What follows belongs to an exercise in optimizing a design on an open flow for a short achievable clock period and few clock cycles; a production flow would make more cautious choices.
At most, simulation tests tie the RTL to the original design; equivalence was not proved.
Some runs may be left out. An edit can pass the tests and still lose a function that they never use.
Only the layout flow was run in runs 2 to 5 and 7; the RTL was not checked for function there.
Power and IR drop assume default switching activity.

## flow/design.v

```verilog
`timescale 1ns / 1ps
module adder(
input [7:0]PC,
input [7:0]B,
output [7:0]BrA);
assign BrA = PC + B;
endmodule
`timescale 1ns / 1ps
module alu(
           input [7:0] A,
           input [7:0] B,   
           input [3:0] FS, 
           input [2:0] sh,  
           output [7:0] F,  
           output C,  
           output N , 
           output V , 
           output Z,  
           output reg [7:0]Y         
    );
reg [7:0] outputreg ; 
reg [8:0] carryreg;
reg zeroflag;
reg overflowflag;
reg carryflag;
reg negativeflag;
parameter nop = 4'b0000;  
parameter add = 4'b0001;  
parameter sub = 4'b0010;  
parameter xor2 = 4'b0011;  
parameter or2 = 4'b0100;  
parameter logicshift_right = 4'b0101;  
parameter logicshift_left = 4'b0110;  
parameter compliment =	4'b0111;  
parameter bypass =	4'b1000;  
parameter and2 = 4'b1001;  
parameter greater_comparison = 4'b1010;  
parameter equality_comparison = 4'b1011;  
parameter not2 = 4'b1100;  
always @ (*)
begin
carryreg = 9'h0;
overflowflag = 1'b0;
case(FS)
    add:
    begin
    outputreg = A + B;  
    carryreg = A + B;
    end
    sub:
    begin
    outputreg = A + ~B + 1;  
    carryreg = A + ~B + 1;
    end
    and2:
    outputreg = A & B;  
    or2:
    outputreg = A | B;  
    xor2:
    outputreg = A ^ B;  
    bypass:
    outputreg = A;  
    not2:
    outputreg = ~A;  
    greater_comparison:
    outputreg = A>B ? 1'b0 : 1'b1 ;  
    equality_comparison:
    outputreg = A==B ? 8'h0 : 8'h1;  
    logicshift_right:
    begin
    outputreg = A >> sh;  
    carryreg = outputreg;
    end
    logicshift_left:
    begin
    outputreg = A << sh;  
    carryreg = outputreg;
    end
    compliment:
    outputreg = ~A;
    default:
    outputreg = 9'h0;
endcase
zeroflag = (outputreg == 0 )? 1'b1: 1'b0; 
negativeflag = outputreg[7]; 
carryflag = carryreg[8]; 
if (FS == 1 | FS == 2)  
   begin
   overflowflag = (negativeflag ^ carryflag) ? 1'b1 : 1'b0;
   end
Y[7:1]= 7'b0000000;
Y[0]=overflowflag;
end
assign F = outputreg[7:0];
assign N = negativeflag;
assign C = carryflag;
assign V = overflowflag;
assign Z = zeroflag;
endmodule
`timescale 1ns / 1ps
module branchpred(
input [1:0] BS,
output B_D);
assign B_D = ~(BS[0] | BS [1]);
endmodule
`timescale 1ns / 1ps
module constant_unit(
input [5:0] IM, 
input CS,
output [7:0] CU_out);
reg [7:0] constantunit;
always@(*)
begin
if (CS==0) 
begin
constantunit[5:0]=IM; 
constantunit[7:6]=2'b00; 
end
else
begin 
constantunit[5:0]=IM; 
constantunit[7]=IM[5]; 
constantunit[6]=IM[5];
end
end
assign CU_out=constantunit; 
endmodule
`timescale 1ns / 1ps
module datahazard(
input [2:0] AA,
input [2:0] BA,
input [2:0] DA,
input RW,
input MA,
input MB,
output DHS
    );
reg or_1,comp_1,comp_2,HA,HB;
always@(*)
begin    
or_1 = DA[0]|DA[1]|DA[2];
if (AA ^ DA)
    comp_1 = 1'b0;
else
    comp_1 = 1'b1;
if (BA ^ DA)
    comp_2 = 1'b0;
else
    comp_2 = 1'b1; 
HA = RW & or_1 & ~MA & comp_1;
HB = RW & or_1 & ~MB & comp_2;    
end  
assign DHS = ~(HA | HB);
endmodule
`timescale 1ns / 1ps
module initlogic(
input [1:0] BS,
input PS,
input z,
output [1:0] BS_out
);
assign BS_out = {BS[1],(BS[0]&(BS[1]|(PS ^ z)))};
endmodule
`timescale 1ns / 1ps
module instruction_decoder(
    input [16:0] instruction,
    output  RW,
    output  [2:0] DA, 
    output [1:0] MD , 
    output [1:0] BS,  
    output PS, 
    output MW, 
    output [3:0] FS, 
    output MA, 
    output MB, 
    output [2:0]AA,  
    output [2:0]BA,  
    output CS,  
    output [2:0] SH,  
    output output_write_enable,
	output input_enable
    );
parameter NOP = 5'b00000;  
parameter SUB = 5'b00001;  
parameter JML = 5'b00010;  
parameter JMP = 5'b00011;  
parameter AIU = 5'b00100;  
parameter ST  = 5'b00101;  
parameter AND = 5'b00110;  
parameter JMR = 5'b00111;  
parameter LSL = 5'b01000;  
parameter ADI = 5'b01001;  
parameter XOR = 5'b01010;  
parameter BZ  = 5'b01011;  
parameter MOV = 5'b01100;  
parameter LD  = 5'b01101;  
parameter SLT = 5'b01110;  
parameter ADD = 5'b01111;  
parameter OUT = 5'b10000;  
parameter NOT = 5'b10001;  
parameter IN  = 5'b10010;  
parameter BNZ = 5'b10011;  
parameter ORI = 5'b10100;  
parameter LSR = 5'b10101;  
reg RW_WIRE;
reg [2:0] DA_WIRE;   
reg [1:0] MD_WIRE ; 
reg [1:0] BS_WIRE;   
reg PS_WIRE ;  
reg MW_WIRE ;  
reg [3:0] FS_WIRE;  
reg MA_WIRE ;  
reg MB_WIRE ;  
reg [2:0]AA_WIRE ;  
reg [2:0]BA_WIRE ;  
reg CS_WIRE ;  
reg [2:0] SH_WIRE;
reg [4:0] opcode;
reg output_write_enable_wire;
reg input_enable_wire;
always@(*) begin
opcode = instruction[16:12]; 
case(opcode)
    NOP:begin     
    RW_WIRE = 1'b0; 
	 DA_WIRE = 3'b000; 
	 MD_WIRE = 2'b00;
	 BS_WIRE = 2'b00;
	 PS_WIRE = 1'b0;
	 MW_WIRE = 1'b0;
	 FS_WIRE = 4'b0000; 
	 MA_WIRE = 1'b0; 
	 MB_WIRE = 1'b0; 
	 AA_WIRE = 3'b000; 
	 BA_WIRE = 3'b000; 
	 CS_WIRE = 1'b0;
	 SH_WIRE=3'h0; 
	 output_write_enable_wire = 1'b0;
	 input_enable_wire = 1'b0;
    end 
    SUB:begin  
    RW_WIRE = 1'b1; 
	 DA_WIRE = instruction[11:9]; 
	 MD_WIRE = 2'b00;
	 BS_WIRE = 2'b00;
	 PS_WIRE = 1'b0;
	 MW_WIRE = 1'b0;
	 FS_WIRE = 4'b0010; 
	 MA_WIRE = 1'b0; 
	 MB_WIRE = 1'b0; 
	 AA_WIRE = instruction[8:6]; 
	 BA_WIRE = instruction[5:3]; 
	 CS_WIRE = 1'b0;
	 SH_WIRE = 3'h0; 
	 output_write_enable_wire = 1'b0; 
	 input_enable_wire = 1'b0;
    end 
    JML:begin    
    RW_WIRE = 1'b1; 
	 DA_WIRE = instruction[11:9]; 
	 MD_WIRE = 2'b00;
	 BS_WIRE = 2'b11;
	 PS_WIRE = 1'b0;
	 MW_WIRE = 1'b0 ;
	 FS_WIRE = 4'b1000; 
	 MA_WIRE = 1'b1; 
	 MB_WIRE = 1'b1; 
	 AA_WIRE = 3'b000; 
	 BA_WIRE = 3'b000; 
	 CS_WIRE = 1'b1;
	 SH_WIRE = 3'h0;
	 SH_WIRE=3'h0; 
	 output_write_enable_wire = 1'b0; 
	 input_enable_wire = 1'b0;
    end 
    JMP:begin  
    RW_WIRE = 1'b0; 
	 DA_WIRE = 3'b000; 
	 MD_WIRE = 2'b00;
	 BS_WIRE = 2'b11;
	 PS_WIRE = 1'b0;
	 MW_WIRE = 1'b0;
	 FS_WIRE = 4'b0000; 
	 MA_WIRE = 1'b0; 
	 MB_WIRE = 1'b1; 
	 AA_WIRE = 3'b000; 
	 BA_WIRE = 3'b000; 
	 CS_WIRE = 1'b1;
	 SH_WIRE = 3'h0;  
	 output_write_enable_wire = 1'b0;
	 input_enable_wire = 1'b0;	 
    end 
    AIU:begin  
    RW_WIRE = 1'b1; 
	 DA_WIRE = instruction[11:9]; 
	 MD_WIRE = 2'b00;
	 BS_WIRE = 2'b00;
	 PS_WIRE = 1'b0;
	 MW_WIRE = 1'b0;
	 FS_WIRE = 4'b0001; 
	 MA_WIRE = 1'b0; 
	 MB_WIRE = 1'b1; 
	 AA_WIRE = instruction[8:6]; 
	 BA_WIRE = 3'b000; 
	 CS_WIRE = 1'b1;
	 SH_WIRE = 3'h0; 
	 output_write_enable_wire = 1'b0; 
	 input_enable_wire = 1'b0;
    end
    ST:begin   
    RW_WIRE = 1'b0; 
	 DA_WIRE = instruction[11:9]; 
	 MD_WIRE = 2'b00;
	 BS_WIRE = 2'b00;
	 PS_WIRE = 1'b0;
	 MW_WIRE = 1'b1;
	 FS_WIRE = 4'b0000; 
	 MA_WIRE = 1'b0; 
	 MB_WIRE = 1'b0; 
	 AA_WIRE = instruction[8:6]; 
	 BA_WIRE = instruction[5:3]; 
	 CS_WIRE = 1'b0; 
	 SH_WIRE = 3'h0;
	 output_write_enable_wire = 1'b0; 
	 input_enable_wire = 1'b0;
    end 
    AND:begin   
    RW_WIRE = 1'b1; 
	 DA_WIRE = instruction[11:9]; 
	 MD_WIRE = 2'b00;
	 BS_WIRE = 2'b00;
	 PS_WIRE = 1'b0;
	 MW_WIRE = 1'b0;
	 FS_WIRE = 4'b1001; 
	 MA_WIRE = 1'b0; 
	 MB_WIRE = 1'b0; 
	 AA_WIRE = instruction[8:6]; 
	 BA_WIRE = instruction[5:3]; 
	 CS_WIRE = 1'b0; 
	 SH_WIRE = 3'h0; 
	 output_write_enable_wire = 1'b0;
	 input_enable_wire = 1'b0;
    end
    JMR:begin   
    RW_WIRE = 1'b0; 
	 DA_WIRE = 3'b000; 
	 MD_WIRE = 2'b00;
	 BS_WIRE = 2'b10;
	 PS_WIRE = 1'b0;
	 MW_WIRE = 1'b0;
	 FS_WIRE = 4'b0000; 
	 MA_WIRE = 1'b0; 
	 MB_WIRE = 1'b0; 
	 AA_WIRE = instruction[8:6]; 
	 BA_WIRE = 3'b000; 
	 CS_WIRE = 1'b0; 
	 SH_WIRE = 3'h0;
	 output_write_enable_wire = 1'b0; 
	 input_enable_wire = 1'b0;
    end 
    LSL:begin   
	 BS_WIRE = 2'b00;
	 PS_WIRE = 1'b0;
	 MW_WIRE = 1'b0;
	 AA_WIRE = instruction[8:6];
	 MA_WIRE = 1'b0;
	 FS_WIRE = 4'b0110;
	 SH_WIRE = instruction[2:0]; 
	 MD_WIRE = 2'b00;
	 RW_WIRE = 1'b1;
	 DA_WIRE = instruction[11:9];
	 MB_WIRE = 1'b0; 
	 BA_WIRE = 3'b000;           
	 CS_WIRE = 1'b0;
	 output_write_enable_wire = 1'b0;
	 input_enable_wire = 1'b0;
	 end 
    ADI:begin   
    RW_WIRE = 1'b1; 
	 DA_WIRE = instruction[11:9]; 
	 MD_WIRE = 2'b00;
	 BS_WIRE = 2'b00;
	 PS_WIRE = 1'b0;
	 MW_WIRE = 1'b0;
	 FS_WIRE = 4'b0001; 
	 MA_WIRE = 1'b0; 
	 MB_WIRE = 1'b1; 
	 AA_WIRE = instruction[8:6]; 
	 BA_WIRE = 3'b000; 
	 CS_WIRE = 1'b1;
	 SH_WIRE=3'h0;
	 output_write_enable_wire = 1'b0;  
    input_enable_wire = 1'b0;
	 end 
	 XOR:begin  
    RW_WIRE = 1'b1; 
	 DA_WIRE = instruction[11:9]; 
	 MD_WIRE = 2'b00;
	 BS_WIRE = 2'b00;
	 PS_WIRE = 1'b0;
	 MW_WIRE = 1'b0;
	 FS_WIRE = 4'b0011; 
	 MA_WIRE = 1'b0; 
	 MB_WIRE = 1'b0; 
	 AA_WIRE = instruction[8:6]; 
	 BA_WIRE = instruction[5:3]; 
	 CS_WIRE = 1'b0;
	 SH_WIRE=3'h0; 
	 output_write_enable_wire = 1'b0; 
	 input_enable_wire = 1'b0;
    end
	 BZ:begin   
    RW_WIRE = 1'b0; 
	 DA_WIRE = 3'b000; 
	 MD_WIRE = 2'b00;
	 BS_WIRE = 2'b01;
	 PS_WIRE = 1'b0;
	 MW_WIRE = 1'b0;
	 FS_WIRE = 4'b1000; 
	 MA_WIRE = 1'b0; 
	 MB_WIRE = 1'b1; 
	 AA_WIRE = instruction[8:6]; 
	 BA_WIRE = 3'b000; 
	 CS_WIRE = 1'b1;
	 SH_WIRE =3'h0;
	 output_write_enable_wire = 1'b0;  
	 input_enable_wire = 1'b0;
    end 
	 MOV:begin  
    RW_WIRE = 1'b1; 
	 DA_WIRE = instruction[11:9]; 
	 MD_WIRE = 2'b00;
	 BS_WIRE = 2'b00;
	 PS_WIRE = 1'b0;
	 MW_WIRE = 1'b0;
	 FS_WIRE = 4'b1000; 
	 MA_WIRE = 1'b0; 
	 MB_WIRE = 1'b0; 
	 AA_WIRE = instruction[8:6]; 
	 BA_WIRE = 3'b000; 
	 CS_WIRE = 1'b0;
	 SH_WIRE = 3'h0; 
	 output_write_enable_wire = 1'b0; 
    input_enable_wire = 1'b0;
	 end 
    LD:begin   
    RW_WIRE = 1'b1; 
	 DA_WIRE = instruction[11:9]; 
	 MD_WIRE = 2'b01;
	 BS_WIRE = 2'b00;
	 PS_WIRE = 1'b0;
	 MW_WIRE = 1'b0;
	 FS_WIRE = 4'b0000; 
	 MA_WIRE = 1'b0; 
	 MB_WIRE = 1'b0; 
	 AA_WIRE = instruction[8:6]; 
	 BA_WIRE = 3'b000; 
	 CS_WIRE = 1'b0;
	 SH_WIRE = 3'h0; 
	 output_write_enable_wire = 1'b0;
	 input_enable_wire = 1'b0;	 
    end
    SLT:begin  
    RW_WIRE = 1'b1; 
	 DA_WIRE = instruction[11:9]; 
	 MD_WIRE = 2'b00;
	 BS_WIRE = 2'b00;
	 PS_WIRE = 1'b0;
	 MW_WIRE = 1'b0;
	 FS_WIRE = 4'b1010; 
	 MA_WIRE = 1'b0; 
	 MB_WIRE = 1'b0; 
	 AA_WIRE = instruction[8:6]; 
	 BA_WIRE = instruction[5:3]; 
	 CS_WIRE = 1'b0;
	 SH_WIRE = 3'h0;  
	 output_write_enable_wire = 1'b0;
	 input_enable_wire = 1'b0;
    end 
	 ADD:begin  
    RW_WIRE = 1'b1; 
	 DA_WIRE = instruction[11:9]; 
	 MD_WIRE = 2'b00;
	 BS_WIRE = 2'b00;
	 PS_WIRE = 1'b0;
	 MW_WIRE = 1'b0;
	 FS_WIRE = 4'b0001; 
	 MA_WIRE = 1'b0; 
	 MB_WIRE = 1'b0; 
	 AA_WIRE = instruction[8:6]; 
	 BA_WIRE = instruction[5:3]; 
	 CS_WIRE = 1'b0;
	 SH_WIRE = 3'h0; 
	 output_write_enable_wire = 1'b0; 
	 input_enable_wire = 1'b0;
    end
	 OUT:begin   
    RW_WIRE = 1'b0; 
	 DA_WIRE = instruction[11:9]; 
	 MD_WIRE = 2'b00;
	 BS_WIRE = 2'b00;
	 PS_WIRE = 1'b0;
	 MW_WIRE = 1'b0;
	 FS_WIRE = 4'b0000; 
	 MA_WIRE = 1'b0; 
	 MB_WIRE = 1'b0; 
	 AA_WIRE = instruction[8:6]; 
	 BA_WIRE = instruction[5:3]; 
	 CS_WIRE = 1'b0;
	 SH_WIRE=3'h0; 
	 output_write_enable_wire = 1'b1; 
	 input_enable_wire = 1'b0;
    end 
    NOT:begin  
    RW_WIRE = 1'b1; 
	 DA_WIRE = instruction[11:9]; 
	 MD_WIRE = 2'b00;
	 BS_WIRE = 2'b00;
	 PS_WIRE = 1'b0;
	 MW_WIRE = 1'b0;
	 FS_WIRE = 4'b1100; 
	 MA_WIRE = 1'b0; 
	 MB_WIRE = 1'b0; 
	 AA_WIRE = instruction[8:6]; 
	 BA_WIRE = 3'b000; 
	 CS_WIRE = 1'b0;
	 SH_WIRE=3'h0; 
	 output_write_enable_wire = 1'b0; 
	 input_enable_wire = 1'b0;
    end 
    IN:begin  
    RW_WIRE = 1'b1; 
	 DA_WIRE = instruction[11:9]; 
	 MD_WIRE = 2'b10;
	 BS_WIRE = 2'b00;
	 PS_WIRE = 1'b0;
	 MW_WIRE = 1'b0;
	 FS_WIRE = 4'b0000; 
	 MA_WIRE = 1'b0; 
	 MB_WIRE = 1'b0; 
	 AA_WIRE = 3'b000;           
	 BA_WIRE = 3'b000; 
	 CS_WIRE = 1'b0;
	 SH_WIRE=3'h0; 
	 output_write_enable_wire = 1'b0; 
	 input_enable_wire = 1'b1;
    end 
	 BNZ:begin  
    RW_WIRE = 1'b0; 
	 DA_WIRE = 3'b000; 
	 MD_WIRE = 2'b00;
	 BS_WIRE = 2'b01;
	 PS_WIRE = 1'b1;
	 MW_WIRE = 1'b0;
	 FS_WIRE = 4'b1000; 
	 MA_WIRE = 1'b0; 
	 MB_WIRE = 1'b1; 
	 AA_WIRE = instruction[8:6]; 
	 BA_WIRE = 3'b000; 
	 CS_WIRE = 1'b1;
	 SH_WIRE= 3'h0; 
	 output_write_enable_wire = 1'b0; 
	 input_enable_wire = 1'b0;
    end 
	 ORI:begin   
    RW_WIRE = 1'b1; 
	 DA_WIRE = instruction[11:9]; 
	 MD_WIRE = 2'b00;
	 BS_WIRE = 2'b00;
	 PS_WIRE = 1'b0;
	 MW_WIRE = 1'b0;
	 FS_WIRE = 4'b0100; 
	 MA_WIRE = 1'b0; 
	 MB_WIRE = 1'b1; 
	 AA_WIRE = instruction[8:6]; 
	 BA_WIRE = 3'b000; 
	 CS_WIRE = 1'b0;
	 SH_WIRE=3'h0; 
	 output_write_enable_wire = 1'b0;  
	 input_enable_wire = 1'b0;
    end 
    LSR:begin   
	 BS_WIRE = 2'b00;
	 PS_WIRE = 1'b0;
	 MW_WIRE = 1'b0;
	 AA_WIRE = instruction[8:6];
	 MA_WIRE = 1'b0;
	 FS_WIRE = 4'b0101;
	 SH_WIRE = instruction[2:0]; 
	 MD_WIRE = 2'b00;
	 RW_WIRE = 1'b1;
	 DA_WIRE = instruction[11:9];
	 MB_WIRE = 1'b0; 
	 BA_WIRE = 3'b000; 
	 CS_WIRE = 1'b0;
	 output_write_enable_wire = 1'b0;
	 input_enable_wire = 1'b0;
    end 
	 default: begin
    RW_WIRE = 1'b0; 
	 DA_WIRE = 3'b000; 
	 MD_WIRE = 2'b00;
	 BS_WIRE = 2'b00;
	 PS_WIRE = 1'b0;
	 MW_WIRE = 1'b0;
	 FS_WIRE = 4'b0000; 
	 MA_WIRE = 1'b0; 
	 MB_WIRE = 1'b0; 
	 AA_WIRE = 3'b000; 
	 BA_WIRE = 3'b000; 
	 CS_WIRE = 1'b0;
	 SH_WIRE=3'h0;
	 output_write_enable_wire = 1'b0;
	 input_enable_wire = 1'b0;
	 end
    endcase
end
assign RW = RW_WIRE;
assign DA = DA_WIRE;
assign MD = MD_WIRE;
assign BS = BS_WIRE;
assign PS = PS_WIRE;
assign MW = MW_WIRE;
assign FS = FS_WIRE;
assign MA = MA_WIRE;
assign MB = MB_WIRE;
assign AA = AA_WIRE;
assign BA = BA_WIRE;
assign CS = CS_WIRE;
assign SH = SH_WIRE;
assign output_write_enable = output_write_enable_wire;
assign input_enable = input_enable_wire;
endmodule
`timescale 1ns / 1ps
module mux_a(PC,a_data,A,MA);
input [7:0]PC;
input [7:0]a_data;
input MA;
output reg [7:0]A;
always @ (*)
begin
	if(MA)
		A = PC;
	else
		A = a_data;
end
endmodule
`timescale 1ns / 1ps
module mux_b(
input MB,  
input [7:0]constantunit_out,   
input [7:0]register_b,  
output [7:0]mux_b_out   
);
reg [7:0]mux_b;   
always@(*)
begin
if (MB)
    mux_b = constantunit_out;
else
    mux_b = register_b;
end
assign mux_b_out = mux_b ;
endmodule
`timescale 1ns / 1ps
module mux_c(
input [1:0] BS_out,  
input [7:0] PC_value,   
input [7:0] RAA,  
input [7:0] BrA,
output [7:0] PC_out
);
parameter PC = 2'b00;
parameter jump = 2'b10;
reg [7:0]mux_c;   
always@(*)
begin
case (BS_out)  
    PC:
    mux_c = PC_value;
    jump:
    mux_c = RAA;
    default:
    mux_c = BrA;
endcase
end
assign PC_out = mux_c ;
endmodule
`timescale 1ns / 1ps
module mux_d(Y,F,data_out,MD,mux_d_out
    );
input [7:0]Y;
input [7:0]F;
input [7:0]data_out;
input [1:0]MD;
output reg [7:0]mux_d_out;
always@(*)
begin
	if(MD==2'b00)
		mux_d_out=F;
	else if(MD==2'b01)
		mux_d_out=data_out;
	else if(MD==2'b10)
		mux_d_out=Y;
	else
		mux_d_out=F;
end
endmodule
`timescale 1ns / 1ps
module muxe (
input [7:0] Bus_D,
input [7:0] data_in,
input ie,
output reg [7:0]mux_e_out
);
always@(*)
begin
	if(ie)
		mux_e_out=data_in;
	else
		mux_e_out=Bus_D;
end
endmodule
module register(
	input clk,
	input [2:0] addr_a,
	input [2:0] addr_b,
	input [2:0] addr_d,
	input [7:0] data_in,
	input wr_en,
	output [7:0] data_a,
	output [7:0] data_b
	);
 reg [7:0] memblk [0:7];
 assign data_a = (addr_a == 3'b000) ? 8'b00000000 : memblk[addr_a];
 assign data_b = (addr_b == 3'b000) ? 8'b00000000 : memblk[addr_b];
always @ (negedge clk)
 begin
 if (wr_en && addr_d != 3'b000)
 memblk[addr_d] <= data_in;
 end
endmodule
`timescale 1ns / 1ps
module microP(
    input clk,
    input reset,
    output [7:0] imem_addr,
    input [16:0] imem_data,
    output [7:0] dmem_addr,
    output [7:0] dmem_wdata,
    output dmem_we,
    input [7:0] dmem_rdata,
    input [7:0] data_in,
    output out_we,
    output [7:0] data_out_col,
    output [7:0] data_out_addr
    );
reg [7:0] PC;
wire [7:0] PC_1 = PC + 8'd1;
assign imem_addr = PC;
reg [16:0] IR;
reg [7:0] PC_1_d;
wire RW_d, PS_d, MW_d, MA_d, MB_d, CS_d, OW_d, IE_d;
wire [2:0] DA_d, AA_d, BA_d, SH_d;
wire [1:0] MD_d, BS_d;
wire [3:0] FS_d;
instruction_decoder DEC(
    .instruction(IR),
    .RW(RW_d), .DA(DA_d), .MD(MD_d), .BS(BS_d), .PS(PS_d), .MW(MW_d),
    .FS(FS_d), .MA(MA_d), .MB(MB_d), .AA(AA_d), .BA(BA_d), .CS(CS_d),
    .SH(SH_d), .output_write_enable(OW_d), .input_enable(IE_d)
    );
wire [7:0] a_data, b_data, reg_d;
wire RW_w;
wire [2:0] DA_w;
register REGFILE(
    .clk(clk), .addr_a(AA_d), .addr_b(BA_d), .addr_d(DA_w),
    .data_in(reg_d), .wr_en(RW_w), .data_a(a_data), .data_b(b_data)
    );
wire [7:0] const_out, bus_a_d, bus_b_d;
constant_unit CONST(.IM(IR[5:0]), .CS(CS_d), .CU_out(const_out));
mux_a MUXA(.PC(PC_1_d), .a_data(a_data), .A(bus_a_d), .MA(MA_d));
mux_b MUXB(.MB(MB_d), .constantunit_out(const_out), .register_b(b_data), .mux_b_out(bus_b_d));
reg RW_e, PS_e, MW_e, OW_e, IE_e;
reg [2:0] DA_e, SH_e;
reg [1:0] MD_e, BS_e;
reg [3:0] FS_e;
reg [7:0] BUS_A, BUS_B, PC_2;
wire DHS;
datahazard HAZ(.AA(AA_d), .BA(BA_d), .DA(DA_e), .RW(RW_e), .MA(MA_d), .MB(MB_d), .DHS(DHS));
wire [7:0] F, Y;
wire C, N, V, Z;
alu ALU(.A(BUS_A), .B(BUS_B), .FS(FS_e), .sh(SH_e), .F(F), .C(C), .N(N), .V(V), .Z(Z), .Y(Y));
wire [7:0] BrA;
adder BRADD(.PC(PC_2), .B(BUS_B), .BrA(BrA));
wire [1:0] BS_out;
initlogic BRLOGIC(.BS(BS_e), .PS(PS_e), .z(Z), .BS_out(BS_out));
wire B_D;   
branchpred BRDET(.BS(BS_out), .B_D(B_D));
wire [7:0] next_pc;
mux_c MUXC(.BS_out(BS_out), .PC_value(PC_1), .RAA(BUS_A), .BrA(BrA), .PC_out(next_pc));
assign dmem_addr = BUS_A;
assign dmem_wdata = BUS_B;
assign dmem_we = MW_e;
assign out_we = OW_e;
assign data_out_col = BUS_A;
assign data_out_addr = BUS_B;
reg RW_w_r, IE_w;
reg [2:0] DA_w_r;
reg [1:0] MD_w;
reg [7:0] F_w, D_w, Y_w;
assign RW_w = RW_w_r;
assign DA_w = DA_w_r;
wire [7:0] bus_d;
mux_d MUXD(.Y(Y_w), .F(F_w), .data_out(D_w), .MD(MD_w), .mux_d_out(bus_d));
muxe MUXE(.Bus_D(bus_d), .data_in(data_in), .ie(IE_w), .mux_e_out(reg_d));
always @(posedge clk) begin
    if (!reset) begin
        PC <= 8'd0;
        IR <= 17'd0;
        PC_1_d <= 8'd0;
        RW_e <= 1'b0; MW_e <= 1'b0; OW_e <= 1'b0; IE_e <= 1'b0;
        BS_e <= 2'b00; PS_e <= 1'b0;
        RW_w_r <= 1'b0; IE_w <= 1'b0;
    end else begin
        RW_w_r <= RW_e;
        DA_w_r <= DA_e;
        MD_w <= MD_e;
        IE_w <= IE_e;
        F_w <= F;
        D_w <= dmem_rdata;
        Y_w <= Y;
        if (!B_D) begin
            PC <= next_pc;
            IR <= 17'd0;
            RW_e <= 1'b0; MW_e <= 1'b0; OW_e <= 1'b0; IE_e <= 1'b0;
            BS_e <= 2'b00; PS_e <= 1'b0;
        end else if (!DHS) begin
            RW_e <= 1'b0; MW_e <= 1'b0; OW_e <= 1'b0; IE_e <= 1'b0;
            BS_e <= 2'b00; PS_e <= 1'b0;
        end else begin
            PC <= next_pc;
            IR <= imem_data;
            PC_1_d <= PC_1;
            RW_e <= RW_d; MW_e <= MW_d; OW_e <= OW_d; IE_e <= IE_d;
            BS_e <= BS_d; PS_e <= PS_d;
        end
        if (B_D && DHS) begin
            DA_e <= DA_d;
            MD_e <= MD_d;
            FS_e <= FS_d;
            SH_e <= SH_d;
            BUS_A <= bus_a_d;
            BUS_B <= bus_b_d;
            PC_2 <= PC_1_d;
        end
    end
end
endmodule
```

## flow/run.sh

```bash
#!/bin/bash
# synth_recipe.tcl (not shown) runs the flow's synth.tcl, then flattens the netlist and writes it again
# the make line also repeats each setting of config.mk as NAME=value (left out here)
make -C /OpenROAD-flow-scripts/flow DESIGN_CONFIG=/design/flow/config.mk WORK_HOME=/design/flow/orfs CLKGATE_MAP_FILE= SYNTH_SCRIPT=/design/flow/synth_recipe.tcl finish
```

## flow/config.mk

```make
export PLATFORM = sky130hd
export DESIGN_NAME = microP
export DESIGN_NICKNAME = microP
export VERILOG_FILES = /design/flow/design.v
export SDC_FILE = /design/flow/constraint.sdc
export NUM_CORES = 4
export LEC_CHECK = 0
export CAP_MARGIN = 20
export CORE_MARGIN = 2
export CORE_UTILIZATION = 40
export PLACE_DENSITY = 0.6
export SLEW_MARGIN = 20
```

## flow/constraint.sdc

```tcl
create_clock -name core_clock -period 5.0 [get_ports {clk}]
set_input_delay 1.0000 -clock core_clock [delete_from_list [all_inputs] [get_ports {clk}]]
set_output_delay 1.0000 -clock core_clock [all_outputs]
set_load 0.01 [all_outputs]
```

### Sequential cells coloured by netlist name, run 1

Bar = 50 um. Other sequential cells in the stronger grey, the rest of the logic in the fainter grey.
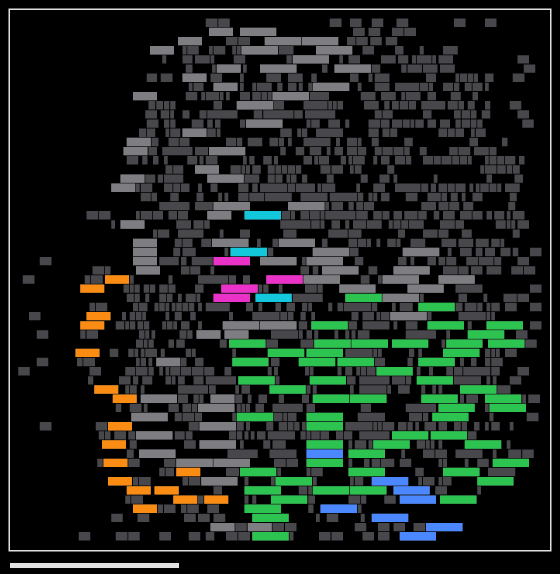
colour	netlist name	sequential cells
cyan	SH_e	3
magenta	FS_e	4
orange	IR	17
green	REGFILE.memblk	56
blue	D_w	8
not coloured	68
Core Util, Final: 0.4821
register share of the cell area: 0.3669

### Clock distribution, run 1

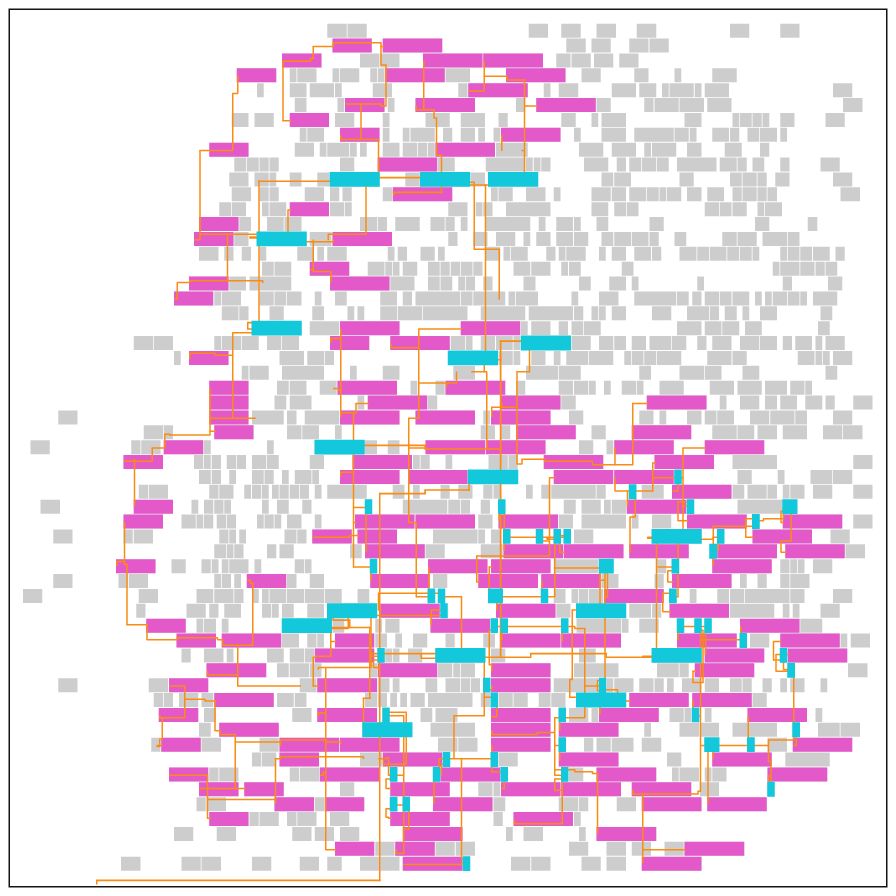
[orange] clock wires | length: 2320 um
[magenta] flip-flops | count: 156
[cyan] cells driving clock nets | count: 73
routed clock nets	74
Clk. pwr: 1490 uW
worst skew pair latency: 0.48 ns
Clk pwr share: 0.352

==> metrics.yaml, run 1 <==
status:
  status: "finished clean"
drt:
  dr.pass1.iters: 6
  antenna_left: 0
  wl_um: 29560
  wl_met3_um: 1964
place:
  dp_slack_ns: 0.1892
  io_buffer_count: 76
synthesis:
  netlist_area_um2: 9757
  ys_ff_latch: 156
  syn_avg_cell_area_um2: 10.39
  yosysSeqAreaShare: 0.4370
  ys_async_sr_fraction: 0
pwr:
  vdd_ir_drop_max_v: 0.0002348
  p_int_uw: 2725
  p_sw_frac: 0.3544
  pwr_density_cell_nw_per_um2: 363.2
clocking:
  cts_tree: "done"
  clk_pin_slew_worst_paths_ns: 0.08
  cts_buffers: 17
  clock_path_buffers: 2
floorplanning:
  die_w_um: 160.2
  core_region_area_um2: 24110
timing:
  drv_slew: 0
  fmax_mhz: 216.8
  finalHoldViolations: 0
worst_setup_path:
  critPathRequiredTime_ns: 5.19
global_route:
  track_usage: 0.2329
flow_run:
  maxCapViolCount: 0
Testbench counts for the RTL of run 1, summed over its fixed seeds: cycles 71,692.
### Cell sizes after repair, run 1

Bar = 50 um.
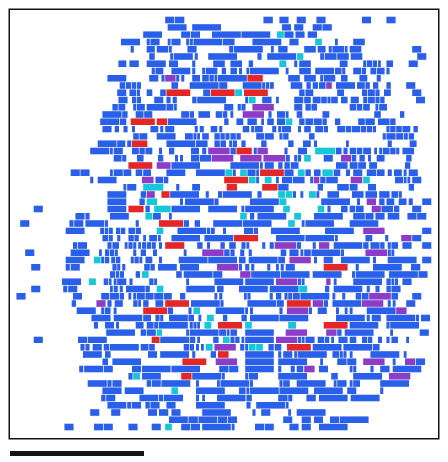
colour	size	cells	share
purple	drive 2	43	4.1%
red	drive 6 and up	29	2.7%
blue	drive 1 or less	937	89%
cyan	drive 3 to 4	48	4.5%
Signal buffers: 117
final non-filler cell area: 11620 um2
Worst Setup Slack, final: 0.3864 ns
Area Overhead vs Synth: 19.11%

### Congestion heat map, run 1

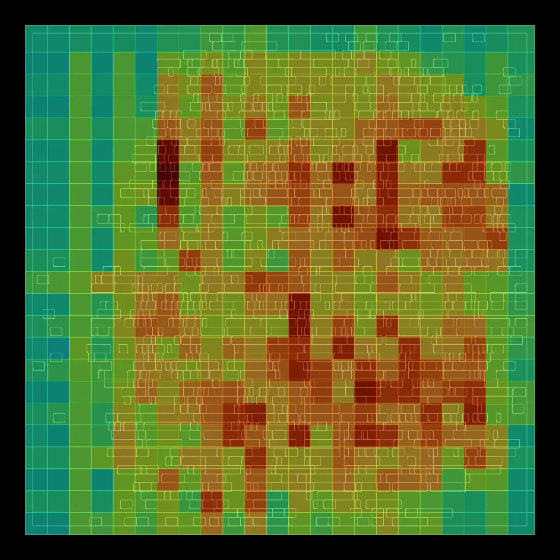
DR WL/cell: 21.40 um
most used routing layer: met2

## run 1: layer usage
layer  GRT usage  vias to the layer above
li1            -                     3711
met1      0.3127                     3863
met3     0.04442                       48
met5           0                        -
met2      0.3788                      314
met4     0.08026                        0
## run 1: kinds of logic (layout without fill, tap and decap cells)
group                    count (synthesis)  in the layout  share of synthesized area
AO/OA/AOI/OAI                          224            224                     0.1561
XOR/XNOR                                25             25                    0.02244
adder cells (fa/ha/maj)                 36             36                    0.04847
buffers and inverters                  133            251                    0.06181
flip-flops                             156            156                     0.4370
multiplexers                            90             90                     0.1217
AND/OR/NAND/NOR                        275            275                     0.1525
## run 1: cells in the mapped netlist (all sizes together), types with 16 or more instances
master	n	area, um2
ha	33	412.9
a22oi	16	120.1
nand2b	16	100.1
mux4	22	495.5
o21ai	41	209.0
a21oi	53	265.3
a211oi	20	150.1
nor2	66	247.7
nor2b	22	137.6
inv	44	165.2
dfxtp	42	840.8
nor3	28	140.1
nand2	59	221.5
edfxtp	114	3423
clkbuf	46	172.7
mux2i	59	590.6
buf	40	254.0
## run 1: state kept, by name, indices dropped and copies added, names as in the netlist, 2 cells and up
| register | count |
|---|---|
| IR | 17 |
| D_w | 8 |
| FS_e | 4 |
| MD_w | 2 |
| BS_e | 2 |
| PC_2 | 8 |
| SH_e | 3 |
| F_w | 8 |
| REGFILE.memblk | 56 |
| DA_w_r | 3 |
| PC | 8 |
| BUS_B | 8 |
| PC_1_d | 8 |
| DA_e | 3 |
| MD_e | 2 |
| BUS_A | 8 |
## run 1: power groups by stage
stage	logic, uW	registers, uW	clock network (uW)
after CTS	1080	1640	1500
after floorplan	729	1620	68.0
final	1100	1640	1490
after detailed placement	1080	1660	68.0
after global routing	1180	1650	1590
after global placement	1070	1660	68.0
## run 1: placed cells by master, fill, tap and decap left out, drive strengths merged, types with 28 or more instances in the layout
master | Yosys | layout
clkdlybuf4s50 | 0 | 76
nor3 | 28 | 28
inv | 44 | 108
o21ai | 41 | 41
dfxtp | 42 | 42
nor2 | 66 | 66
ha | 33 | 33
a21oi | 53 | 53
mux2i | 59 | 59
nand2 | 59 | 59
buf | 40 | 41
edfxtp | 114 | 114
## run 1: critical path, cell delays in order, from the launching register on
cell      delay (ns)
edfxtp_1        0.50
inv_1           0.26
ha_1            0.33
nor4_1          0.40
a21oi_1         0.12
a311oi_1        0.28
o22ai_1         0.18
or4_1           0.52
or4_4           0.49
or4_4           0.56
and4_1          0.23
nand2_1         0.09
inv_1           0.16
buf_12          0.23
## run 1: path summary, 6_finish.rpt
path / start / endpoint / slack (ns)
hold / removal: MD_e[0] / MD_w[0] / 0.42
setup reg to reg: BUS_B[1] / BUS_A[0] / 0.39
hold reg to reg: MD_e[0] / MD_w[0] / 0.42
setup / recovery: BUS_B[1] / BUS_A[0] / 0.39
## run 1: through the flow
| step | cell area [um2] | total power, uW | hold slack, ns |
|---|---|---|---|
| final | 11620 | 4221 | 0.4218 |
| after floorplan | 9757 | 2413 | 0.4003 |
| after global placement | 10820 | 2804 | 0.4098 |
| after detailed placement | 10820 | 2810 | 0.4045 |
| after CTS | 11620 | 4229 | 0.4232 |
| after global routing | 11620 | 4422 | 0.4454 |
## run 1: layout make-up
type / count / area (um2)
clock inverters: 71 / 382.9
clock buffers: 17 / 425.4
fillers: 2258 / 12480
multi-input cells: 650 / 4890
repair buffers: 117 / 1081
flip-flops and latches: 156 / 4264
well taps: 324 / 405.4
inverters: 46 / 172.7
==> run 2: a larger rewrite; changed files in full <==
==> flow/design.v <==
`timescale 1ns / 1ps
module microP(
    input clk,
    input reset,
    output [7:0] imem_addr,
    input [16:0] imem_data,
    output [7:0] dmem_addr,
    output [7:0] dmem_wdata,
    output dmem_we,
    input [7:0] dmem_rdata,
    input [7:0] data_in,
    output out_we,
    output [7:0] data_out_col,
    output [7:0] data_out_addr
    );
localparam [4:0] OP_SUB = 5'd1,  OP_JML = 5'd2,  OP_JMP = 5'd3,  OP_AIU = 5'd4,
                 OP_ST  = 5'd5,  OP_AND = 5'd6,  OP_JMR = 5'd7,  OP_LSL = 5'd8,
                 OP_ADI = 5'd9,  OP_XOR = 5'd10, OP_BZ  = 5'd11, OP_MOV = 5'd12,
                 OP_LD  = 5'd13, OP_SLT = 5'd14, OP_ADD = 5'd15, OP_OUT = 5'd16,
                 OP_NOT = 5'd17, OP_IN  = 5'd18, OP_BNZ = 5'd19, OP_ORI = 5'd20,
                 OP_LSR = 5'd21;
reg [7:0] A_e, B_e;       
reg cin_e;                
reg s_add, s_slt, s_and, s_or, s_xor, s_a, s_not, s_lsl, s_lsr, s_ld, s_in;
reg RW_e, MW_e, OW_e;
reg [2:0] DR_e;
reg [7:0] R1, R2, R3, R4, R5, R6, R7;
wire [8:0] sum = {1'b0, A_e} + {1'b0, B_e} + {8'd0, cin_e};
wire [7:0] shl = A_e << B_e[2:0];
wire [7:0] shr = A_e >> B_e[2:0];
wire [7:0] res =
      ({8{s_add}} & sum[7:0])
    | ({8{s_slt}} & {7'd0, ~sum[8]})
    | ({8{s_and}} & (A_e & B_e))
    | ({8{s_or }} & (A_e | B_e))
    | ({8{s_xor}} & (A_e ^ B_e))
    | ({8{s_a  }} & A_e)
    | ({8{s_not}} & ~A_e)
    | ({8{s_lsl}} & shl)
    | ({8{s_lsr}} & shr)
    | ({8{s_ld }} & dmem_rdata)
    | ({8{s_in }} & data_in);
wire z_res = (res == 8'd0);
assign dmem_addr = A_e;
assign dmem_wdata = B_e;
assign dmem_we = MW_e;
assign out_we = OW_e;
assign data_out_col = A_e;
assign data_out_addr = B_e;
reg [7:0] PC;
assign imem_addr = PC;
wire [7:0] PC1 = PC + 8'd1;
wire [4:0] op = imem_data[16:12];
wire [2:0] dr = imem_data[11:9];
wire [2:0] sa = imem_data[8:6];
wire [2:0] sb = imem_data[5:3];
wire [5:0] im = imem_data[5:0];
wire [7:0] se_im = {{2{im[5]}}, im};
function [7:0] rd;
    input [2:0] a;
    input [7:0] r1, r2, r3, r4, r5, r6, r7;
    case (a)
        3'd1: rd = r1; 3'd2: rd = r2; 3'd3: rd = r3; 3'd4: rd = r4;
        3'd5: rd = r5; 3'd6: rd = r6; 3'd7: rd = r7;
        default: rd = 8'd0;
    endcase
endfunction
wire [7:0] ra = rd(sa, R1, R2, R3, R4, R5, R6, R7);
wire [7:0] rb = rd(sb, R1, R2, R3, R4, R5, R6, R7);
wire fwd_a = RW_e && (DR_e == sa);
wire fwd_b = RW_e && (DR_e == sb);
wire [7:0] A = fwd_a ? res : ra;
wire [7:0] B = fwd_b ? res : rb;
wire [7:0] zr = {R7 == 8'd0, R6 == 8'd0, R5 == 8'd0, R4 == 8'd0,
                 R3 == 8'd0, R2 == 8'd0, R1 == 8'd0, 1'b1};
wire zA = fwd_a ? z_res : zr[sa];
wire [7:0] target = PC1 + se_im;
wire taken = (op == OP_JMP) || (op == OP_JML) ||
             ((op == OP_BZ) && zA) || ((op == OP_BNZ) && !zA);
wire [7:0] next_pc = (op == OP_JMR) ? A : (taken ? target : PC1);
reg [7:0] A_d, B_d;
reg cin_d;
reg d_add, d_slt, d_and, d_or, d_xor, d_a, d_not, d_lsl, d_lsr, d_ld, d_in;
reg w_d, MW_d, OW_d;
always @(*) begin
    A_d = A; B_d = B; cin_d = 1'b0;
    d_add = 1'b0; d_slt = 1'b0; d_and = 1'b0; d_or = 1'b0; d_xor = 1'b0; d_a = 1'b0;
    d_not = 1'b0; d_lsl = 1'b0; d_lsr = 1'b0; d_ld = 1'b0; d_in = 1'b0;
    w_d = 1'b0; MW_d = 1'b0; OW_d = 1'b0;
    case (op)
        OP_SUB: begin w_d = 1'b1; d_add = 1'b1; B_d = ~B; cin_d = 1'b1; end
        OP_JML: begin w_d = 1'b1; d_a = 1'b1; A_d = PC1; end
        OP_AIU, OP_ADI: begin w_d = 1'b1; d_add = 1'b1; B_d = se_im; end
        OP_ST:  begin MW_d = 1'b1; end
        OP_AND: begin w_d = 1'b1; d_and = 1'b1; end
        OP_LSL: begin w_d = 1'b1; d_lsl = 1'b1; B_d = {5'd0, imem_data[2:0]}; end
        OP_LSR: begin w_d = 1'b1; d_lsr = 1'b1; B_d = {5'd0, imem_data[2:0]}; end
        OP_XOR: begin w_d = 1'b1; d_xor = 1'b1; end
        OP_MOV: begin w_d = 1'b1; d_a = 1'b1; end
        OP_LD:  begin w_d = 1'b1; d_ld = 1'b1; end
        OP_SLT: begin w_d = 1'b1; d_slt = 1'b1; B_d = ~B; end
        OP_ADD: begin w_d = 1'b1; d_add = 1'b1; end
        OP_OUT: begin OW_d = 1'b1; end
        OP_NOT: begin w_d = 1'b1; d_not = 1'b1; end
        OP_IN:  begin w_d = 1'b1; d_in = 1'b1; end
        OP_ORI: begin w_d = 1'b1; d_or = 1'b1; B_d = {2'b00, im}; end
        default: ;
    endcase
end
always @(posedge clk) begin
    if (!reset) begin
        PC <= 8'd0;
        RW_e <= 1'b0; MW_e <= 1'b0; OW_e <= 1'b0;
    end else begin
        PC <= next_pc;
        RW_e <= w_d && (dr != 3'd0);
        MW_e <= MW_d;
        OW_e <= OW_d;
    end
end
always @(posedge clk) begin
    A_e <= A_d; B_e <= B_d; cin_e <= cin_d; DR_e <= dr;
    s_add <= d_add; s_slt <= d_slt; s_and <= d_and; s_or <= d_or; s_xor <= d_xor;
    s_a <= d_a; s_not <= d_not; s_lsl <= d_lsl; s_lsr <= d_lsr; s_ld <= d_ld; s_in <= d_in;
end
always @(posedge clk) begin
    if (RW_e) begin
        case (DR_e)
            3'd1: R1 <= res; 3'd2: R2 <= res; 3'd3: R3 <= res; 3'd4: R4 <= res;
            3'd5: R5 <= res; 3'd6: R6 <= res; 3'd7: R7 <= res;
            default: ;
        endcase
    end
end
endmodule
==> flow/config.mk <==
export PLATFORM = sky130hd
export DESIGN_NAME = microP
export DESIGN_NICKNAME = microP
export VERILOG_FILES = /design/flow/design.v
export SDC_FILE = /design/flow/constraint.sdc
export NUM_CORES = 4
export LEC_CHECK = 0
export ABC_CLOCK_PERIOD_IN_PS = 2000
export CAP_MARGIN = 20
export CORE_MARGIN = 2
export CORE_UTILIZATION = 40
export PLACE_DENSITY = 0.6
export SETUP_SLACK_MARGIN = 3.0
export SLEW_MARGIN = 20
export TNS_END_PERCENT = 100
### Signal routing as the flow saved it, run 2

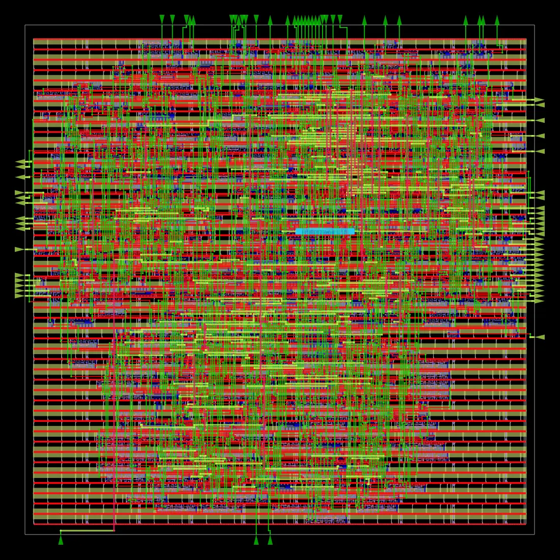
final wirelength: 24650 um
routed wl met3: 1921 um

### Congestion heat map, run 2

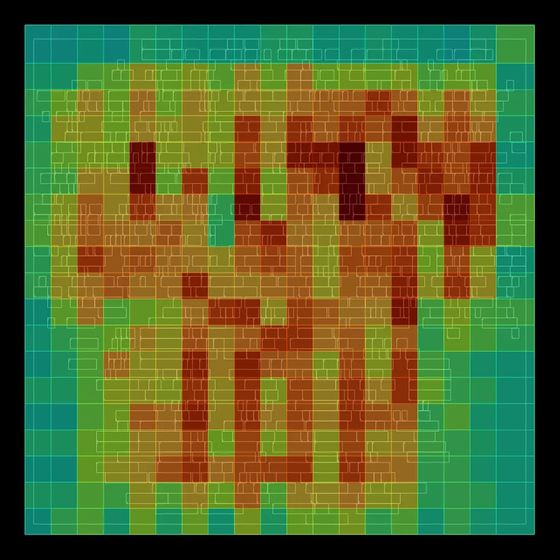
M1 GR Usage: 0.3674
Total GRT Usage: 0.2681
met2 Use GR: 0.4269
Core Util, Final: 0.5752
global routing usage on met3: 0.04837

### Wiring by layer, run 2

Bar = 50 um.
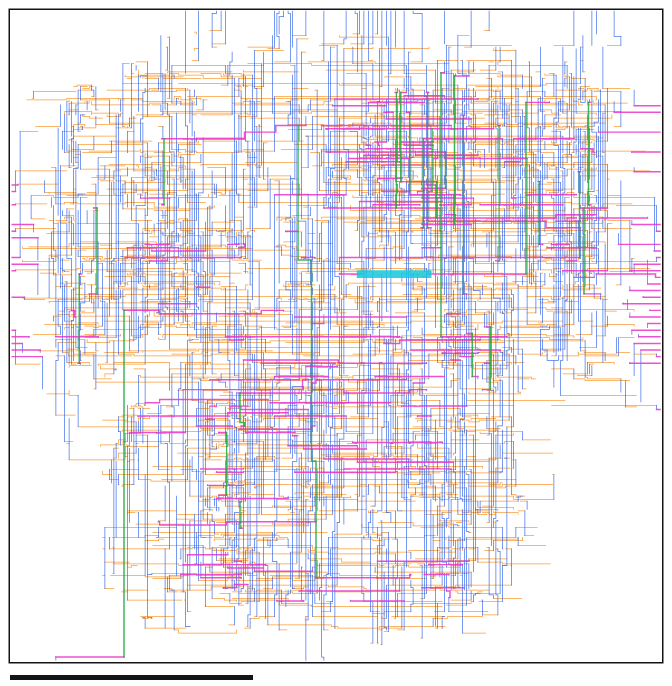
colour	layer	wire length
orange	met1	10500 um
magenta	met3	1920 um
blue	met2	11600 um
cyan	met5	13.8 um
green	met4	655 um
via count: 6587
DR WL/cell: 23.08 um

==> metrics.yaml, run 2 <==
global_route:
  gr-total-overflow: 0  # unchanged
timing:
  drv_slew: 0  # unchanged
  fmax_mhz: 288.1  # was 216.8 MHz
  finalHoldViolations: 0  # unchanged
drt:
  dr.pass1.iters: 6  # unchanged
  antenna_left: 0  # unchanged
worst_setup_path:
  r2r-end: "PC[1]"  # was BUS_A[0]
  critPathRequiredTime_ns: 5.25  # was 5.19 ns
  r2r_setup_slack_ns: 1.53  # was 0.39 ns
  cp_cell_sequence: "fa_2 > inv_2 > fa_2 > nand2b_4 > a21oi_4 > mux2i_2 > a2111oi_4 > nand3_1 > o41a_1 > o2111a_2 > or4_1 > o2111a_1"  # was inv_1 > ha_1 > nor4_1 > a21oi_1 > a311oi_1 > o22ai_1 > or4_1 > or4_4 > or4_4 > and4_1 > nand2_1 > inv_1 > buf_12
  reg2reg_from: "cin_e"  # was BUS_B[1]
  slowest_stage: "o41a_1"  # was or4_4
  cp_common_cell: "fa_2"
  slowest_delay_ns: 0.49  # was 0.56 ns
  critPathArrivalTime_ns: 3.72  # was 4.80 ns
synthesis:
  ys_async_sr_fraction: 0  # unchanged
  yosys-top-cells-count: "nor2_1 (58), a21oi_1 (56), edfxtp_1 (56)"  # was edfxtp_1 (114), nor2_1 (66), mux2i_1 (59), nand2_1 (59), a21oi_1 (53)
  syn_avg_cell_area_um2: 9.405  # was 10.39 um2
  yosysSeqAreaShare: 0.3715  # was 0.4370
  yosys.area.top_type: "edfxtp_1"  # unchanged
  ys_ff_latch: 98  # was 156
  yosysMostFrequentCell: "nor2_1"  # was edfxtp_1
  netlist_area_um2: 6790  # was 9757 um2
  yosys-top-cells-area: "edfxtp_1 (25%), dfxtp_1 (12%), mux2i_1 (6.8%), ha_1 (4.6%), a21oi_1 (4.1%)"  # was edfxtp_1 (35%), dfxtp_1 (8.6%), mux2i_1 (6.1%), mux4_2 (5.1%), ha_1 (4.2%)
  yosysTopAreaCellShare: 0.2477  # was 0.3509
clocking:
  clk_pin_slew_worst_paths_ns: 0.07  # was 0.08 ns
  cts_tree: "done"  # unchanged
  clock_path_buffers: 2  # unchanged
  worstSkewPairLatency_ns: 0.36  # was 0.48 ns
cells_and_area:
  layout_common_cells: "edfxtp_1 (56), nand2_1 (55), nor2_1 (53)"  # was edfxtp_1 (114), inv_1 (99), clkdlybuf4s50_1 (76)
  areaGrowthSynthToFinish_pct: 40.48  # was 19.11%
  fillers: 1378  # was 2258
  final_common_cell: "edfxtp_1"  # unchanged
  final_cells: 1068  # was 1381
  seq_area_um2: 2574  # was 4264 um2
  multi_input_area_um2: 4473  # was 4890 um2
  layout.nets: 906  # was 1115
pwr:
  finalPower_uw: 2654  # was 4221 uW
  pwr_density_cell_nw_per_um2: 278.2  # was 363.2 nW/um2
  vdd_ir_drop_max_v: 0.0001774  # was 0.0002348 V
status:
  status: "finished clean"  # unchanged
floorplanning:
  core.rowCount: 47  # was 57
  core_region_area_um2: 16580  # was 24110 um2
  die_w_um: 134.3  # was 160.2 um
min_path:
  hold_start: "PC[0]"  # was MD_e[0]
  hp-class: "reg -> reg"  # unchanged
  worstHoldEndpoint: "PC[0]"  # was MD_w[0]
place:
  dpl.cell_count: 965  # was 1294
  io_buffer_count: 76  # unchanged
flow_run:
  maxCapViolCount: 0  # unchanged
==> run 2: how the worst max path moves through the flow <==
stage	start	endpoint	cells past startpoint
floorplan	data_in[5]	PC[1]	8
finish	cin_e	PC[1]	12
detailed placement	dmem_rdata[1]	PC[6]	10
global route	B_e[0]	PC[1]	12
CTS	B_e[0]	PC[1]	12
global placement	dmem_rdata[1]	PC[1]	10
==> run 2: cell families (layout without fill, tap and decap cells) <==
logic type | count (synthesis) | count (layout) | share of synthesized area
and+or+nand+nor | 234 | 234 | 0.1728
AOI/OAI and AO/OA | 169 | 169 | 0.1732
buffers and inverters | 99 | 225 | 0.06486
DFF | 98 | 98 | 0.3715
muxes | 74 | 74 | 0.1369
adders and majority gates | 28 | 28 | 0.05491
xor gates and xnor gates | 20 | 20 | 0.02580
==> run 2: timing repair <==
action,CTS,global route
pin swaps,56,30
setup endpoints to repair,136,111
setup buffers,69,14
hold buffers,0,0
cloned,3,1
resized for setup,305,59
==> run 2: cell type report <==
| cell class | count | share of cell area |
|---|---|---|
| multi-input combinational | 525 | 0.4689 |
| sequential | 98 | 0.2698 |
| timing repair buffer | 171 | 0.1848 |
| tap | 220 | 0.02886 |
| clock buffer | 9 | 0.02361 |
| inverter | 38 | 0.01797 |
| clock inverter | 7 | 0.006034 |
==> run 2: power breakdown <==
group / total (uW) / switching (uW) / internal (uW)
registers: 974 / 59.7 / 914
logic: 998 / 510 / 488
clock network: 682 / 335 / 347
total: 2650 / 905 / 1750
==> run 2: critical path: cells and delay by family (launching register included) <==
| family | cells | cell delay [ns] |
|---|---|---|
| adder cells (fa/ha/maj) | 2 | 0.61 |
| flip-flops | 1 | 0.37 |
| AO/OA/AOI/OAI | 5 | 1.43 |
| AND/OR/NAND/NOR | 3 | 0.79 |
| multiplexers | 1 | 0.11 |
| buffers and inverters | 1 | 0.05 |
==> run 2: per-stage QoR <==
| step | worst slack, ns | cell area [um2] | hold WS (ns) | utilization |
|---|---|---|---|---|
| 6_report | 1.529 | 9539 | 0.5171 | 0.5752 |
| 3_3_place_gp | 0.9418 | 7755 | 0.5751 | 0.4676 |
| 5_1_grt | 1.418 | 9539 | 0.5522 | 0.5752 |
| 2_1_floorplan | 1.639 | 7184 | 0.5706 | - |
| 4_1_cts | 1.534 | 9266 | 0.5098 | 0.5588 |
| 3_5_place_dp | 0.8595 | 7755 | 0.5779 | 0.4676 |
==> run 2: per-layer routing <==
metal	GRT usage	wire (um)	vias up
met5	0	13	-
met4	0.09415	654	2
met3	0.04837	1921	62
met2	0.4269	11550	357
met1	0.3674	10510	3226
li1	-	-	2940
==> run 2 -> run 3 <==
==> flow/flow/run.sh (new file) <==
#!/bin/bash
# The standard layout, with the resizer allowed to swap cells of any footprint.
set -euo pipefail
bash standard.sh MATCH_CELL_FOOTPRINT=0 finish > standard_flow.log 2>&1
==> flow/standard.sh (new file) <==
#!/bin/bash
# synth_recipe.tcl (not shown) runs the flow's synth.tcl, then flattens the netlist and writes it again
# the make line also repeats each setting of config.mk as NAME=value (left out here)
make -C /OpenROAD-flow-scripts/flow DESIGN_CONFIG=/design/flow/config.mk WORK_HOME=/design/flow/orfs CLKGATE_MAP_FILE= SYNTH_SCRIPT=/design/flow/synth_recipe.tcl "${@:-finish}"
removed: flow/run.sh
### Cell sizes after repair, run 3

Bar = 50 um.
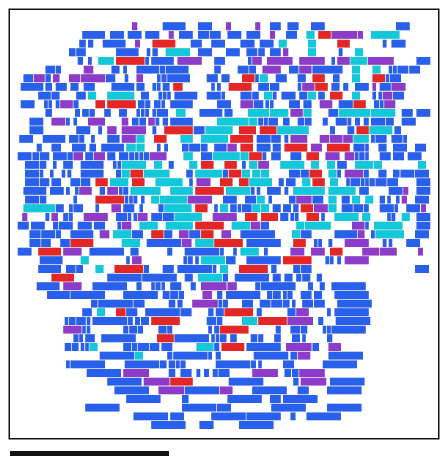
colour	size	cells	share
red	drive 6 and up	62	7.4%
purple	drive 2	102	12%
blue	drive 1 or less	576	68%
cyan	drive 3 to 4	103	12%
Signal buffers: 166
Worst Setup Slack, final: 1.522 ns
Area Overhead vs Synth: 41.81%

### Gate families picked out, run 3

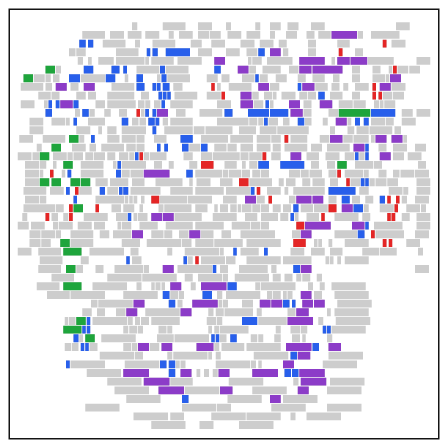
colour	family	cells	most used
blue	NOR gates	113	nor2_1
red	inverters	38	inv_1
green	XOR/XNOR gates	20	xor2_1
purple	multiplexers	74	mux2i_1
non-filler cells, final: 1063
most common cell after layout, fill and taps aside: edfxtp_1
fraction of area in multi-input gates: 0.4680

### Clock distribution, run 3

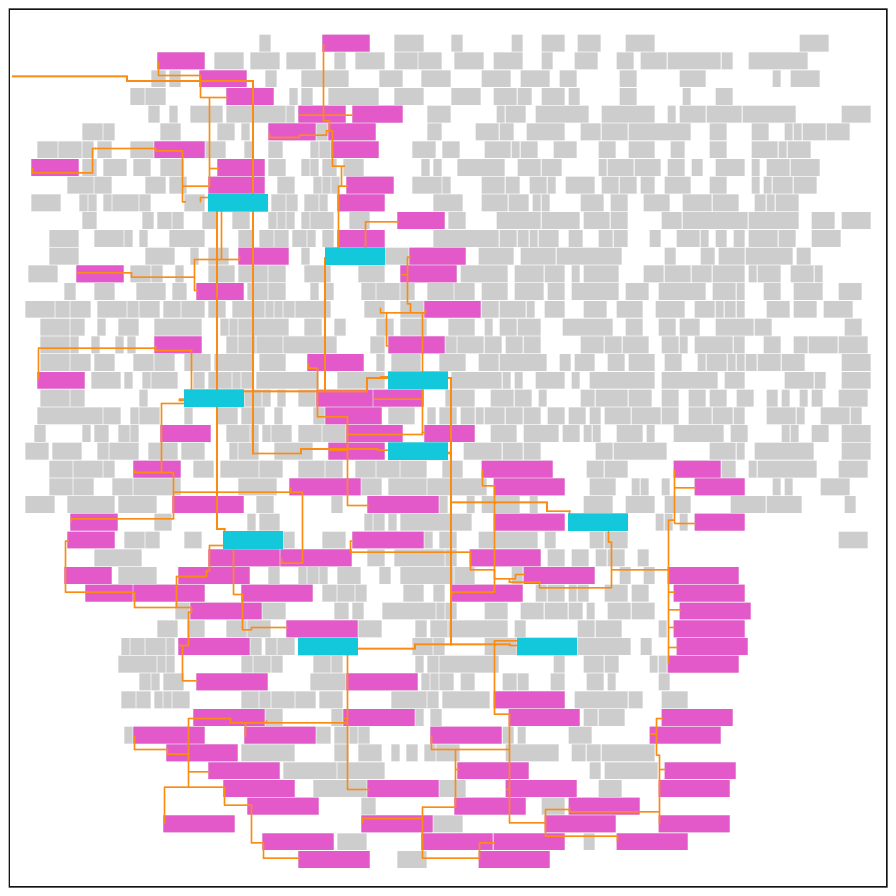
[cyan] cells driving clock nets | count: 9
[magenta] flip-flops | count: 98
[orange] clock wires | length: 1250 um
routed clock nets	10
worst skew pair latency: 0.36 ns
Clk. pwr: 679 uW

==> metrics.yaml, run 3 <==
flow_run:
  maxCapViolCount: 0  # unchanged
clocking:
  clock_path_buffers: 2  # unchanged
  holdBufCountCts: 0  # unchanged
  clk_pin_slew_worst_paths_ns: 0.07  # about the same
  h-tree-depth: 3  # unchanged
  clockRootBuffer: "clkbuf_16"  # unchanged
  cts_tree: "done"  # unchanged
  cts_buffers: 9  # unchanged
timing:
  holdWs_ns: 0.5223  # was 0.5171 ns
  slew_headroom: 0.4118  # was 0.4212
  finalHoldViolations: 0  # unchanged
  drv_slew: 0  # unchanged
  fmax_mhz: 287.6  # was 288.1 MHz
  finClkSkew_ns: 0.01438  # was 0.01396 ns
cells_and_area:
  layout.nets: 901  # was 906
  stdcell_area_um2: 9629  # was 9539 um2
  antennaDiodeCount: 0  # unchanged
  layout_common_cells: "edfxtp_1 (56), nand2_1 (55), nor2_1 (53)"  # unchanged
  postLayoutCoreUtil: 0.5807  # was 0.5752
  fillers: 1440  # was 1378
global_route:
  grt_busiest_layer: "met2"  # unchanged
  gr-total-overflow: 0  # unchanged
  track_usage: 0.2683  # was 0.2681
  gr-usage-met2: 0.4334  # was 0.4269
  grt_util_met3: 0.05178  # was 0.04837
  use_met1: 0.3615  # was 0.3674
place:
  dp_slack_ns: 0.8968  # was 0.8595 ns
  postPlaceCellArea_um2: 7787  # was 7755 um2
  io_buffer_count: 76  # unchanged
  place.gp.congestion: 0.9290  # was 0.9502
synthesis:
  yosysSeqAreaShare: 0.3715  # unchanged
  ys_async_sr_fraction: 0  # unchanged
  yosys.area.top_type: "edfxtp_1"  # unchanged
  yosys-top-cells-area: "edfxtp_1 (25%), dfxtp_1 (12%), mux2i_1 (6.8%), ha_1 (4.6%), a21oi_1 (4.1%)"  # unchanged
  syn_avg_cell_area_um2: 9.405  # unchanged
  yosys-top-cells-count: "nor2_1 (58), a21oi_1 (56), edfxtp_1 (56)"  # unchanged
  synth_edf_count: 56  # unchanged
  netlist_area_um2: 6790  # unchanged
  yosysTopAreaCellShare: 0.2477  # unchanged
  ys_ff_latch: 98  # unchanged
  yosysMostFrequentCell: "nor2_1"  # unchanged
drt:
  wire_per_inst_um: 22.93  # was 23.08 um
  antenna_left: 0  # unchanged
  dr.pass1.iters: 6  # unchanged
  wl_um: 24380  # was 24650 um
  via_count: 6501  # was 6587
  dr.first_iter.drc_count: 577  # was 738
worst_setup_path:
  critPathArrivalTime_ns: 3.73  # was 3.72 ns
  critical_path_class: "reg -> reg"  # unchanged
  critPathRequiredTime_ns: 5.25  # about the same
floorplanning:
  io_pins: 77  # unchanged
  die_w_um: 134.3  # unchanged
  die-area_um2: 18030  # unchanged
  core_region_area_um2: 16580  # unchanged
  core.rowCount: 47  # unchanged
pwr:
  pwr_density_cell_nw_per_um2: 275.2  # was 278.2 nW/um2
  vdd_ir_drop_max_v: 0.0001685  # was 0.0001774 V
status:
  status: "finished clean"  # unchanged
min_path:
  hp-class: "reg -> reg"  # unchanged
[run 3: cell counts after synthesis]
No cell type changed its count.
[run 3: worst max-delay path, stage by stage (launching register included)]
cell and delay, ns:
dfxtp_4 0.37, fa_2 0.24, inv_2 0.05, fa_2 0.35, nand2b_4 0.16, buf_4 0.13, buf_6 0.10, a21oi_2 0.12
xor2_1 0.09, a211oi_2 0.26, nand2_1 0.11, o41a_1 0.44, o2111a_2 0.33, or4_1 0.47, o2111a_1 0.15
[run 3: logic make-up (layout without fill, tap and decap cells)]
| kind of cell | after synthesis | count (layout) | share of synthesized area |
|---|---|---|---|
| buffers and inverters | 99 | 220 | 0.06486 |
| AO/OA/AOI/OAI | 169 | 169 | 0.1732 |
| multiplexers | 74 | 74 | 0.1369 |
| AND/OR/NAND/NOR | 234 | 234 | 0.1728 |
| flip-flops | 98 | 98 | 0.3715 |
| XOR/XNOR | 20 | 20 | 0.02580 |
| adder cells (fa/ha/maj) | 28 | 28 | 0.05491 |
[run 3: per-layer routing]
metal	wire, um	share of wire
met4	620	0.025
met2	11520	0.47
met5	0	0
met1	10300	0.42
met3	1946	0.080
[run 3: final timing paths]
check | start | end | slack (ns) | depth (start not counted)
hold / removal | PC[0] | PC[0] | 0.52 | 1
setup / recovery | B_e[0] | PC[1] | 1.52 | 14
setup reg to reg | B_e[0] | PC[1] | 1.52 | 14
hold reg to reg | PC[0] | PC[0] | 0.52 | 1
[run 3: per-stage QoR]
step / instances / power (uW)
floorplan: 722 / 1454
global placement: 966 / 1661
detailed placement: 966 / 1675
CTS: 1047 / 2568
global route: 1063 / 2748
finish: 1063 / 2650
[run 3: final cells by class]
type | count | area, um2 | area share
Timing Repair Buffer | 166 | 1821 | 0.1891
Inverter | 38 | 173.9 | 0.01806
Multi-Input combinational cell | 525 | 4507 | 0.4680
Clock buffer | 9 | 225.2 | 0.02339
Clock inverter | 7 | 57.56 | 0.005977
Sequential cell | 98 | 2570 | 0.2669
Tap cell | 220 | 275.3 | 0.02859
[run 3: timing repair]
item | 4_1_cts | 5_1_grt
pin swaps | 54 | 32
setup buffers | 61 | 15
gates cloned | 4 | 1
gates resized for setup | 216 | 46
endpoints found under the setup margin | 134 | 101
[run 3: power by group]
part / leakage, uW / internal, uW / total [uW] / switching [uW]
combinational: 0.00315 / 489 / 996 / 507
clock: 0.000136 / 346 / 679 / 333
sequential: 0.000869 / 914 / 975 / 61.8
total: 0.00415 / 1750 / 2650 / 902
--- run 4 (changed files replaced; the others as in run 3) ---
==> flow/design.v <==
`timescale 1ns / 1ps
module microP(
    input clk,
    input reset,
    output [7:0] imem_addr,
    input [16:0] imem_data,
    output [7:0] dmem_addr,
    output [7:0] dmem_wdata,
    output dmem_we,
    input [7:0] dmem_rdata,
    input [7:0] data_in,
    output out_we,
    output [7:0] data_out_col,
    output [7:0] data_out_addr
    );
reg [7:0] PC;
reg [7:0] A_e, B_e;       
reg cin_e;                
reg add_e;                
reg [9:0] sel_e;          
reg RW_e, MW_e, OW_e;
reg [2:0] DR_e;
reg [7:0] R1, R2, R3, R4, R5, R6, R7;    
wire [7:0] sum, sumn;
wire cout, coutn;
wire [7:0] p_e;
add8 ADD(.a(A_e), .b(B_e), .cin(cin_e), .s(sum), .sn(sumn), .cout(cout), .coutn(coutn), .p(p_e));
wire [7:0] fast;
alu_fast ALUF(.A(A_e), .B(B_e), .sel(sel_e[8:0]), .ld(dmem_rdata), .din(data_in), .f(fast));
wire slt_e = sel_e[9];
wire [7:0] res;
mux8 RESM(.s(add_e), .a(fast | {7'd0, slt_e & coutn}), .b(sum), .y(res));
wire z_add;
wire [7:0] k_e;
or8 KE(.a(A_e), .b(B_e), .y(k_e));
sum_zero SZ(.t(p_e), .k(k_e), .cin(cin_e), .z(z_add));
assign dmem_addr = A_e;
assign dmem_wdata = B_e;
assign dmem_we = MW_e;
assign out_we = OW_e;
assign data_out_col = A_e;
assign data_out_addr = B_e;
assign imem_addr = PC;
wire [2:0] dr = imem_data[11:9];
wire [2:0] sa = imem_data[8:6];
wire [2:0] sb = imem_data[5:3];
wire [5:0] im = imem_data[5:0];
wire [7:0] PC1, target;
wire unused_c2, unused_c2n;
wire [7:0] unused_n2, unused_p2;
inc8 INC(.a(PC), .y(PC1));
add8 TGT(.a(PC), .b({{2{im[5]}}, im}), .cin(1'b1), .s(target), .sn(unused_n2), .cout(unused_c2), .coutn(unused_c2n), .p(unused_p2));
wire [7:0] ra, rb;
wire zr_an, zr_b_unused, fwd_a, fwd_b;
reg_read RDA(.a(sa), .r1(R1), .r2(R2), .r3(R3), .r4(R4), .r5(R5), .r6(R6), .r7(R7),
             .rw_e(RW_e), .dr_e(DR_e), .q(ra), .nz(zr_an), .fwd(fwd_a));
reg_read RDB(.a(sb), .r1(R1), .r2(R2), .r3(R3), .r4(R4), .r5(R5), .r6(R6), .r7(R7),
             .rw_e(RW_e), .dr_e(DR_e), .q(rb), .nz(zr_b_unused), .fwd(fwd_b));
wire is_jmr, is_jml, b_z1, b_z0, uses_a, w_d, MW_d, OW_d, cin_d, add_d, inv_b, b_imm;
wire [9:0] sel_d;
wire [7:0] imm;
decode DEC(.ins(imem_data), .is_jmr(is_jmr), .is_jml(is_jml), .b_z1(b_z1), .b_z0(b_z0),
           .uses_a(uses_a), .w(w_d), .mw(MW_d), .ow(OW_d), .cin(cin_d), .add(add_d),
           .inv_b(inv_b), .b_imm(b_imm), .sel(sel_d), .imm(imm));
wire [7:0] next_pc;
pc_select PCS(.reset(reset), .fwd_a(fwd_a), .add_e(add_e), .z_add(z_add), .zr_an(zr_an),
              .uses_a(uses_a), .is_jmr(is_jmr), .b_z1(b_z1), .b_z0(b_z0),
              .pc(PC), .sum(sum), .ra(ra), .target(target), .pc1(PC1), .next_pc(next_pc));
wire [7:0] A_d, B_d;
wire [7:0] a_other;
mux8 AOTH(.s(is_jml), .a(ra), .b(PC1), .y(a_other));
opnd_sel OPA(.fwd(fwd_a & ~is_jml), .add_e(add_e), .slt_e(slt_e), .inv(1'b0), .cout(cout),
             .coutn(coutn), .sum(sum), .sumn(sumn),
             .fast(fast), .other(a_other), .q(A_d));
wire [7:0] b_other;
b_other_sel BOTH(.imm_sel(b_imm), .inv(inv_b), .imm(imm), .rb(rb), .y(b_other));
opnd_sel OPB(.fwd(fwd_b & ~b_imm), .add_e(add_e), .slt_e(slt_e), .inv(inv_b), .cout(cout),
             .coutn(coutn), .sum(sum), .sumn(sumn),
             .fast(fast), .other(b_other), .q(B_d));
always @(posedge clk) begin
    if (!reset) begin
        RW_e <= 1'b0; MW_e <= 1'b0; OW_e <= 1'b0;
    end else begin
        RW_e <= w_d && (dr != 3'd0);
        MW_e <= MW_d;
        OW_e <= OW_d;
    end
end
always @(posedge clk) begin
    PC <= next_pc;
end
always @(posedge clk) begin
    A_e <= A_d; B_e <= B_d; cin_e <= cin_d; add_e <= add_d; sel_e <= sel_d; DR_e <= dr;
end
always @(posedge clk) begin
    if (RW_e) begin
        case (DR_e)
            3'd1: R1 <= res; 3'd2: R2 <= res; 3'd3: R3 <= res; 3'd4: R4 <= res;
            3'd5: R5 <= res; 3'd6: R6 <= res; 3'd7: R7 <= res;
            default: ;
        endcase
    end
end
endmodule
module decode(
    input [16:0] ins,
    output is_jmr, output is_jml,
    output b_z1,       
    output b_z0,       
    output uses_a,     
    output reg w, output reg mw, output reg ow, output reg cin, output reg add,
    output reg inv_b, output reg b_imm, output reg [9:0] sel, output reg [7:0] imm
    );
wire [4:0] op = ins[16:12];
wire is_jmp = (op == 5'd2) || (op == 5'd3);
wire is_bz = (op == 5'd11);
wire is_bnz = (op == 5'd19);
assign is_jmr = (op == 5'd7);
assign is_jml = (op == 5'd2);
assign b_z1 = is_jmp | is_bz;
assign b_z0 = is_jmp | is_bnz;
assign uses_a = is_bz | is_bnz | is_jmr;
always @(*) begin
    w = 1'b0; mw = 1'b0; ow = 1'b0; cin = 1'b0; add = 1'b0; inv_b = 1'b0; b_imm = 1'b0;
    sel = 10'd0; imm = {{2{ins[5]}}, ins[5:0]};
    case (op)
        5'd1:  begin w = 1'b1; add = 1'b1; inv_b = 1'b1; cin = 1'b1; end    
        5'd2:  begin w = 1'b1; sel[3] = 1'b1; end                           
        5'd4, 5'd9: begin w = 1'b1; add = 1'b1; b_imm = 1'b1; end           
        5'd5:  begin mw = 1'b1; end                                         
        5'd6:  begin w = 1'b1; sel[0] = 1'b1; end                           
        5'd8:  begin w = 1'b1; sel[5] = 1'b1; b_imm = 1'b1; imm = {5'd0, ins[2:0]}; end   
        5'd10: begin w = 1'b1; sel[2] = 1'b1; end                           
        5'd12: begin w = 1'b1; sel[3] = 1'b1; end                           
        5'd13: begin w = 1'b1; sel[7] = 1'b1; end                           
        5'd14: begin w = 1'b1; sel[9] = 1'b1; inv_b = 1'b1; end             
        5'd15: begin w = 1'b1; add = 1'b1; end                              
        5'd16: begin ow = 1'b1; end                                         
        5'd17: begin w = 1'b1; sel[4] = 1'b1; end                           
        5'd18: begin w = 1'b1; sel[8] = 1'b1; end                           
        5'd20: begin w = 1'b1; sel[1] = 1'b1; b_imm = 1'b1; imm = {2'b00, ins[5:0]}; end  
        5'd21: begin w = 1'b1; sel[6] = 1'b1; b_imm = 1'b1; imm = {5'd0, ins[2:0]}; end   
        default: ;
    endcase
end
endmodule
module alu_fast(
    input [7:0] A, input [7:0] B, input [8:0] sel,
    input [7:0] ld, input [7:0] din,
    output [7:0] f
    );
assign f =
      ({8{sel[0]}} & (A & B))
    | ({8{sel[1]}} & (A | B))
    | ({8{sel[2]}} & (A ^ B))
    | ({8{sel[3]}} & A)
    | ({8{sel[4]}} & ~A)
    | ({8{sel[5]}} & (A << B[2:0]))
    | ({8{sel[6]}} & (A >> B[2:0]))
    | ({8{sel[7]}} & ld)
    | ({8{sel[8]}} & din);
endmodule
module sum_zero(input [7:0] t, input [7:0] k, input cin, output z);
assign z = ~|({t[7:1], t[0]} ^ {k[6:0], cin});
endmodule
module reg_read(
    input [2:0] a,
    input [7:0] r1, input [7:0] r2, input [7:0] r3, input [7:0] r4,
    input [7:0] r5, input [7:0] r6, input [7:0] r7,
    input rw_e, input [2:0] dr_e,
    output reg [7:0] q, output nz, output fwd
    );
always @(*) begin
    case (a)
        3'd1: q = r1; 3'd2: q = r2; 3'd3: q = r3; 3'd4: q = r4;
        3'd5: q = r5; 3'd6: q = r6; 3'd7: q = r7;
        default: q = 8'd0;
    endcase
end
wire [7:0] z = {~|r7, ~|r6, ~|r5, ~|r4, ~|r3, ~|r2, ~|r1, 1'b1};
wire [3:0] l1;
wire [1:0] l2;
mux1i M10(.s(a[0]), .a(z[0]), .b(z[1]), .y(l1[0]));
mux1i M11(.s(a[0]), .a(z[2]), .b(z[3]), .y(l1[1]));
mux1i M12(.s(a[0]), .a(z[4]), .b(z[5]), .y(l1[2]));
mux1i M13(.s(a[0]), .a(z[6]), .b(z[7]), .y(l1[3]));
mux1i M20(.s(a[1]), .a(l1[0]), .b(l1[1]), .y(l2[0]));
mux1i M21(.s(a[1]), .a(l1[2]), .b(l1[3]), .y(l2[1]));
mux1i M3(.s(a[2]), .a(l2[0]), .b(l2[1]), .y(nz));
assign fwd = rw_e && (dr_e == a);
endmodule
module pc_select(
    input reset, input fwd_a, input add_e, input z_add, input zr_an,
    input uses_a, input is_jmr, input b_z1, input b_z0,
    input [7:0] pc, input [7:0] sum, input [7:0] ra, input [7:0] target, input [7:0] pc1,
    output [7:0] next_pc
    );
wire hold, s_sum, s_ra, t1z, t1n, t0z, t0n, p1z, p1n, p0z, p0n;
pc_ctl CTL(.reset(reset), .fwd_a(fwd_a), .add_e(add_e), .uses_a(uses_a), .is_jmr(is_jmr),
           .b_z1(b_z1), .b_z0(b_z0), .hold(hold), .s_sum(s_sum), .s_ra(s_ra),
           .t1z(t1z), .t1n(t1n), .t0z(t0z), .t0n(t0n), .p1z(p1z), .p1n(p1n), .p0z(p0z), .p0n(p0n));
wire t1_n, t0_n, p1_n, p0_n, s_tgt, s_pc1;
mux1i MT1(.s(z_add), .a(t1n), .b(t1z), .y(t1_n));
mux1i MT0(.s(zr_an), .a(t0z), .b(t0n), .y(t0_n));
mux1i MP1(.s(z_add), .a(p1n), .b(p1z), .y(p1_n));
mux1i MP0(.s(zr_an), .a(p0z), .b(p0n), .y(p0_n));
mux1i MT(.s(fwd_a), .a(t0_n), .b(t1_n), .y(s_tgt));
mux1i MP(.s(fwd_a), .a(p0_n), .b(p1_n), .y(s_pc1));
wire [7:0] early;
ao3x8 EARLY(.s0(hold), .d0(pc), .s1(s_sum), .d1(sum), .s2(s_ra), .d2(ra), .y(early));
ao2or8 LATE(.s0(s_tgt), .d0(target), .s1(s_pc1), .d1(pc1), .o(early), .y(next_pc));
endmodule
module pc_ctl(
    input reset, input fwd_a, input add_e, input uses_a, input is_jmr, input b_z1, input b_z0,
    output hold, output s_sum, output s_ra,
    output t1z, output t1n, output t0z, output t0n,
    output p1z, output p1n, output p0z, output p0n
    );
assign hold = reset & uses_a & fwd_a & ~add_e;
assign s_sum = reset & is_jmr & fwd_a & add_e;
assign s_ra = reset & is_jmr & ~fwd_a;
wire en1 = reset & ~is_jmr & (~uses_a | add_e);
wire en0 = reset & ~is_jmr;
assign t1z = en1 & b_z1;  assign t1n = en1 & b_z0;
assign p1z = en1 & ~b_z1; assign p1n = en1 & ~b_z0;
assign t0z = en0 & b_z1;  assign t0n = en0 & b_z0;
assign p0z = en0 & ~b_z1; assign p0n = en0 & ~b_z0;
endmodule
module opnd_sel(
    input fwd, input add_e, input slt_e, input inv, input cout, input coutn,
    input [7:0] sum, input [7:0] sumn, input [7:0] fast, input [7:0] other,
    output [7:0] q
    );
wire s_sum = fwd & add_e & ~inv;
wire s_sumn = fwd & add_e & inv;
wire s_fast = fwd & ~add_e;
wire s_oth = ~fwd;
wire s_slt = fwd & slt_e & ~inv;
wire s_sltn = fwd & slt_e & inv;
wire [7:0] fx = fast ^ {8{inv}};
wire s_fast0 = fwd & ~add_e & ~slt_e;
wire [7:0] early;
ao2x8 EARLY(.s0(s_fast), .d0({fx[7:1], 1'b0}), .s1(s_oth), .d1(other), .y(early[7:0]));
wire early0;
ao2x1 EARLY0(.s0(s_fast0), .d0(fx[0]), .s1(s_oth), .d1(other[0]), .y(early0));
wire e0;
ao2or1 E0(.s0(s_slt), .d0(coutn), .s1(s_sltn), .d1(cout), .o(early0), .y(e0));
ao2or8 LATE(.s0(s_sum), .d0(sum), .s1(s_sumn), .d1(sumn), .o({early[7:1], e0}), .y(q));
endmodule
module b_other_sel(input imm_sel, input inv, input [7:0] imm, input [7:0] rb, output [7:0] y);
assign y = imm_sel ? imm : (rb ^ {8{inv}});
endmodule
module inc8(input [7:0] a, output [7:0] y);
assign y = a + 8'd1;
endmodule
module or8(input [7:0] a, input [7:0] b, output [7:0] y);
genvar i;
generate
    for (i = 0; i < 8; i = i + 1) begin : gb
        or1 U(.a(a[i]), .b(b[i]), .y(y[i]));
    end
endgenerate
endmodule
module or1(input a, input b, output y);
assign y = a | b;
endmodule
module mux1i(input s, input a, input b, output y);    
assign y = ~(s ? b : a);
endmodule
module mux1(input s, input a, input b, output y);
assign y = s ? b : a;
endmodule
module mux8(input s, input [7:0] a, input [7:0] b, output [7:0] y);
assign y = s ? b : a;
endmodule
module ao2x8(input s0, input [7:0] d0, input s1, input [7:0] d1, output [7:0] y);
assign y = ({8{s0}} & d0) | ({8{s1}} & d1);
endmodule
module ao2x1(input s0, input d0, input s1, input d1, output y);
assign y = (s0 & d0) | (s1 & d1);
endmodule
module ao3x8(input s0, input [7:0] d0, input s1, input [7:0] d1, input s2, input [7:0] d2,
             output [7:0] y);
assign y = ({8{s0}} & d0) | ({8{s1}} & d1) | ({8{s2}} & d2);
endmodule
module ao2or8(input s0, input [7:0] d0, input s1, input [7:0] d1, input [7:0] o, output [7:0] y);
genvar i;
generate
    for (i = 0; i < 8; i = i + 1) begin : b
        ao2or1 U(.s0(s0), .d0(d0[i]), .s1(s1), .d1(d1[i]), .o(o[i]), .y(y[i]));
    end
endgenerate
endmodule
module ao2or1(input s0, input d0, input s1, input d1, input o, output y);
wire n;
aoi22 A(.a1(s0), .a2(d0), .b1(s1), .b2(d1), .y(n));
assign y = ~n | o;
endmodule
module aoi22(input a1, input a2, input b1, input b2, output y);
assign y = ~((a1 & a2) | (b1 & b2));
endmodule
module xor1(input a, input b, output y);
assign y = a ^ b;
endmodule
module xnor1(input a, input b, output y);
assign y = ~(a ^ b);
endmodule
module and1(input a, input b, output y);
assign y = a & b;
endmodule
module inv1(input a, output y);
assign y = ~a;
endmodule
module aoi21(input a1, input a2, input b1, output y);    
assign y = ~((a1 & a2) | b1);
endmodule
module oai21(input a1, input a2, input b1, output y);    
assign y = ~((a1 | a2) & b1);
endmodule
module nand1(input a, input b, output y);
assign y = ~(a & b);
endmodule
module nor1(input a, input b, output y);
assign y = ~(a | b);
endmodule
module a21o1(input a1, input a2, input b1, output y);    
assign y = (a1 & a2) | b1;
endmodule
module add8(input [7:0] a, input [7:0] b, input cin,
            output [7:0] s, output [7:0] sn, output cout, output coutn, output [7:0] p);
wire [7:0] g;
genvar i;
generate
    for (i = 0; i < 8; i = i + 1) begin : pg
        xor1 X(.a(a[i]), .b(b[i]), .y(p[i]));
        and1 A(.a(a[i]), .b(b[i]), .y(g[i]));
    end
endgenerate
wire g00;
a21o1 G00(.a1(p[0]), .a2(cin), .b1(g[0]), .y(g00));
wire [7:1] g1n;
wire [7:2] p1n;
aoi21 G11(.a1(p[1]), .a2(g00), .b1(g[1]), .y(g1n[1]));    
generate
    for (i = 2; i < 8; i = i + 1) begin : l1
        aoi21 G(.a1(p[i]), .a2(g[i-1]), .b1(g[i]), .y(g1n[i]));
        nand1 P(.a(p[i]), .b(p[i-1]), .y(p1n[i]));
    end
endgenerate
wire g00n;
inv1 I00(.a(g00), .y(g00n));
wire [7:2] g2;
wire [7:4] p2;
oai21 G22(.a1(p1n[2]), .a2(g00n), .b1(g1n[2]), .y(g2[2]));    
oai21 G23(.a1(p1n[3]), .a2(g1n[1]), .b1(g1n[3]), .y(g2[3]));   
generate
    for (i = 4; i < 8; i = i + 1) begin : l2
        oai21 G(.a1(p1n[i]), .a2(g1n[i-2]), .b1(g1n[i]), .y(g2[i]));
        nor1 P(.a(p1n[i]), .b(p1n[i-2]), .y(p2[i]));
    end
endgenerate
wire c2;
inv1 I11(.a(g1n[1]), .y(c2));
wire [7:4] g3n;
aoi21 G34(.a1(p2[4]), .a2(g00), .b1(g2[4]), .y(g3n[4]));    
aoi21 G35(.a1(p2[5]), .a2(c2), .b1(g2[5]), .y(g3n[5]));     
aoi21 G36(.a1(p2[6]), .a2(g2[2]), .b1(g2[6]), .y(g3n[6]));  
aoi21 G37(.a1(p2[7]), .a2(g2[3]), .b1(g2[7]), .y(g3n[7]));  
inv1 CO(.a(g3n[7]), .y(cout));
assign coutn = g3n[7];
xor1  S0(.a(p[0]), .b(cin), .y(s[0]));      xnor1 N0(.a(p[0]), .b(cin), .y(sn[0]));
xor1  S1(.a(p[1]), .b(g00), .y(s[1]));      xnor1 N1(.a(p[1]), .b(g00), .y(sn[1]));
xnor1 S2(.a(p[2]), .b(g1n[1]), .y(s[2]));   xor1  N2(.a(p[2]), .b(g1n[1]), .y(sn[2]));
xor1  S3(.a(p[3]), .b(g2[2]), .y(s[3]));    xnor1 N3(.a(p[3]), .b(g2[2]), .y(sn[3]));
xor1  S4(.a(p[4]), .b(g2[3]), .y(s[4]));    xnor1 N4(.a(p[4]), .b(g2[3]), .y(sn[4]));
xnor1 S5(.a(p[5]), .b(g3n[4]), .y(s[5]));   xor1  N5(.a(p[5]), .b(g3n[4]), .y(sn[5]));
xnor1 S6(.a(p[6]), .b(g3n[5]), .y(s[6]));   xor1  N6(.a(p[6]), .b(g3n[5]), .y(sn[6]));
xnor1 S7(.a(p[7]), .b(g3n[6]), .y(s[7]));   xor1  N7(.a(p[7]), .b(g3n[6]), .y(sn[7]));
endmodule
==> flow/flow/run.sh <==
#!/bin/bash
# The standard layout (standard.sh), with two changes to how it is made:
# the resizer may swap a cell for one of another footprint, and the port
# buffers are buf_4 cells (the standard flow's default is a delay buffer).
set -euo pipefail
bash standard.sh MATCH_CELL_FOOTPRINT=0 "BUFFER_PORTS_ARGS=-buffer_cell sky130_fd_sc_hd__buf_4" finish > standard_flow.log 2>&1
==> flow/config.mk <==
export PLATFORM = sky130hd
export DESIGN_NAME = microP
export DESIGN_NICKNAME = microP
export VERILOG_FILES = /design/flow/design.v
export SDC_FILE = /design/flow/constraint.sdc
export NUM_CORES = 4
export LEC_CHECK = 0
export CAP_MARGIN = 20
export CORE_MARGIN = 2
export CORE_UTILIZATION = 40
export PLACE_DENSITY = 0.6
export SETUP_SLACK_MARGIN = 3.0
export SLEW_MARGIN = 20
export SYNTH_HIERARCHICAL = 1
export SYNTH_MINIMUM_KEEP_SIZE = 0
export TNS_END_PERCENT = 100
### Clock distribution, run 4

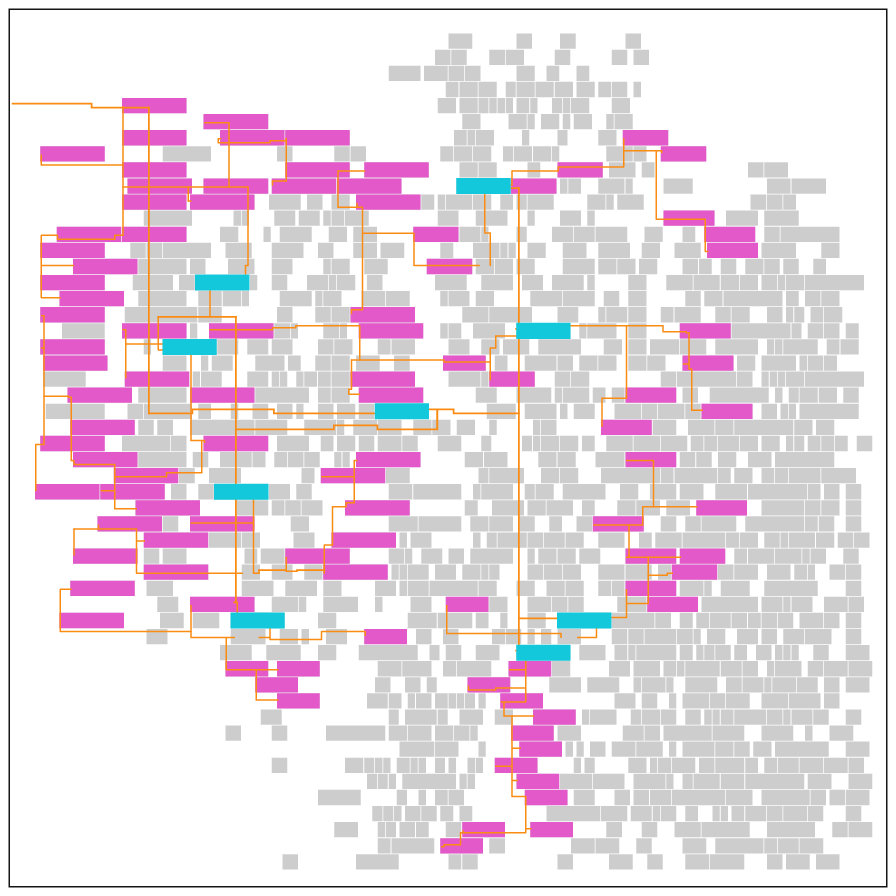
[magenta] flip-flops | count: 98
[orange] clock wires | length: 1310 um
[cyan] cells driving clock nets | count: 9
flops lie	all over the die
Clk. pwr: 745 uW
skew final: 0.01128 ns
Clk pwr share: 0.236

### Congestion heat map, run 4

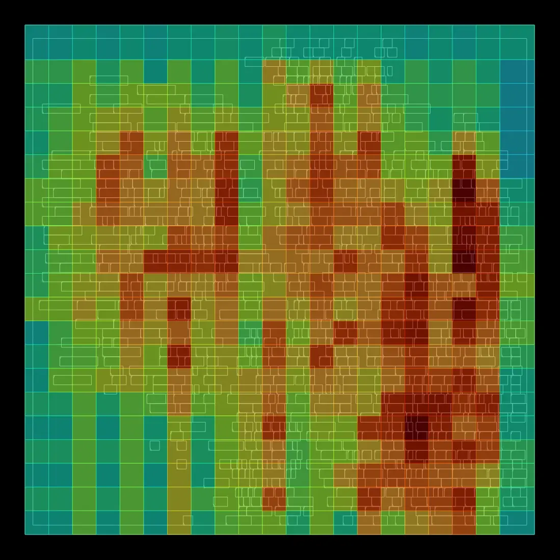
Total GRT Usage: 0.2243
global routing usage on met3: 0.03804
M1 GR Usage: 0.2767
Core Util, Final: 0.5605
DR WL/cell: 20.99 um

### Gate families picked out, run 4

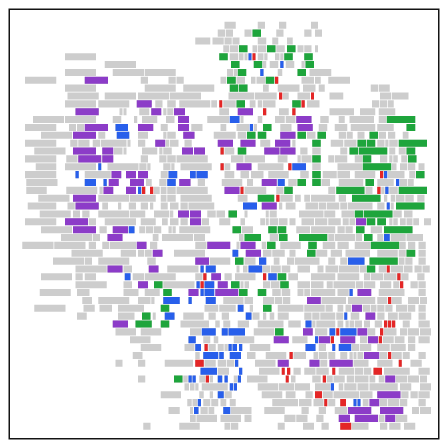
colour	family	cells	most used
purple	multiplexers	85	mux2i_1
green	XOR/XNOR gates	85	xor2_1
blue	NOR gates	80	nor2_1
red	inverters	47	inv_1
fraction of area in multi-input gates: 0.5239
non-filler cells, final: 1252
most common cell after layout, fill and taps aside: buf_4

==> metrics.yaml, run 4 <==
status:
  status: "finished clean"  # unchanged
timing:
  finalHoldViolations: 0  # unchanged
  fmax_mhz: 417.4  # was 287.6 MHz
  drv_slew: 0  # unchanged
  slew_headroom: 0.3058  # was 0.4118
worst_setup_path:
  r2r-end: "PC[3]"  # was PC[1]
  reg2reg_from: "R1[4]"  # was B_e[0]
  critPathArrivalTime_ns: 2.65  # was 3.73 ns
  worst_r2r_path_depth: 10  # was 14
  critPathCapture: "PC[3]"  # was PC[1]
  critical_path_class: "in -> reg"  # was reg -> reg
  critPathRequiredTime_ns: 5.25  # about the same
  r2r_setup_slack_ns: 2.63  # was 1.52 ns
drt:
  dr.first_iter.drc_count: 550  # was 577
  via_count: 7118  # was 6501
  antenna_left: 0  # unchanged
  wl_um: 26280  # was 24380 um
  dr.pass1.iters: 5  # was 6
global_route:
  gr-total-overflow: 0  # unchanged
floorplanning:
  io_pins: 77  # unchanged
  core_region_area_um2: 20300  # was 16580 um2
  die_w_um: 148.1  # was 134.3 um
pwr:
  finalPower_uw: 3159  # was 2650 uW
  vdd_ir_drop_max_v: 0.0001737  # was 0.0001685 V
clocking:
  clock_path_buffers: 2  # unchanged
  h-tree-depth: 3  # unchanged
  clockRootBuffer: "clkbuf_16"  # unchanged
  cts_buffers: 9  # unchanged
  holdBufCountCts: 0  # unchanged
  clk_pin_slew_worst_paths_ns: 0.07  # about the same
synthesis:
  syn_avg_cell_area_um2: 10.08  # was 9.405 um2
place:
  io_buffer_count: 76  # unchanged
  place.gp.congestion: 0.8708  # was 0.9290
cells_and_area:
  fillers: 1725  # was 1440
  top_register: "sel_e"
  layout_common_cells: "buf_4 (133), edfxtp_1 (56), nand2_1 (49)"  # was edfxtp_1 (56), nand2_1 (55), nor2_1 (53)
  areaGrowthSynthToFinish_pct: 37.03  # was 41.81%
flow_run:
  maxCapViolCount: 0  # unchanged
min_path:
  hp-class: "reg -> reg"  # unchanged
[run 4: layer usage]
metal  wire length [um]  track usage
met1              10730       0.2767
met2              13110       0.3931
met3               1383      0.03804
met4               1059      0.08476
met5                  0            0
[run 4: timing repair]
| item | in CTS | in global routing |
|---|---|---|
| resized for setup | 179 | 88 |
| endpoints found under the hold margin | 0 | 0 |
| gates cloned | 1 | 1 |
| pin swaps | 48 | 45 |
| setup buffers | 65 | 56 |
| endpoints found under the setup margin | 118 | 109 |
[run 4: worst min-delay path by stage]
stage / to / depth (start not counted) / slack (ns) / start
final: PC[0] / 3 / 0.64 / PC[0]
after global routing: PC[0] / 3 / 0.68 / PC[0]
after CTS: PC[0] / 3 / 0.66 / PC[0]
after detailed placement: PC[0] / 3 / 0.70 / PC[0]
after global placement: PC[0] / 3 / 0.69 / PC[0]
after floorplan: PC[0] / 3 / 0.61 / PC[0]
[run 4: area by class of cell]
cell class	count	area, um2	area share
multi-input combinational	620	5961	0.5239
sequential	98	2586	0.2273
timing repair buffer	201	1974	0.1735
tap	270	337.8	0.02969
clock buffer	9	225.2	0.01980
inverter	47	200.2	0.01760
clock inverter	7	92.59	0.008138
[run 4: power breakdown]
| group | internal (uW) | leakage (uW) | switching, uW | total, uW |
|---|---|---|---|---|
| sequential | 922 | 0.000870 | 92.2 | 1010 |
| clock | 402 | 0.000156 | 342 | 745 |
| combinational | 673 | 0.00352 | 727 | 1400 |
| total | 2000 | 0.00454 | 1160 | 3160 |
[run 4: worst max-delay path: stages]
cell and delay [ns]:
buf_6 0.15, nand3b_1 0.24, nor3_4 0.22, nand2b_4 0.22
nor3_2 0.05, mux2i_1 0.25, mux2i_4 0.12, buf_12 0.16
a22oi_2 0.17, nand2b_1 0.07
[run 4: through the flow]
step | cells | area, um2 | hold WS, ns | utilization
2_1_floorplan | 827 | 8452 | 0.6097 | -
5_1_grt | 1252 | 11380 | 0.6814 | 0.5605
3_3_place_gp | 1113 | 8857 | 0.6906 | 0.4363
3_5_place_dp | 1113 | 8857 | 0.7047 | 0.4363
4_1_cts | 1195 | 10530 | 0.6582 | 0.5186
6_report | 1252 | 11380 | 0.6399 | 0.5605
==> run 4 -> run 5 <==
==> flow/run.sh (new file) <==
#!/bin/bash
# synth_recipe.tcl (not shown) runs the flow's synth.tcl, then flattens the netlist and writes it again
# the make line also repeats each setting of config.mk as NAME=value (left out here)
make -C /OpenROAD-flow-scripts/flow DESIGN_CONFIG=/design/flow/config.mk WORK_HOME=/design/flow/orfs CLKGATE_MAP_FILE= SYNTH_SCRIPT=/design/flow/synth_recipe.tcl finish
removed: flow/flow/run.sh
removed: flow/standard.sh
### Clock distribution, run 5

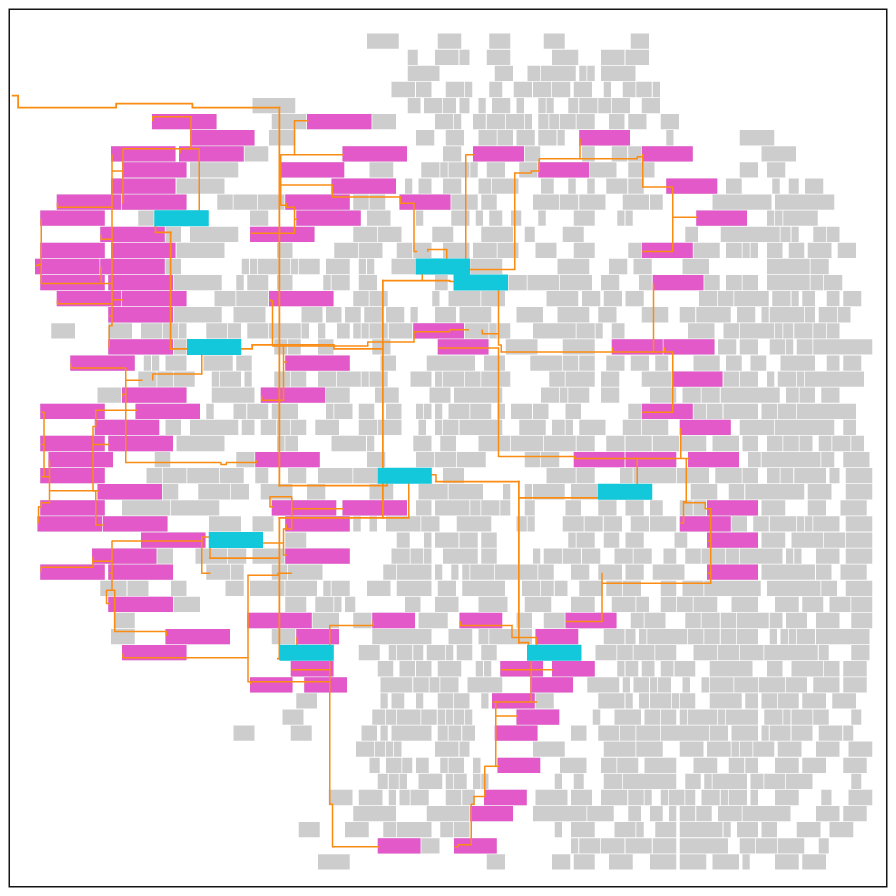
[magenta] flip-flops | count: 98
[cyan] cells driving clock nets | count: 9
[orange] clock wires | length: 1430 um
routed clock nets	10
Clk pwr share: 0.230
skew final: 0.01548 ns
worst skew pair latency: 0.37 ns
Clk. pwr: 721 uW

### Gate families picked out, run 5

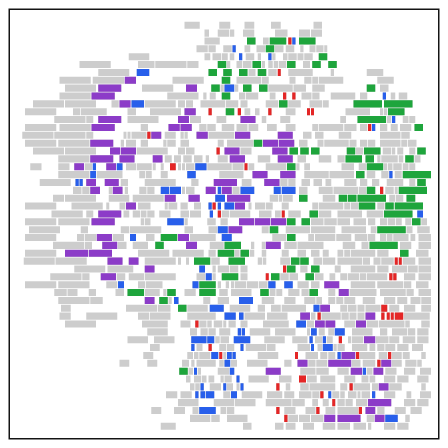
colour	family	cells	most used
purple	multiplexers	85	mux2i_1
green	XOR/XNOR gates	85	xor2_1
red	inverters	47	inv_1
blue	NOR gates	80	nor2_1
non-filler cells, final: 1267
fraction of area in multi-input gates: 0.5149

### Cell sizes after repair, run 5

Bar = 50 um.
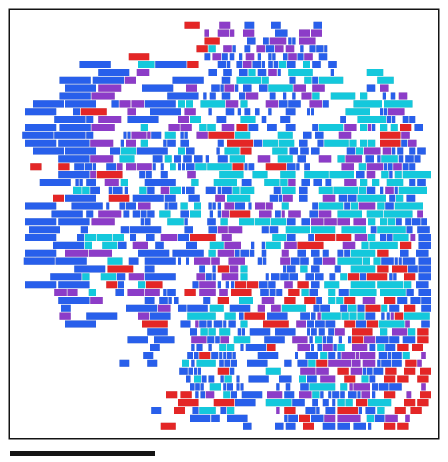
colour	size	cells	share
red	drive 6 and up	93	9.3%
cyan	drive 3 to 4	197	20%
purple	drive 2	173	17%
blue	drive 1 or less	534	54%
final non-filler cell area: 11550 um2
Worst Setup Slack, final: 2.566 ns

==> metrics.yaml, run 5 <==
worst_setup_path:
  worst_r2r_path_depth: 10  # unchanged
  critical_path_class: "in -> reg"  # unchanged
  reg2reg_from: "R6[7]"  # was R1[4]
  worst_setup_path_end_kind: "flop"  # unchanged
  r2r_setup_slack_ns: 2.60  # was 2.63 ns
  critPathRequiredTime_ns: 5.26  # was 5.25 ns
drt:
  antenna_left: 0  # unchanged
  via_count: 7183  # was 7118
  wl_met3_um: 1419  # was 1383 um
  met1Wirelength_um: 11250  # was 10730 um
  wl_um: 27010  # was 26280 um
  dr.pass1.iters: 6  # was 5
  dr.first_iter.drc_count: 589  # was 550
  wire_per_inst_um: 21.32  # was 20.99 um
cells_and_area:
  final_common_cell: "buf_4"  # unchanged
  areaGrowthSynthToFinish_pct: 39.13  # was 37.03%
  antennaDiodeCount: 0  # unchanged
  layout.nets: 1045  # was 1030
  top_register: "sel_e"  # unchanged
  largest_reg_flops: 10  # unchanged
  layout_common_cells: "buf_4 (92), buf_6 (58), edfxtp_1 (56)"  # was buf_4 (133), edfxtp_1 (56), nand2_1 (49)
min_path:
  hold_start: "PC[7]"  # was PC[0]
  worstHoldEndpoint: "PC[7]"  # was PC[0]
  hp-class: "reg -> reg"  # unchanged
  worstHoldPathCells: 3  # unchanged
synthesis:
  syn_avg_cell_area_um2: 10.08  # unchanged
  netlist_area_um2: 8303  # unchanged
floorplanning:
  start_util: 0.4090  # unchanged
  core_region_area_um2: 20300  # unchanged
  die_w_um: 148.1  # unchanged
  core.rowCount: 52  # unchanged
  die-area_um2: 21930  # unchanged
timing:
  slew_headroom: 0.3540  # was 0.3058
  drv_slew: 0  # unchanged
  fmax_mhz: 410.9  # was 417.4 MHz
  max_slew.worst_pin.slew_ns: 0.9676  # was 1.040 ns
  finalHoldViolations: 0  # unchanged
global_route:
  gr-total-overflow: 0  # unchanged
  track_usage: 0.2333  # was 0.2243
clocking:
  h-tree-depth: 3  # unchanged
  cts_buffers: 9  # unchanged
  cts_tree: "done"  # unchanged
  clk_pin_slew_worst_paths_ns: 0.08  # was 0.07 ns
  clockRootBuffer: "clkbuf_16"  # unchanged
  clock_path_buffers: 2  # unchanged
place:
  dpl.cell_count: 1122  # was 1113
  io_buffer_count: 76  # unchanged
pwr:
  pwr_density_cell_nw_per_um2: 271.2  # was 277.6 nW/um2
status:
  status: "finished clean"  # unchanged
flow_run:
  maxCapViolCount: 0  # unchanged
-- run 5: cell type report --
class                           instances  area, um2
Clock inverter                          7      76.32
Clock buffer                            9      225.2
Fill cell                            1684       8747
Tap cell                              270      337.8
Multi-Input combinational cell        620       5948
Inverter                               47      190.2
Sequential cell                        98       2613
Timing Repair Buffer                  216       2162
-- run 5: metrics by stage --
step	total power [uW]	setup WS [ns]	util	instance area, um2	hold slack, ns
floorplan	1682	2.293	-	8492	0.6097
global placement	1976	1.120	0.4502	9139	0.6904
detailed placement	1974	1.061	0.4502	9139	0.6922
CTS	2901	2.547	0.5243	10640	0.6491
global route	3261	2.496	0.5691	11550	0.6659
finish	3133	2.566	0.5691	11550	0.6480
-- run 5: worst max-delay path by stage --
stage / end / cells past startpoint
3_3_place_gp: PC[5] / 9
4_1_cts: A_e[0] / 9
2_1_floorplan: B_e[0] / 10
3_5_place_dp: PC[4] / 9
6_report: PC[7] / 8
5_1_grt: PC[6] / 10
-- run 5: report_power, final --
| part | leakage [uW] | total, uW | switching (uW) | internal [uW] |
|---|---|---|---|---|
| logic | 0.00370 | 1410 | 732 | 676 |
| registers | 0.000873 | 1000 | 81.3 | 921 |
| clock network | 0.000149 | 721 | 365 | 357 |
| total | 0.00472 | 3130 | 1180 | 1950 |
-- run 5: critical path, stage by stage --
cell             delay (ns)
clkdlybuf4s50_1        0.62
xor2_2                 0.26
nand2_1                0.12
o21ai_2                0.20
a21oi_2                0.08
xnor2_1                0.15
a22oi_2                0.18
nand2b_1               0.07
-- run 5: what timing repair did --
| item | CTS | global route |
|---|---|---|
| setup buffers | 75 | 53 |
| endpoints found under the setup margin | 136 | 113 |
| resized for setup | 354 | 130 |
| pin swaps | 68 | 68 |
| cloned | 1 | 0 |
-- run 5: layer usage --
layer / global-route usage / vias up
met3: 0.04202 / 55
met1: 0.2953 / 3519
li1: - / 3363
met2: 0.3993 / 246
met4: 0.08571 / 0
met5: 0 / -
==> run 5 -> run 6 <==
--- a/flow/design.v
+++ b/flow/design.v
@@ -26,5 +26,10 @@
 wire [7:0] p_e;
-add8 ADD(.a(A_e), .b(B_e), .cin(cin_e), .s(sum), .sn(sumn), .cout(cout), .coutn(coutn), .p(p_e));
-wire [7:0] fast;
-alu_fast ALUF(.A(A_e), .B(B_e), .sel(sel_e[8:0]), .ld(dmem_rdata), .din(data_in), .f(fast));
+wire [7:0] g_e;
+add8 ADD(.a(A_e), .b(B_e), .cin(cin_e), .s(sum), .sn(sumn), .cout(cout), .coutn(coutn), .p(p_e),
+         .g(g_e));
+wire [7:0] k_e;
+or8 KE(.a(A_e), .b(B_e), .y(k_e));
+wire [7:0] fast, fastn;
+alu_fast ALUF(.A(A_e), .B(B_e), .g(g_e), .k(k_e), .p(p_e), .sel(sel_e[8:0]), .ld(dmem_rdata),
+              .din(data_in), .f(fast), .fn(fastn));
 wire slt_e = sel_e[9];
@@ -33,4 +38,2 @@
 wire z_add;
-wire [7:0] k_e;
-or8 KE(.a(A_e), .b(B_e), .y(k_e));
 sum_zero SZ(.t(p_e), .k(k_e), .cin(cin_e), .z(z_add));
@@ -49,5 +52,5 @@
 wire unused_c2, unused_c2n;
-wire [7:0] unused_n2, unused_p2;
+wire [7:0] unused_n2, unused_p2, unused_g2;
 inc8 INC(.a(PC), .y(PC1));
-add8 TGT(.a(PC), .b({{2{im[5]}}, im}), .cin(1'b1), .s(target), .sn(unused_n2), .cout(unused_c2), .coutn(unused_c2n), .p(unused_p2));
+add8 TGT(.a(PC), .b({{2{im[5]}}, im}), .cin(1'b1), .s(target), .sn(unused_n2), .cout(unused_c2), .coutn(unused_c2n), .p(unused_p2), .g(unused_g2));
 wire [7:0] ra, rb;
@@ -73,3 +76,3 @@
              .coutn(coutn), .sum(sum), .sumn(sumn),
-             .fast(fast), .other(a_other), .q(A_d));
+             .fast(fast), .fastn(fastn), .other(a_other), .q(A_d));
 wire [7:0] b_other;
@@ -78,3 +81,3 @@
              .coutn(coutn), .sum(sum), .sumn(sumn),
-             .fast(fast), .other(b_other), .q(B_d));
+             .fast(fast), .fastn(fastn), .other(b_other), .q(B_d));
 always @(posedge clk) begin
@@ -147,10 +150,11 @@
 module alu_fast(
-    input [7:0] A, input [7:0] B, input [8:0] sel,
-    input [7:0] ld, input [7:0] din,
-    output [7:0] f
+    input [7:0] A, input [7:0] B, input [7:0] g, input [7:0] k, input [7:0] p,
+    input [8:0] sel, input [7:0] ld, input [7:0] din,
+    output [7:0] f, output [7:0] fn
     );
+assign fn = ~f;
 assign f =
-      ({8{sel[0]}} & (A & B))
-    | ({8{sel[1]}} & (A | B))
-    | ({8{sel[2]}} & (A ^ B))
+      ({8{sel[0]}} & g)
+    | ({8{sel[1]}} & k)
+    | ({8{sel[2]}} & p)
     | ({8{sel[3]}} & A)
@@ -208,5 +212,12 @@
 mux1i MP(.s(fwd_a), .a(p0_n), .b(p1_n), .y(s_pc1));
-wire [7:0] early;
-ao3x8 EARLY(.s0(hold), .d0(pc), .s1(s_sum), .d1(sum), .s2(s_ra), .d2(ra), .y(early));
-ao2or8 LATE(.s0(s_tgt), .d0(target), .s1(s_pc1), .d1(pc1), .o(early), .y(next_pc));
+wire [7:0] early_n, late_n;
+genvar i;
+generate
+    for (i = 0; i < 8; i = i + 1) begin : gb
+        aoi222 E(.a1(hold), .a2(pc[i]), .b1(s_sum), .b2(sum[i]), .c1(s_ra), .c2(ra[i]),
+                 .y(early_n[i]));
+        aoi22 L(.a1(s_tgt), .a2(target[i]), .b1(s_pc1), .b2(pc1[i]), .y(late_n[i]));
+        nand1 N(.a(early_n[i]), .b(late_n[i]), .y(next_pc[i]));
+    end
+endgenerate
 endmodule
@@ -230,3 +241,3 @@
     input fwd, input add_e, input slt_e, input inv, input cout, input coutn,
-    input [7:0] sum, input [7:0] sumn, input [7:0] fast, input [7:0] other,
+    input [7:0] sum, input [7:0] sumn, input [7:0] fast, input [7:0] fastn, input [7:0] other,
     output [7:0] q
@@ -235,3 +246,4 @@
 wire s_sumn = fwd & add_e & inv;
-wire s_fast = fwd & ~add_e;
+wire s_fast = fwd & ~add_e & ~inv;
+wire s_fastn = fwd & ~add_e & inv;
 wire s_oth = ~fwd;
@@ -239,11 +251,25 @@
 wire s_sltn = fwd & slt_e & inv;
-wire [7:0] fx = fast ^ {8{inv}};
-wire s_fast0 = fwd & ~add_e & ~slt_e;
-wire [7:0] early;
-ao2x8 EARLY(.s0(s_fast), .d0({fx[7:1], 1'b0}), .s1(s_oth), .d1(other), .y(early[7:0]));
-wire early0;
-ao2x1 EARLY0(.s0(s_fast0), .d0(fx[0]), .s1(s_oth), .d1(other[0]), .y(early0));
-wire e0;
-ao2or1 E0(.s0(s_slt), .d0(coutn), .s1(s_sltn), .d1(cout), .o(early0), .y(e0));
-ao2or8 LATE(.s0(s_sum), .d0(sum), .s1(s_sumn), .d1(sumn), .o({early[7:1], e0}), .y(q));
+wire s_fast0 = s_fast & ~slt_e;
+wire s_fastn0 = s_fastn & ~slt_e;
+wire [7:0] early_n, late_n;
+genvar i;
+generate
+    for (i = 0; i < 8; i = i + 1) begin : gb
+        aoi222 E(.a1(i == 0 ? s_fast0 : s_fast), .a2(fast[i]),
+                 .b1(i == 0 ? s_fastn0 : s_fastn), .b2(fastn[i]),
+                 .c1(s_oth), .c2(other[i]), .y(early_n[i]));
+        aoi22 L(.a1(s_sum), .a2(sum[i]), .b1(s_sumn), .b2(sumn[i]), .y(late_n[i]));
+    end
+endgenerate
+wire slt_n;
+aoi22 S(.a1(s_slt), .a2(coutn), .b1(s_sltn), .b2(cout), .y(slt_n));
+assign q[0] = ~(early_n[0] & late_n[0] & slt_n);
+generate
+    for (i = 1; i < 8; i = i + 1) begin : gq
+        nand1 N(.a(early_n[i]), .b(late_n[i]), .y(q[i]));
+    end
+endgenerate
+endmodule
+module aoi222(input a1, input a2, input b1, input b2, input c1, input c2, output y);
+assign y = ~((a1 & a2) | (b1 & b2) | (c1 & c2));
 endmodule
@@ -329,4 +355,4 @@
 module add8(input [7:0] a, input [7:0] b, input cin,
-            output [7:0] s, output [7:0] sn, output cout, output coutn, output [7:0] p);
-wire [7:0] g;
+            output [7:0] s, output [7:0] sn, output cout, output coutn, output [7:0] p,
+            output [7:0] g);
 genvar i;
==> flow/flow/run.sh (new file) <==
#!/bin/bash
# The standard layout (standard.sh), with two changes to how it is made:
# the resizer may swap a cell for one of another footprint, and the port
# buffers are buf_4 cells (the standard flow's default is a delay buffer).
set -euo pipefail
bash standard.sh MATCH_CELL_FOOTPRINT=0 "BUFFER_PORTS_ARGS=-buffer_cell sky130_fd_sc_hd__buf_4" finish > standard_flow.log 2>&1
==> flow/standard.sh (new file) <==
#!/bin/bash
# synth_recipe.tcl (not shown) runs the flow's synth.tcl, then flattens the netlist and writes it again
# the make line also repeats each setting of config.mk as NAME=value (left out here)
make -C /OpenROAD-flow-scripts/flow DESIGN_CONFIG=/design/flow/config.mk WORK_HOME=/design/flow/orfs CLKGATE_MAP_FILE= SYNTH_SCRIPT=/design/flow/synth_recipe.tcl "${@:-finish}"
removed: flow/run.sh
### Cell sizes after repair, run 6

Bar = 50 um.
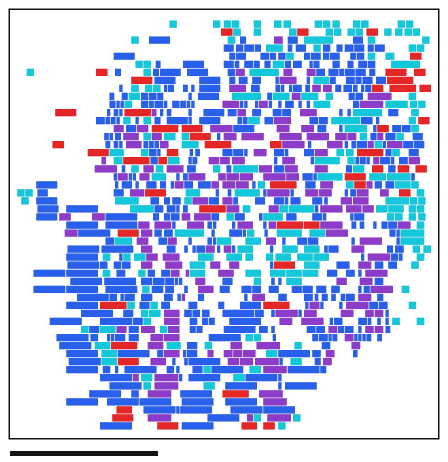
colour	size	cells	share
red	drive 6 and up	50	5.6%
blue	drive 1 or less	485	54%
cyan	drive 3 to 4	192	21%
purple	drive 2	168	19%
Area Overhead vs Synth: 29.69%
Signal buffers: 154
final non-filler cell area: 10290 um2
Worst Setup Slack, final: 2.565 ns

### Congestion heat map, run 6

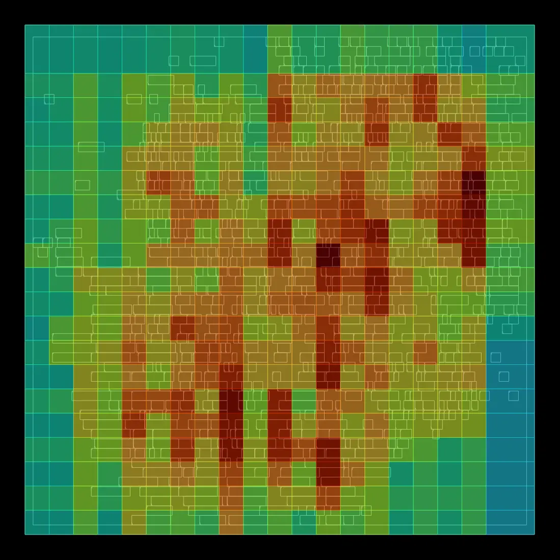
M1 GR Usage: 0.3302
met2 Use GR: 0.3684

### Gate families picked out, run 6

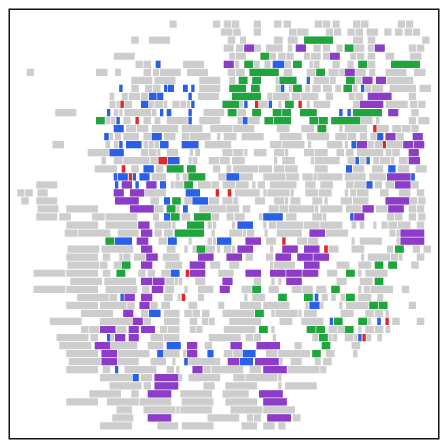
colour	family	cells	most used
purple	multiplexers	89	mux2i_1
red	inverters	17	inv_1
green	XOR/XNOR gates	69	xnor2_1
blue	NOR gates	80	nor2_1
fraction of area in multi-input gates: 0.5402
non-filler cells, final: 1160

==> metrics.yaml, run 6 <==
status:
  status: "finished clean"  # unchanged
cells_and_area:
  largest_reg_flops: 10  # unchanged
  top_register: "sel_e"  # unchanged
  final_common_cell: "buf_4"  # unchanged
  layout_common_cells: "buf_4 (113), nand2_1 (77), edfxtp_1 (56)"  # was buf_4 (92), buf_6 (58), edfxtp_1 (56)
  antennaDiodeCount: 0  # unchanged
  layout.nets: 927  # was 1045
worst_setup_path:
  crit_start: "R2[4]"  # was imem_data[2]
  critPathRequiredTime_ns: 5.24  # was 5.26 ns
  slowest_delay_ns: 0.57  # was 0.62 ns
  critical_path_class: "reg -> reg"  # was in -> reg
  cp_cell_sequence: "or4_4 > nor2_4 > mux2i_1 > mux2i_1 > mux2i_2 > mux2i_1 > mux2i_4 > buf_12 > a22oi_2 > nand2_1"  # was clkdlybuf4s50_1 > xor2_2 > nand2_1 > o21ai_2 > a21oi_2 > xnor2_1 > a22oi_2 > nand2b_1
  worst_setup_path_end_kind: "flop"  # unchanged
  slowest_stage: "or4_4"  # was clkdlybuf4s50_1
  critPathTopFamily: "multiplexers"  # was buffers and inverters
  critPathArrivalTime_ns: 2.67  # was 2.70 ns
place:
  postPlaceCellArea_um2: 8573  # was 9139 um2
  place.gp.congestion: 0.8849  # was 0.8727
  io_buffer_count: 76  # unchanged
  dpl.cell_count: 1069  # was 1122
drt:
  wl_um: 25330  # was 27010 um
  wire_per_inst_um: 21.84  # was 21.32 um
  dr.first_iter.drc_count: 902  # was 589
  dr.pass1.iters: 7  # was 6
  antenna_left: 0  # unchanged
pwr:
  p_int_uw: 1754  # was 1954 uW
  power.share.sequential: 0.368  # was 0.320
  clockPowerShare: 0.234  # was 0.230
  p_sw_uw: 1008  # was 1178 uW
  p_sw_frac: 0.3651  # was 0.3761
  vdd_ir_drop_max_v: 0.0001738  # was 0.0001940 V
timing:
  slew_headroom: 0.5408  # was 0.3540
  drv_slew: 0  # unchanged
  fmax_mhz: 410.7  # was 410.9 MHz
floorplanning:
  core.rowCount: 51  # was 52
  die-area_um2: 20980  # was 21930 um2
  io_pins: 77  # unchanged
  start_util: 0.4078  # was 0.4090
clocking:
  h-tree-depth: 3  # unchanged
  worstSkewPairLatency_ns: 0.36  # was 0.37 ns
  clock_path_buffers: 2  # unchanged
  cts_tree: "done"  # unchanged
synthesis:
  syn_avg_cell_area_um2: 10.24  # was 10.08 um2
min_path:
  hp-class: "reg -> reg"  # unchanged
  hold_start: "PC[6]"  # was PC[7]
global_route:
  gr-total-overflow: 0  # unchanged
  track_usage: 0.2375  # was 0.2333
Testbench counts for the RTL of run 6, summed over its fixed seeds: cycles 47,008.
run 6: cell count changes in the layout (fill, tap and decap cells not counted), moves of 13 or more:
cell / delta
a222oi_1: +16
a22o_1: -16
buf_4: +21
buf_6: -40
dfxtp_2: +18
dfxtp_4: -18
dlymetal6s2s_1: -13
inv_1: -20
nand2_1: +23
nand2b_1: -25
run 6: worst reg2reg max path, cell delays in order (launching register included):
cell      delay [ns]
edfxtp_1        0.42
or4_4           0.57
nor2_4          0.11
mux2i_1         0.08
mux2i_1         0.22
mux2i_2         0.17
mux2i_1         0.26
mux2i_4         0.11
buf_12          0.16
a22oi_2         0.17
nand2_1         0.06
run 6: per-layer routing:
metal	vias to the layer above	track usage	routed length, um
li1	3180	-	-
met1	3422	0.3302	10920
met2	308	0.3684	12130
met3	43	0.04146	1662
met4	0	0.09198	616
met5	-	0	0
run 6: cell type report:
class	instances	area [um2]
Clock buffer	10	229.0
Tap cell	265	331.6
Sequential cell	98	2567
Inverter	17	68.82
Clock inverter	5	41.29
Multi-Input combinational cell	611	5560
Fill cell	1700	9170
Timing Repair Buffer	154	1494
run 6: path summary, 6_finish.rpt:
check | end | slack, ns | cells after the start
worst max-delay path | PC[0] | 2.57 | 10
worst min-delay path | PC[6] | 0.62 | 2
worst max register to register | PC[0] | 2.57 | 10
worst min register to register | PC[6] | 0.62 | 2
run 6: per-stage QoR:
stage               hold WS [ns]  power, uW    util  setup WS (ns)
global placement          0.6523       1895  0.4405          1.851
CTS                       0.6244       2687  0.5058          2.561
finish                    0.6184       2762  0.5288          2.565
floorplan                 0.5982       1645       -          2.296
detailed placement        0.6457       1896  0.4405          1.812
global route              0.6649       2865  0.5288          2.439
run 6: power by group through the flow:
| stage | sequential (uW) | clock (uW) | combinational (uW) |
|---|---|---|---|
| detailed placement | 1030 | 0 | 866 |
| floorplan | 995 | 0 | 650 |
| global placement | 1030 | 0 | 865 |
| global route | 1030 | 678 | 1160 |
| finish | 1020 | 646 | 1100 |
| CTS | 1010 | 652 | 1020 |
run 6: timing repair:
item	4_1_cts	5_1_grt
pin swaps	41	34
cloned	5	1
endpoints found under the hold margin	0	0
resized for setup	119	42
buffers inserted	42	28
setup endpoints to repair	111	106
==> run 6 -> run 7 <==
--- a/flow/design.v
+++ b/flow/design.v
@@ -19,3 +19,4 @@
 reg add_e;                
-reg [9:0] sel_e;          
+reg [10:0] sel_e;         
+reg [7:0] L_e;            
 reg RW_e, MW_e, OW_e;
@@ -32,3 +33,3 @@
 wire [7:0] fast, fastn;
-alu_fast ALUF(.A(A_e), .B(B_e), .g(g_e), .k(k_e), .p(p_e), .sel(sel_e[8:0]), .ld(dmem_rdata),
+alu_fast ALUF(.A(A_e), .B(B_e), .g(g_e), .k(k_e), .p(p_e), .sel({sel_e[10], sel_e[8:0]}), .link(L_e), .ld(dmem_rdata),
               .din(data_in), .f(fast), .fn(fastn));
@@ -55,10 +56,10 @@
 add8 TGT(.a(PC), .b({{2{im[5]}}, im}), .cin(1'b1), .s(target), .sn(unused_n2), .cout(unused_c2), .coutn(unused_c2n), .p(unused_p2), .g(unused_g2));
-wire [7:0] ra, rb;
-wire zr_an, zr_b_unused, fwd_a, fwd_b;
+wire [7:0] ra, rb, ran, rbn;
+wire zr_a, zr_b_unused, fwd_a, fwd_b;
 reg_read RDA(.a(sa), .r1(R1), .r2(R2), .r3(R3), .r4(R4), .r5(R5), .r6(R6), .r7(R7),
-             .rw_e(RW_e), .dr_e(DR_e), .q(ra), .nz(zr_an), .fwd(fwd_a));
+             .rw_e(RW_e), .dr_e(DR_e), .q(ra), .qn(ran), .z(zr_a), .fwd(fwd_a));
 reg_read RDB(.a(sb), .r1(R1), .r2(R2), .r3(R3), .r4(R4), .r5(R5), .r6(R6), .r7(R7),
-             .rw_e(RW_e), .dr_e(DR_e), .q(rb), .nz(zr_b_unused), .fwd(fwd_b));
+             .rw_e(RW_e), .dr_e(DR_e), .q(rb), .qn(rbn), .z(zr_b_unused), .fwd(fwd_b));
 wire is_jmr, is_jml, b_z1, b_z0, uses_a, w_d, MW_d, OW_d, cin_d, add_d, inv_b, b_imm;
-wire [9:0] sel_d;
+wire [10:0] sel_d;
 wire [7:0] imm;
@@ -68,3 +69,3 @@
 wire [7:0] next_pc;
-pc_select PCS(.reset(reset), .fwd_a(fwd_a), .add_e(add_e), .z_add(z_add), .zr_an(zr_an),
+pc_select PCS(.reset(reset), .fwd_a(fwd_a), .add_e(add_e), .z_add(z_add), .zr_a(zr_a),
               .uses_a(uses_a), .is_jmr(is_jmr), .b_z1(b_z1), .b_z0(b_z0),
@@ -72,12 +73,8 @@
 wire [7:0] A_d, B_d;
-wire [7:0] a_other;
-mux8 AOTH(.s(is_jml), .a(ra), .b(PC1), .y(a_other));
-opnd_sel OPA(.fwd(fwd_a & ~is_jml), .add_e(add_e), .slt_e(slt_e), .inv(1'b0), .cout(cout),
-             .coutn(coutn), .sum(sum), .sumn(sumn),
-             .fast(fast), .fastn(fastn), .other(a_other), .q(A_d));
-wire [7:0] b_other;
-b_other_sel BOTH(.imm_sel(b_imm), .inv(inv_b), .imm(imm), .rb(rb), .y(b_other));
-opnd_sel OPB(.fwd(fwd_b & ~b_imm), .add_e(add_e), .slt_e(slt_e), .inv(inv_b), .cout(cout),
-             .coutn(coutn), .sum(sum), .sumn(sumn),
-             .fast(fast), .fastn(fastn), .other(b_other), .q(B_d));
+opnd_sel OPA(.fwd(fwd_a), .add_e(add_e), .slt_e(slt_e), .inv(1'b0), .use_imm(1'b0),
+             .cout(cout), .coutn(coutn), .sum(sum), .sumn(sumn), .fast(fast), .fastn(fastn),
+             .imm(8'd0), .r(ra), .rn(ran), .q(A_d));
+opnd_sel OPB(.fwd(fwd_b), .add_e(add_e), .slt_e(slt_e), .inv(inv_b), .use_imm(b_imm),
+             .cout(cout), .coutn(coutn), .sum(sum), .sumn(sumn), .fast(fast), .fastn(fastn),
+             .imm(imm), .r(rb), .rn(rbn), .q(B_d));
 always @(posedge clk) begin
@@ -95,3 +92,3 @@
 always @(posedge clk) begin
-    A_e <= A_d; B_e <= B_d; cin_e <= cin_d; add_e <= add_d; sel_e <= sel_d; DR_e <= dr;
+    A_e <= A_d; B_e <= B_d; L_e <= PC1; cin_e <= cin_d; add_e <= add_d; sel_e <= sel_d; DR_e <= dr;
 end
@@ -114,3 +111,3 @@
     output reg w, output reg mw, output reg ow, output reg cin, output reg add,
-    output reg inv_b, output reg b_imm, output reg [9:0] sel, output reg [7:0] imm
+    output reg inv_b, output reg b_imm, output reg [10:0] sel, output reg [7:0] imm
     );
@@ -127,6 +124,6 @@
     w = 1'b0; mw = 1'b0; ow = 1'b0; cin = 1'b0; add = 1'b0; inv_b = 1'b0; b_imm = 1'b0;
-    sel = 10'd0; imm = {{2{ins[5]}}, ins[5:0]};
+    sel = 11'd0; imm = {{2{ins[5]}}, ins[5:0]};
     case (op)
         5'd1:  begin w = 1'b1; add = 1'b1; inv_b = 1'b1; cin = 1'b1; end    
-        5'd2:  begin w = 1'b1; sel[3] = 1'b1; end                           
+        5'd2:  begin w = 1'b1; sel[10] = 1'b1; end                          
         5'd4, 5'd9: begin w = 1'b1; add = 1'b1; b_imm = 1'b1; end           
@@ -151,3 +148,3 @@
     input [7:0] A, input [7:0] B, input [7:0] g, input [7:0] k, input [7:0] p,
-    input [8:0] sel, input [7:0] ld, input [7:0] din,
+    input [9:0] sel, input [7:0] link, input [7:0] ld, input [7:0] din,
     output [7:0] f, output [7:0] fn
@@ -164,3 +161,4 @@
     | ({8{sel[7]}} & ld)
-    | ({8{sel[8]}} & din);
+    | ({8{sel[8]}} & din)
+    | ({8{sel[9]}} & link);
 endmodule
@@ -174,3 +172,3 @@
     input rw_e, input [2:0] dr_e,
-    output reg [7:0] q, output nz, output fwd
+    output reg [7:0] q, output [7:0] qn, output z, output fwd
     );
@@ -183,16 +181,36 @@
 end
-wire [7:0] z = {~|r7, ~|r6, ~|r5, ~|r4, ~|r3, ~|r2, ~|r1, 1'b1};
+inv8 QN(.a(q), .y(qn));
+wire [7:0] nz;
+assign nz[0] = 1'b0;
+nonzero8 Z1(.a(r1), .y(nz[1]));
+nonzero8 Z2(.a(r2), .y(nz[2]));
+nonzero8 Z3(.a(r3), .y(nz[3]));
+nonzero8 Z4(.a(r4), .y(nz[4]));
+nonzero8 Z5(.a(r5), .y(nz[5]));
+nonzero8 Z6(.a(r6), .y(nz[6]));
+nonzero8 Z7(.a(r7), .y(nz[7]));
 wire [3:0] l1;
 wire [1:0] l2;
-mux1i M10(.s(a[0]), .a(z[0]), .b(z[1]), .y(l1[0]));
-mux1i M11(.s(a[0]), .a(z[2]), .b(z[3]), .y(l1[1]));
-mux1i M12(.s(a[0]), .a(z[4]), .b(z[5]), .y(l1[2]));
-mux1i M13(.s(a[0]), .a(z[6]), .b(z[7]), .y(l1[3]));
+mux1i M10(.s(a[0]), .a(nz[0]), .b(nz[1]), .y(l1[0]));
+mux1i M11(.s(a[0]), .a(nz[2]), .b(nz[3]), .y(l1[1]));
+mux1i M12(.s(a[0]), .a(nz[4]), .b(nz[5]), .y(l1[2]));
+mux1i M13(.s(a[0]), .a(nz[6]), .b(nz[7]), .y(l1[3]));
 mux1i M20(.s(a[1]), .a(l1[0]), .b(l1[1]), .y(l2[0]));
 mux1i M21(.s(a[1]), .a(l1[2]), .b(l1[3]), .y(l2[1]));
-mux1i M3(.s(a[2]), .a(l2[0]), .b(l2[1]), .y(nz));
+mux1i M3(.s(a[2]), .a(l2[0]), .b(l2[1]), .y(z));
 assign fwd = rw_e && (dr_e == a);
 endmodule
+module nonzero8(input [7:0] a, output y);
+wire [3:0] n;
+nor1 N0(.a(a[0]), .b(a[1]), .y(n[0]));
+nor1 N1(.a(a[2]), .b(a[3]), .y(n[1]));
+nor1 N2(.a(a[4]), .b(a[5]), .y(n[2]));
+nor1 N3(.a(a[6]), .b(a[7]), .y(n[3]));
+assign y = ~(n[0] & n[1] & n[2] & n[3]);
+endmodule
+module inv8(input [7:0] a, output [7:0] y);
+assign y = ~a;
+endmodule
 module pc_select(
-    input reset, input fwd_a, input add_e, input z_add, input zr_an,
+    input reset, input fwd_a, input add_e, input z_add, input zr_a,
     input uses_a, input is_jmr, input b_z1, input b_z0,
@@ -207,5 +225,5 @@
 mux1i MT1(.s(z_add), .a(t1n), .b(t1z), .y(t1_n));
-mux1i MT0(.s(zr_an), .a(t0z), .b(t0n), .y(t0_n));
+mux1i MT0(.s(zr_a), .a(t0n), .b(t0z), .y(t0_n));
 mux1i MP1(.s(z_add), .a(p1n), .b(p1z), .y(p1_n));
-mux1i MP0(.s(zr_an), .a(p0z), .b(p0n), .y(p0_n));
+mux1i MP0(.s(zr_a), .a(p0n), .b(p0z), .y(p0_n));
 mux1i MT(.s(fwd_a), .a(t0_n), .b(t1_n), .y(s_tgt));
@@ -240,16 +258,20 @@
 module opnd_sel(
-    input fwd, input add_e, input slt_e, input inv, input cout, input coutn,
-    input [7:0] sum, input [7:0] sumn, input [7:0] fast, input [7:0] fastn, input [7:0] other,
+    input fwd, input add_e, input slt_e, input inv, input use_imm, input cout, input coutn,
+    input [7:0] sum, input [7:0] sumn, input [7:0] fast, input [7:0] fastn,
+    input [7:0] imm, input [7:0] r, input [7:0] rn,
     output [7:0] q
     );
-wire s_sum = fwd & add_e & ~inv;
-wire s_sumn = fwd & add_e & inv;
-wire s_fast = fwd & ~add_e & ~inv;
-wire s_fastn = fwd & ~add_e & inv;
-wire s_oth = ~fwd;
-wire s_slt = fwd & slt_e & ~inv;
-wire s_sltn = fwd & slt_e & inv;
+wire f = fwd & ~use_imm;
+wire s_sum = f & add_e & ~inv;
+wire s_sumn = f & add_e & inv;
+wire s_fast = f & ~add_e & ~inv;
+wire s_fastn = f & ~add_e & inv;
+wire s_slt = f & slt_e & ~inv;
+wire s_sltn = f & slt_e & inv;
+wire s_imm = use_imm;
+wire s_r = ~f & ~use_imm & ~inv;
+wire s_rn = ~f & ~use_imm & inv;
 wire s_fast0 = s_fast & ~slt_e;
 wire s_fastn0 = s_fastn & ~slt_e;
-wire [7:0] early_n, late_n;
+wire [7:0] n1, n2, n3;
 genvar i;
@@ -259,4 +281,5 @@
                  .b1(i == 0 ? s_fastn0 : s_fastn), .b2(fastn[i]),
-                 .c1(s_oth), .c2(other[i]), .y(early_n[i]));
-        aoi22 L(.a1(s_sum), .a2(sum[i]), .b1(s_sumn), .b2(sumn[i]), .y(late_n[i]));
+                 .c1(s_imm), .c2(imm[i]), .y(n1[i]));
+        aoi22 R(.a1(s_r), .a2(r[i]), .b1(s_rn), .b2(rn[i]), .y(n2[i]));
+        aoi22 L(.a1(s_sum), .a2(sum[i]), .b1(s_sumn), .b2(sumn[i]), .y(n3[i]));
     end
@@ -265,6 +288,6 @@
 aoi22 S(.a1(s_slt), .a2(coutn), .b1(s_sltn), .b2(cout), .y(slt_n));
-assign q[0] = ~(early_n[0] & late_n[0] & slt_n);
+nand4m Q0(.a(n1[0]), .b(n2[0]), .c(n3[0]), .d(slt_n), .y(q[0]));
 generate
     for (i = 1; i < 8; i = i + 1) begin : gq
-        nand1 N(.a(early_n[i]), .b(late_n[i]), .y(q[i]));
+        nand3m N(.a(n1[i]), .b(n2[i]), .c(n3[i]), .y(q[i]));
     end
@@ -272,2 +295,8 @@
 endmodule
+module nand3m(input a, input b, input c, output y);
+assign y = ~(a & b & c);
+endmodule
+module nand4m(input a, input b, input c, input d, output y);
+assign y = ~(a & b & c & d);
+endmodule
 module aoi222(input a1, input a2, input b1, input b2, input c1, input c2, output y);
@@ -275,5 +304,2 @@
 endmodule
-module b_other_sel(input imm_sel, input inv, input [7:0] imm, input [7:0] rb, output [7:0] y);
-assign y = imm_sel ? imm : (rb ^ {8{inv}});
-endmodule
 module inc8(input [7:0] a, output [7:0] y);
--- a/flow/config.mk
+++ b/flow/config.mk
@@ -9,4 +9,4 @@
 export CORE_MARGIN = 2
-export CORE_UTILIZATION = 40
-export PLACE_DENSITY = 0.6
+export CORE_UTILIZATION = 65
+export PLACE_DENSITY = 0.75
 export SETUP_SLACK_MARGIN = 3.0
### Signal routing as the flow saved it, run 7

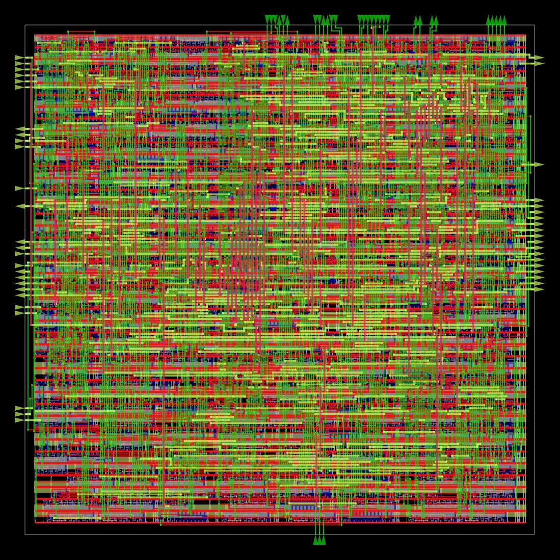
WL met2: 14270 um
Total GRT Usage: 0.4131
DR top layer: met4
routed wl met3: 4311 um
DR WL/cell: 27.66 um

### Cell sizes after repair, run 7

Bar = 20 um.
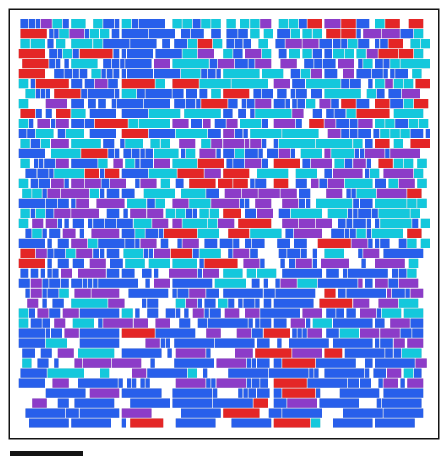
colour	size	cells	share
purple	drive 2	171	18%
blue	drive 1 or less	517	54%
cyan	drive 3 to 4	203	21%
red	drive 6 and up	69	7.2%
Area Overhead vs Synth: 33.79%
Signal buffers: 177
Worst Setup Slack, final: 2.402 ns
final non-filler cell area: 11030 um2

### Clock distribution, run 7

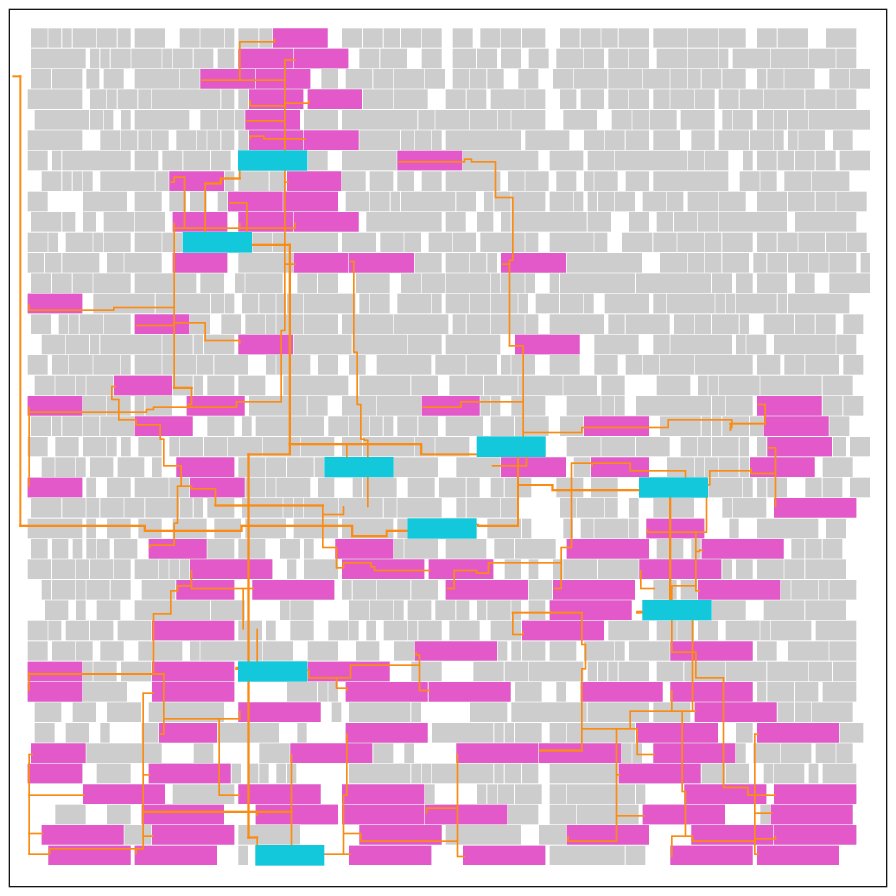
[cyan] cells driving clock nets | count: 9
[orange] clock wires | length: 1400 um
[magenta] flip-flops | count: 107
flops lie	all over the die
Clk. pwr: 748 uW
worst skew pair latency: 0.36 ns
skew final: 0.009404 ns
Clk pwr share: 0.243

==> metrics.yaml, run 7 <==
status:
  status: "finished with violations"  # was finished clean
  check-failures: "max-slew violations"
cells_and_area:
  top_register: "sel_e"  # unchanged
  largest_reg_flops: 11  # was 10
  multi_input_gates: 631  # was 611
flow_run:
  maxCapViolCount: 0  # unchanged
floorplanning:
  start_util: 0.6584  # was 0.4078
  core.rowCount: 41  # was 51
timing:
  finalHoldViolations: 0  # unchanged
  slew_headroom: -0.1551  # was 0.5408
  drv_slew: 9  # was 0
clocking:
  clk_pin_slew_worst_paths_ns: 0.08  # was 0.07 ns
pwr:
  power.share.sequential: 0.357  # was 0.368
drt:
  via_count: 8220  # was 6953
## run 7: changes by cell type in the layout (fill, tap and decap cells not counted), moves of 11 or more
cell     previous run  this run
nand2_1            77        57
conb_1             11        24
nand3_1             8        19
nor2_1             34        53
inv_1              14        26
a22oi_2            26        53
nand4_1             2        19
## run 7: final timing paths
check        slack (ns)  endpoint    from
max reg2reg        2.40    B_e[7]  B_e[1]
min                0.52    L_e[0]   PC[0]
max                2.40    B_e[7]  B_e[1]
min reg2reg        0.52    L_e[0]   PC[0]

re-timing with driven ports:
How much do the figures lean on ideal ports? The routed layouts below were timed once more, with nothing changed but the port constraints. Step 1 assumes that a clkbuf_16 drives the clock port and a buf_2 every other input. Step 2 times the ports against the registers' clock, not the clock port: input delays grow and output delays shrink by t, the midpoint of the rising clock arrivals with the driver on. a / b / c = ideal ports / drivers / drivers and shift; a / b = the first two.
run | t (ns) | slack for setup (ns)
run 2 | 0.401 | 1.529 / 1.529 / 1.208
run 3 | 0.396 | 1.522 / 1.522 / 1.160
run 4 | 0.400 | 2.604 / 2.602 / 2.202
run 5 | 0.406 | 2.566 / 2.591 / 2.184
run 6 | 0.393 | 2.565 / 2.536 / 2.144
run 7 | 0.404 | 2.402 / 2.402 / 2.065
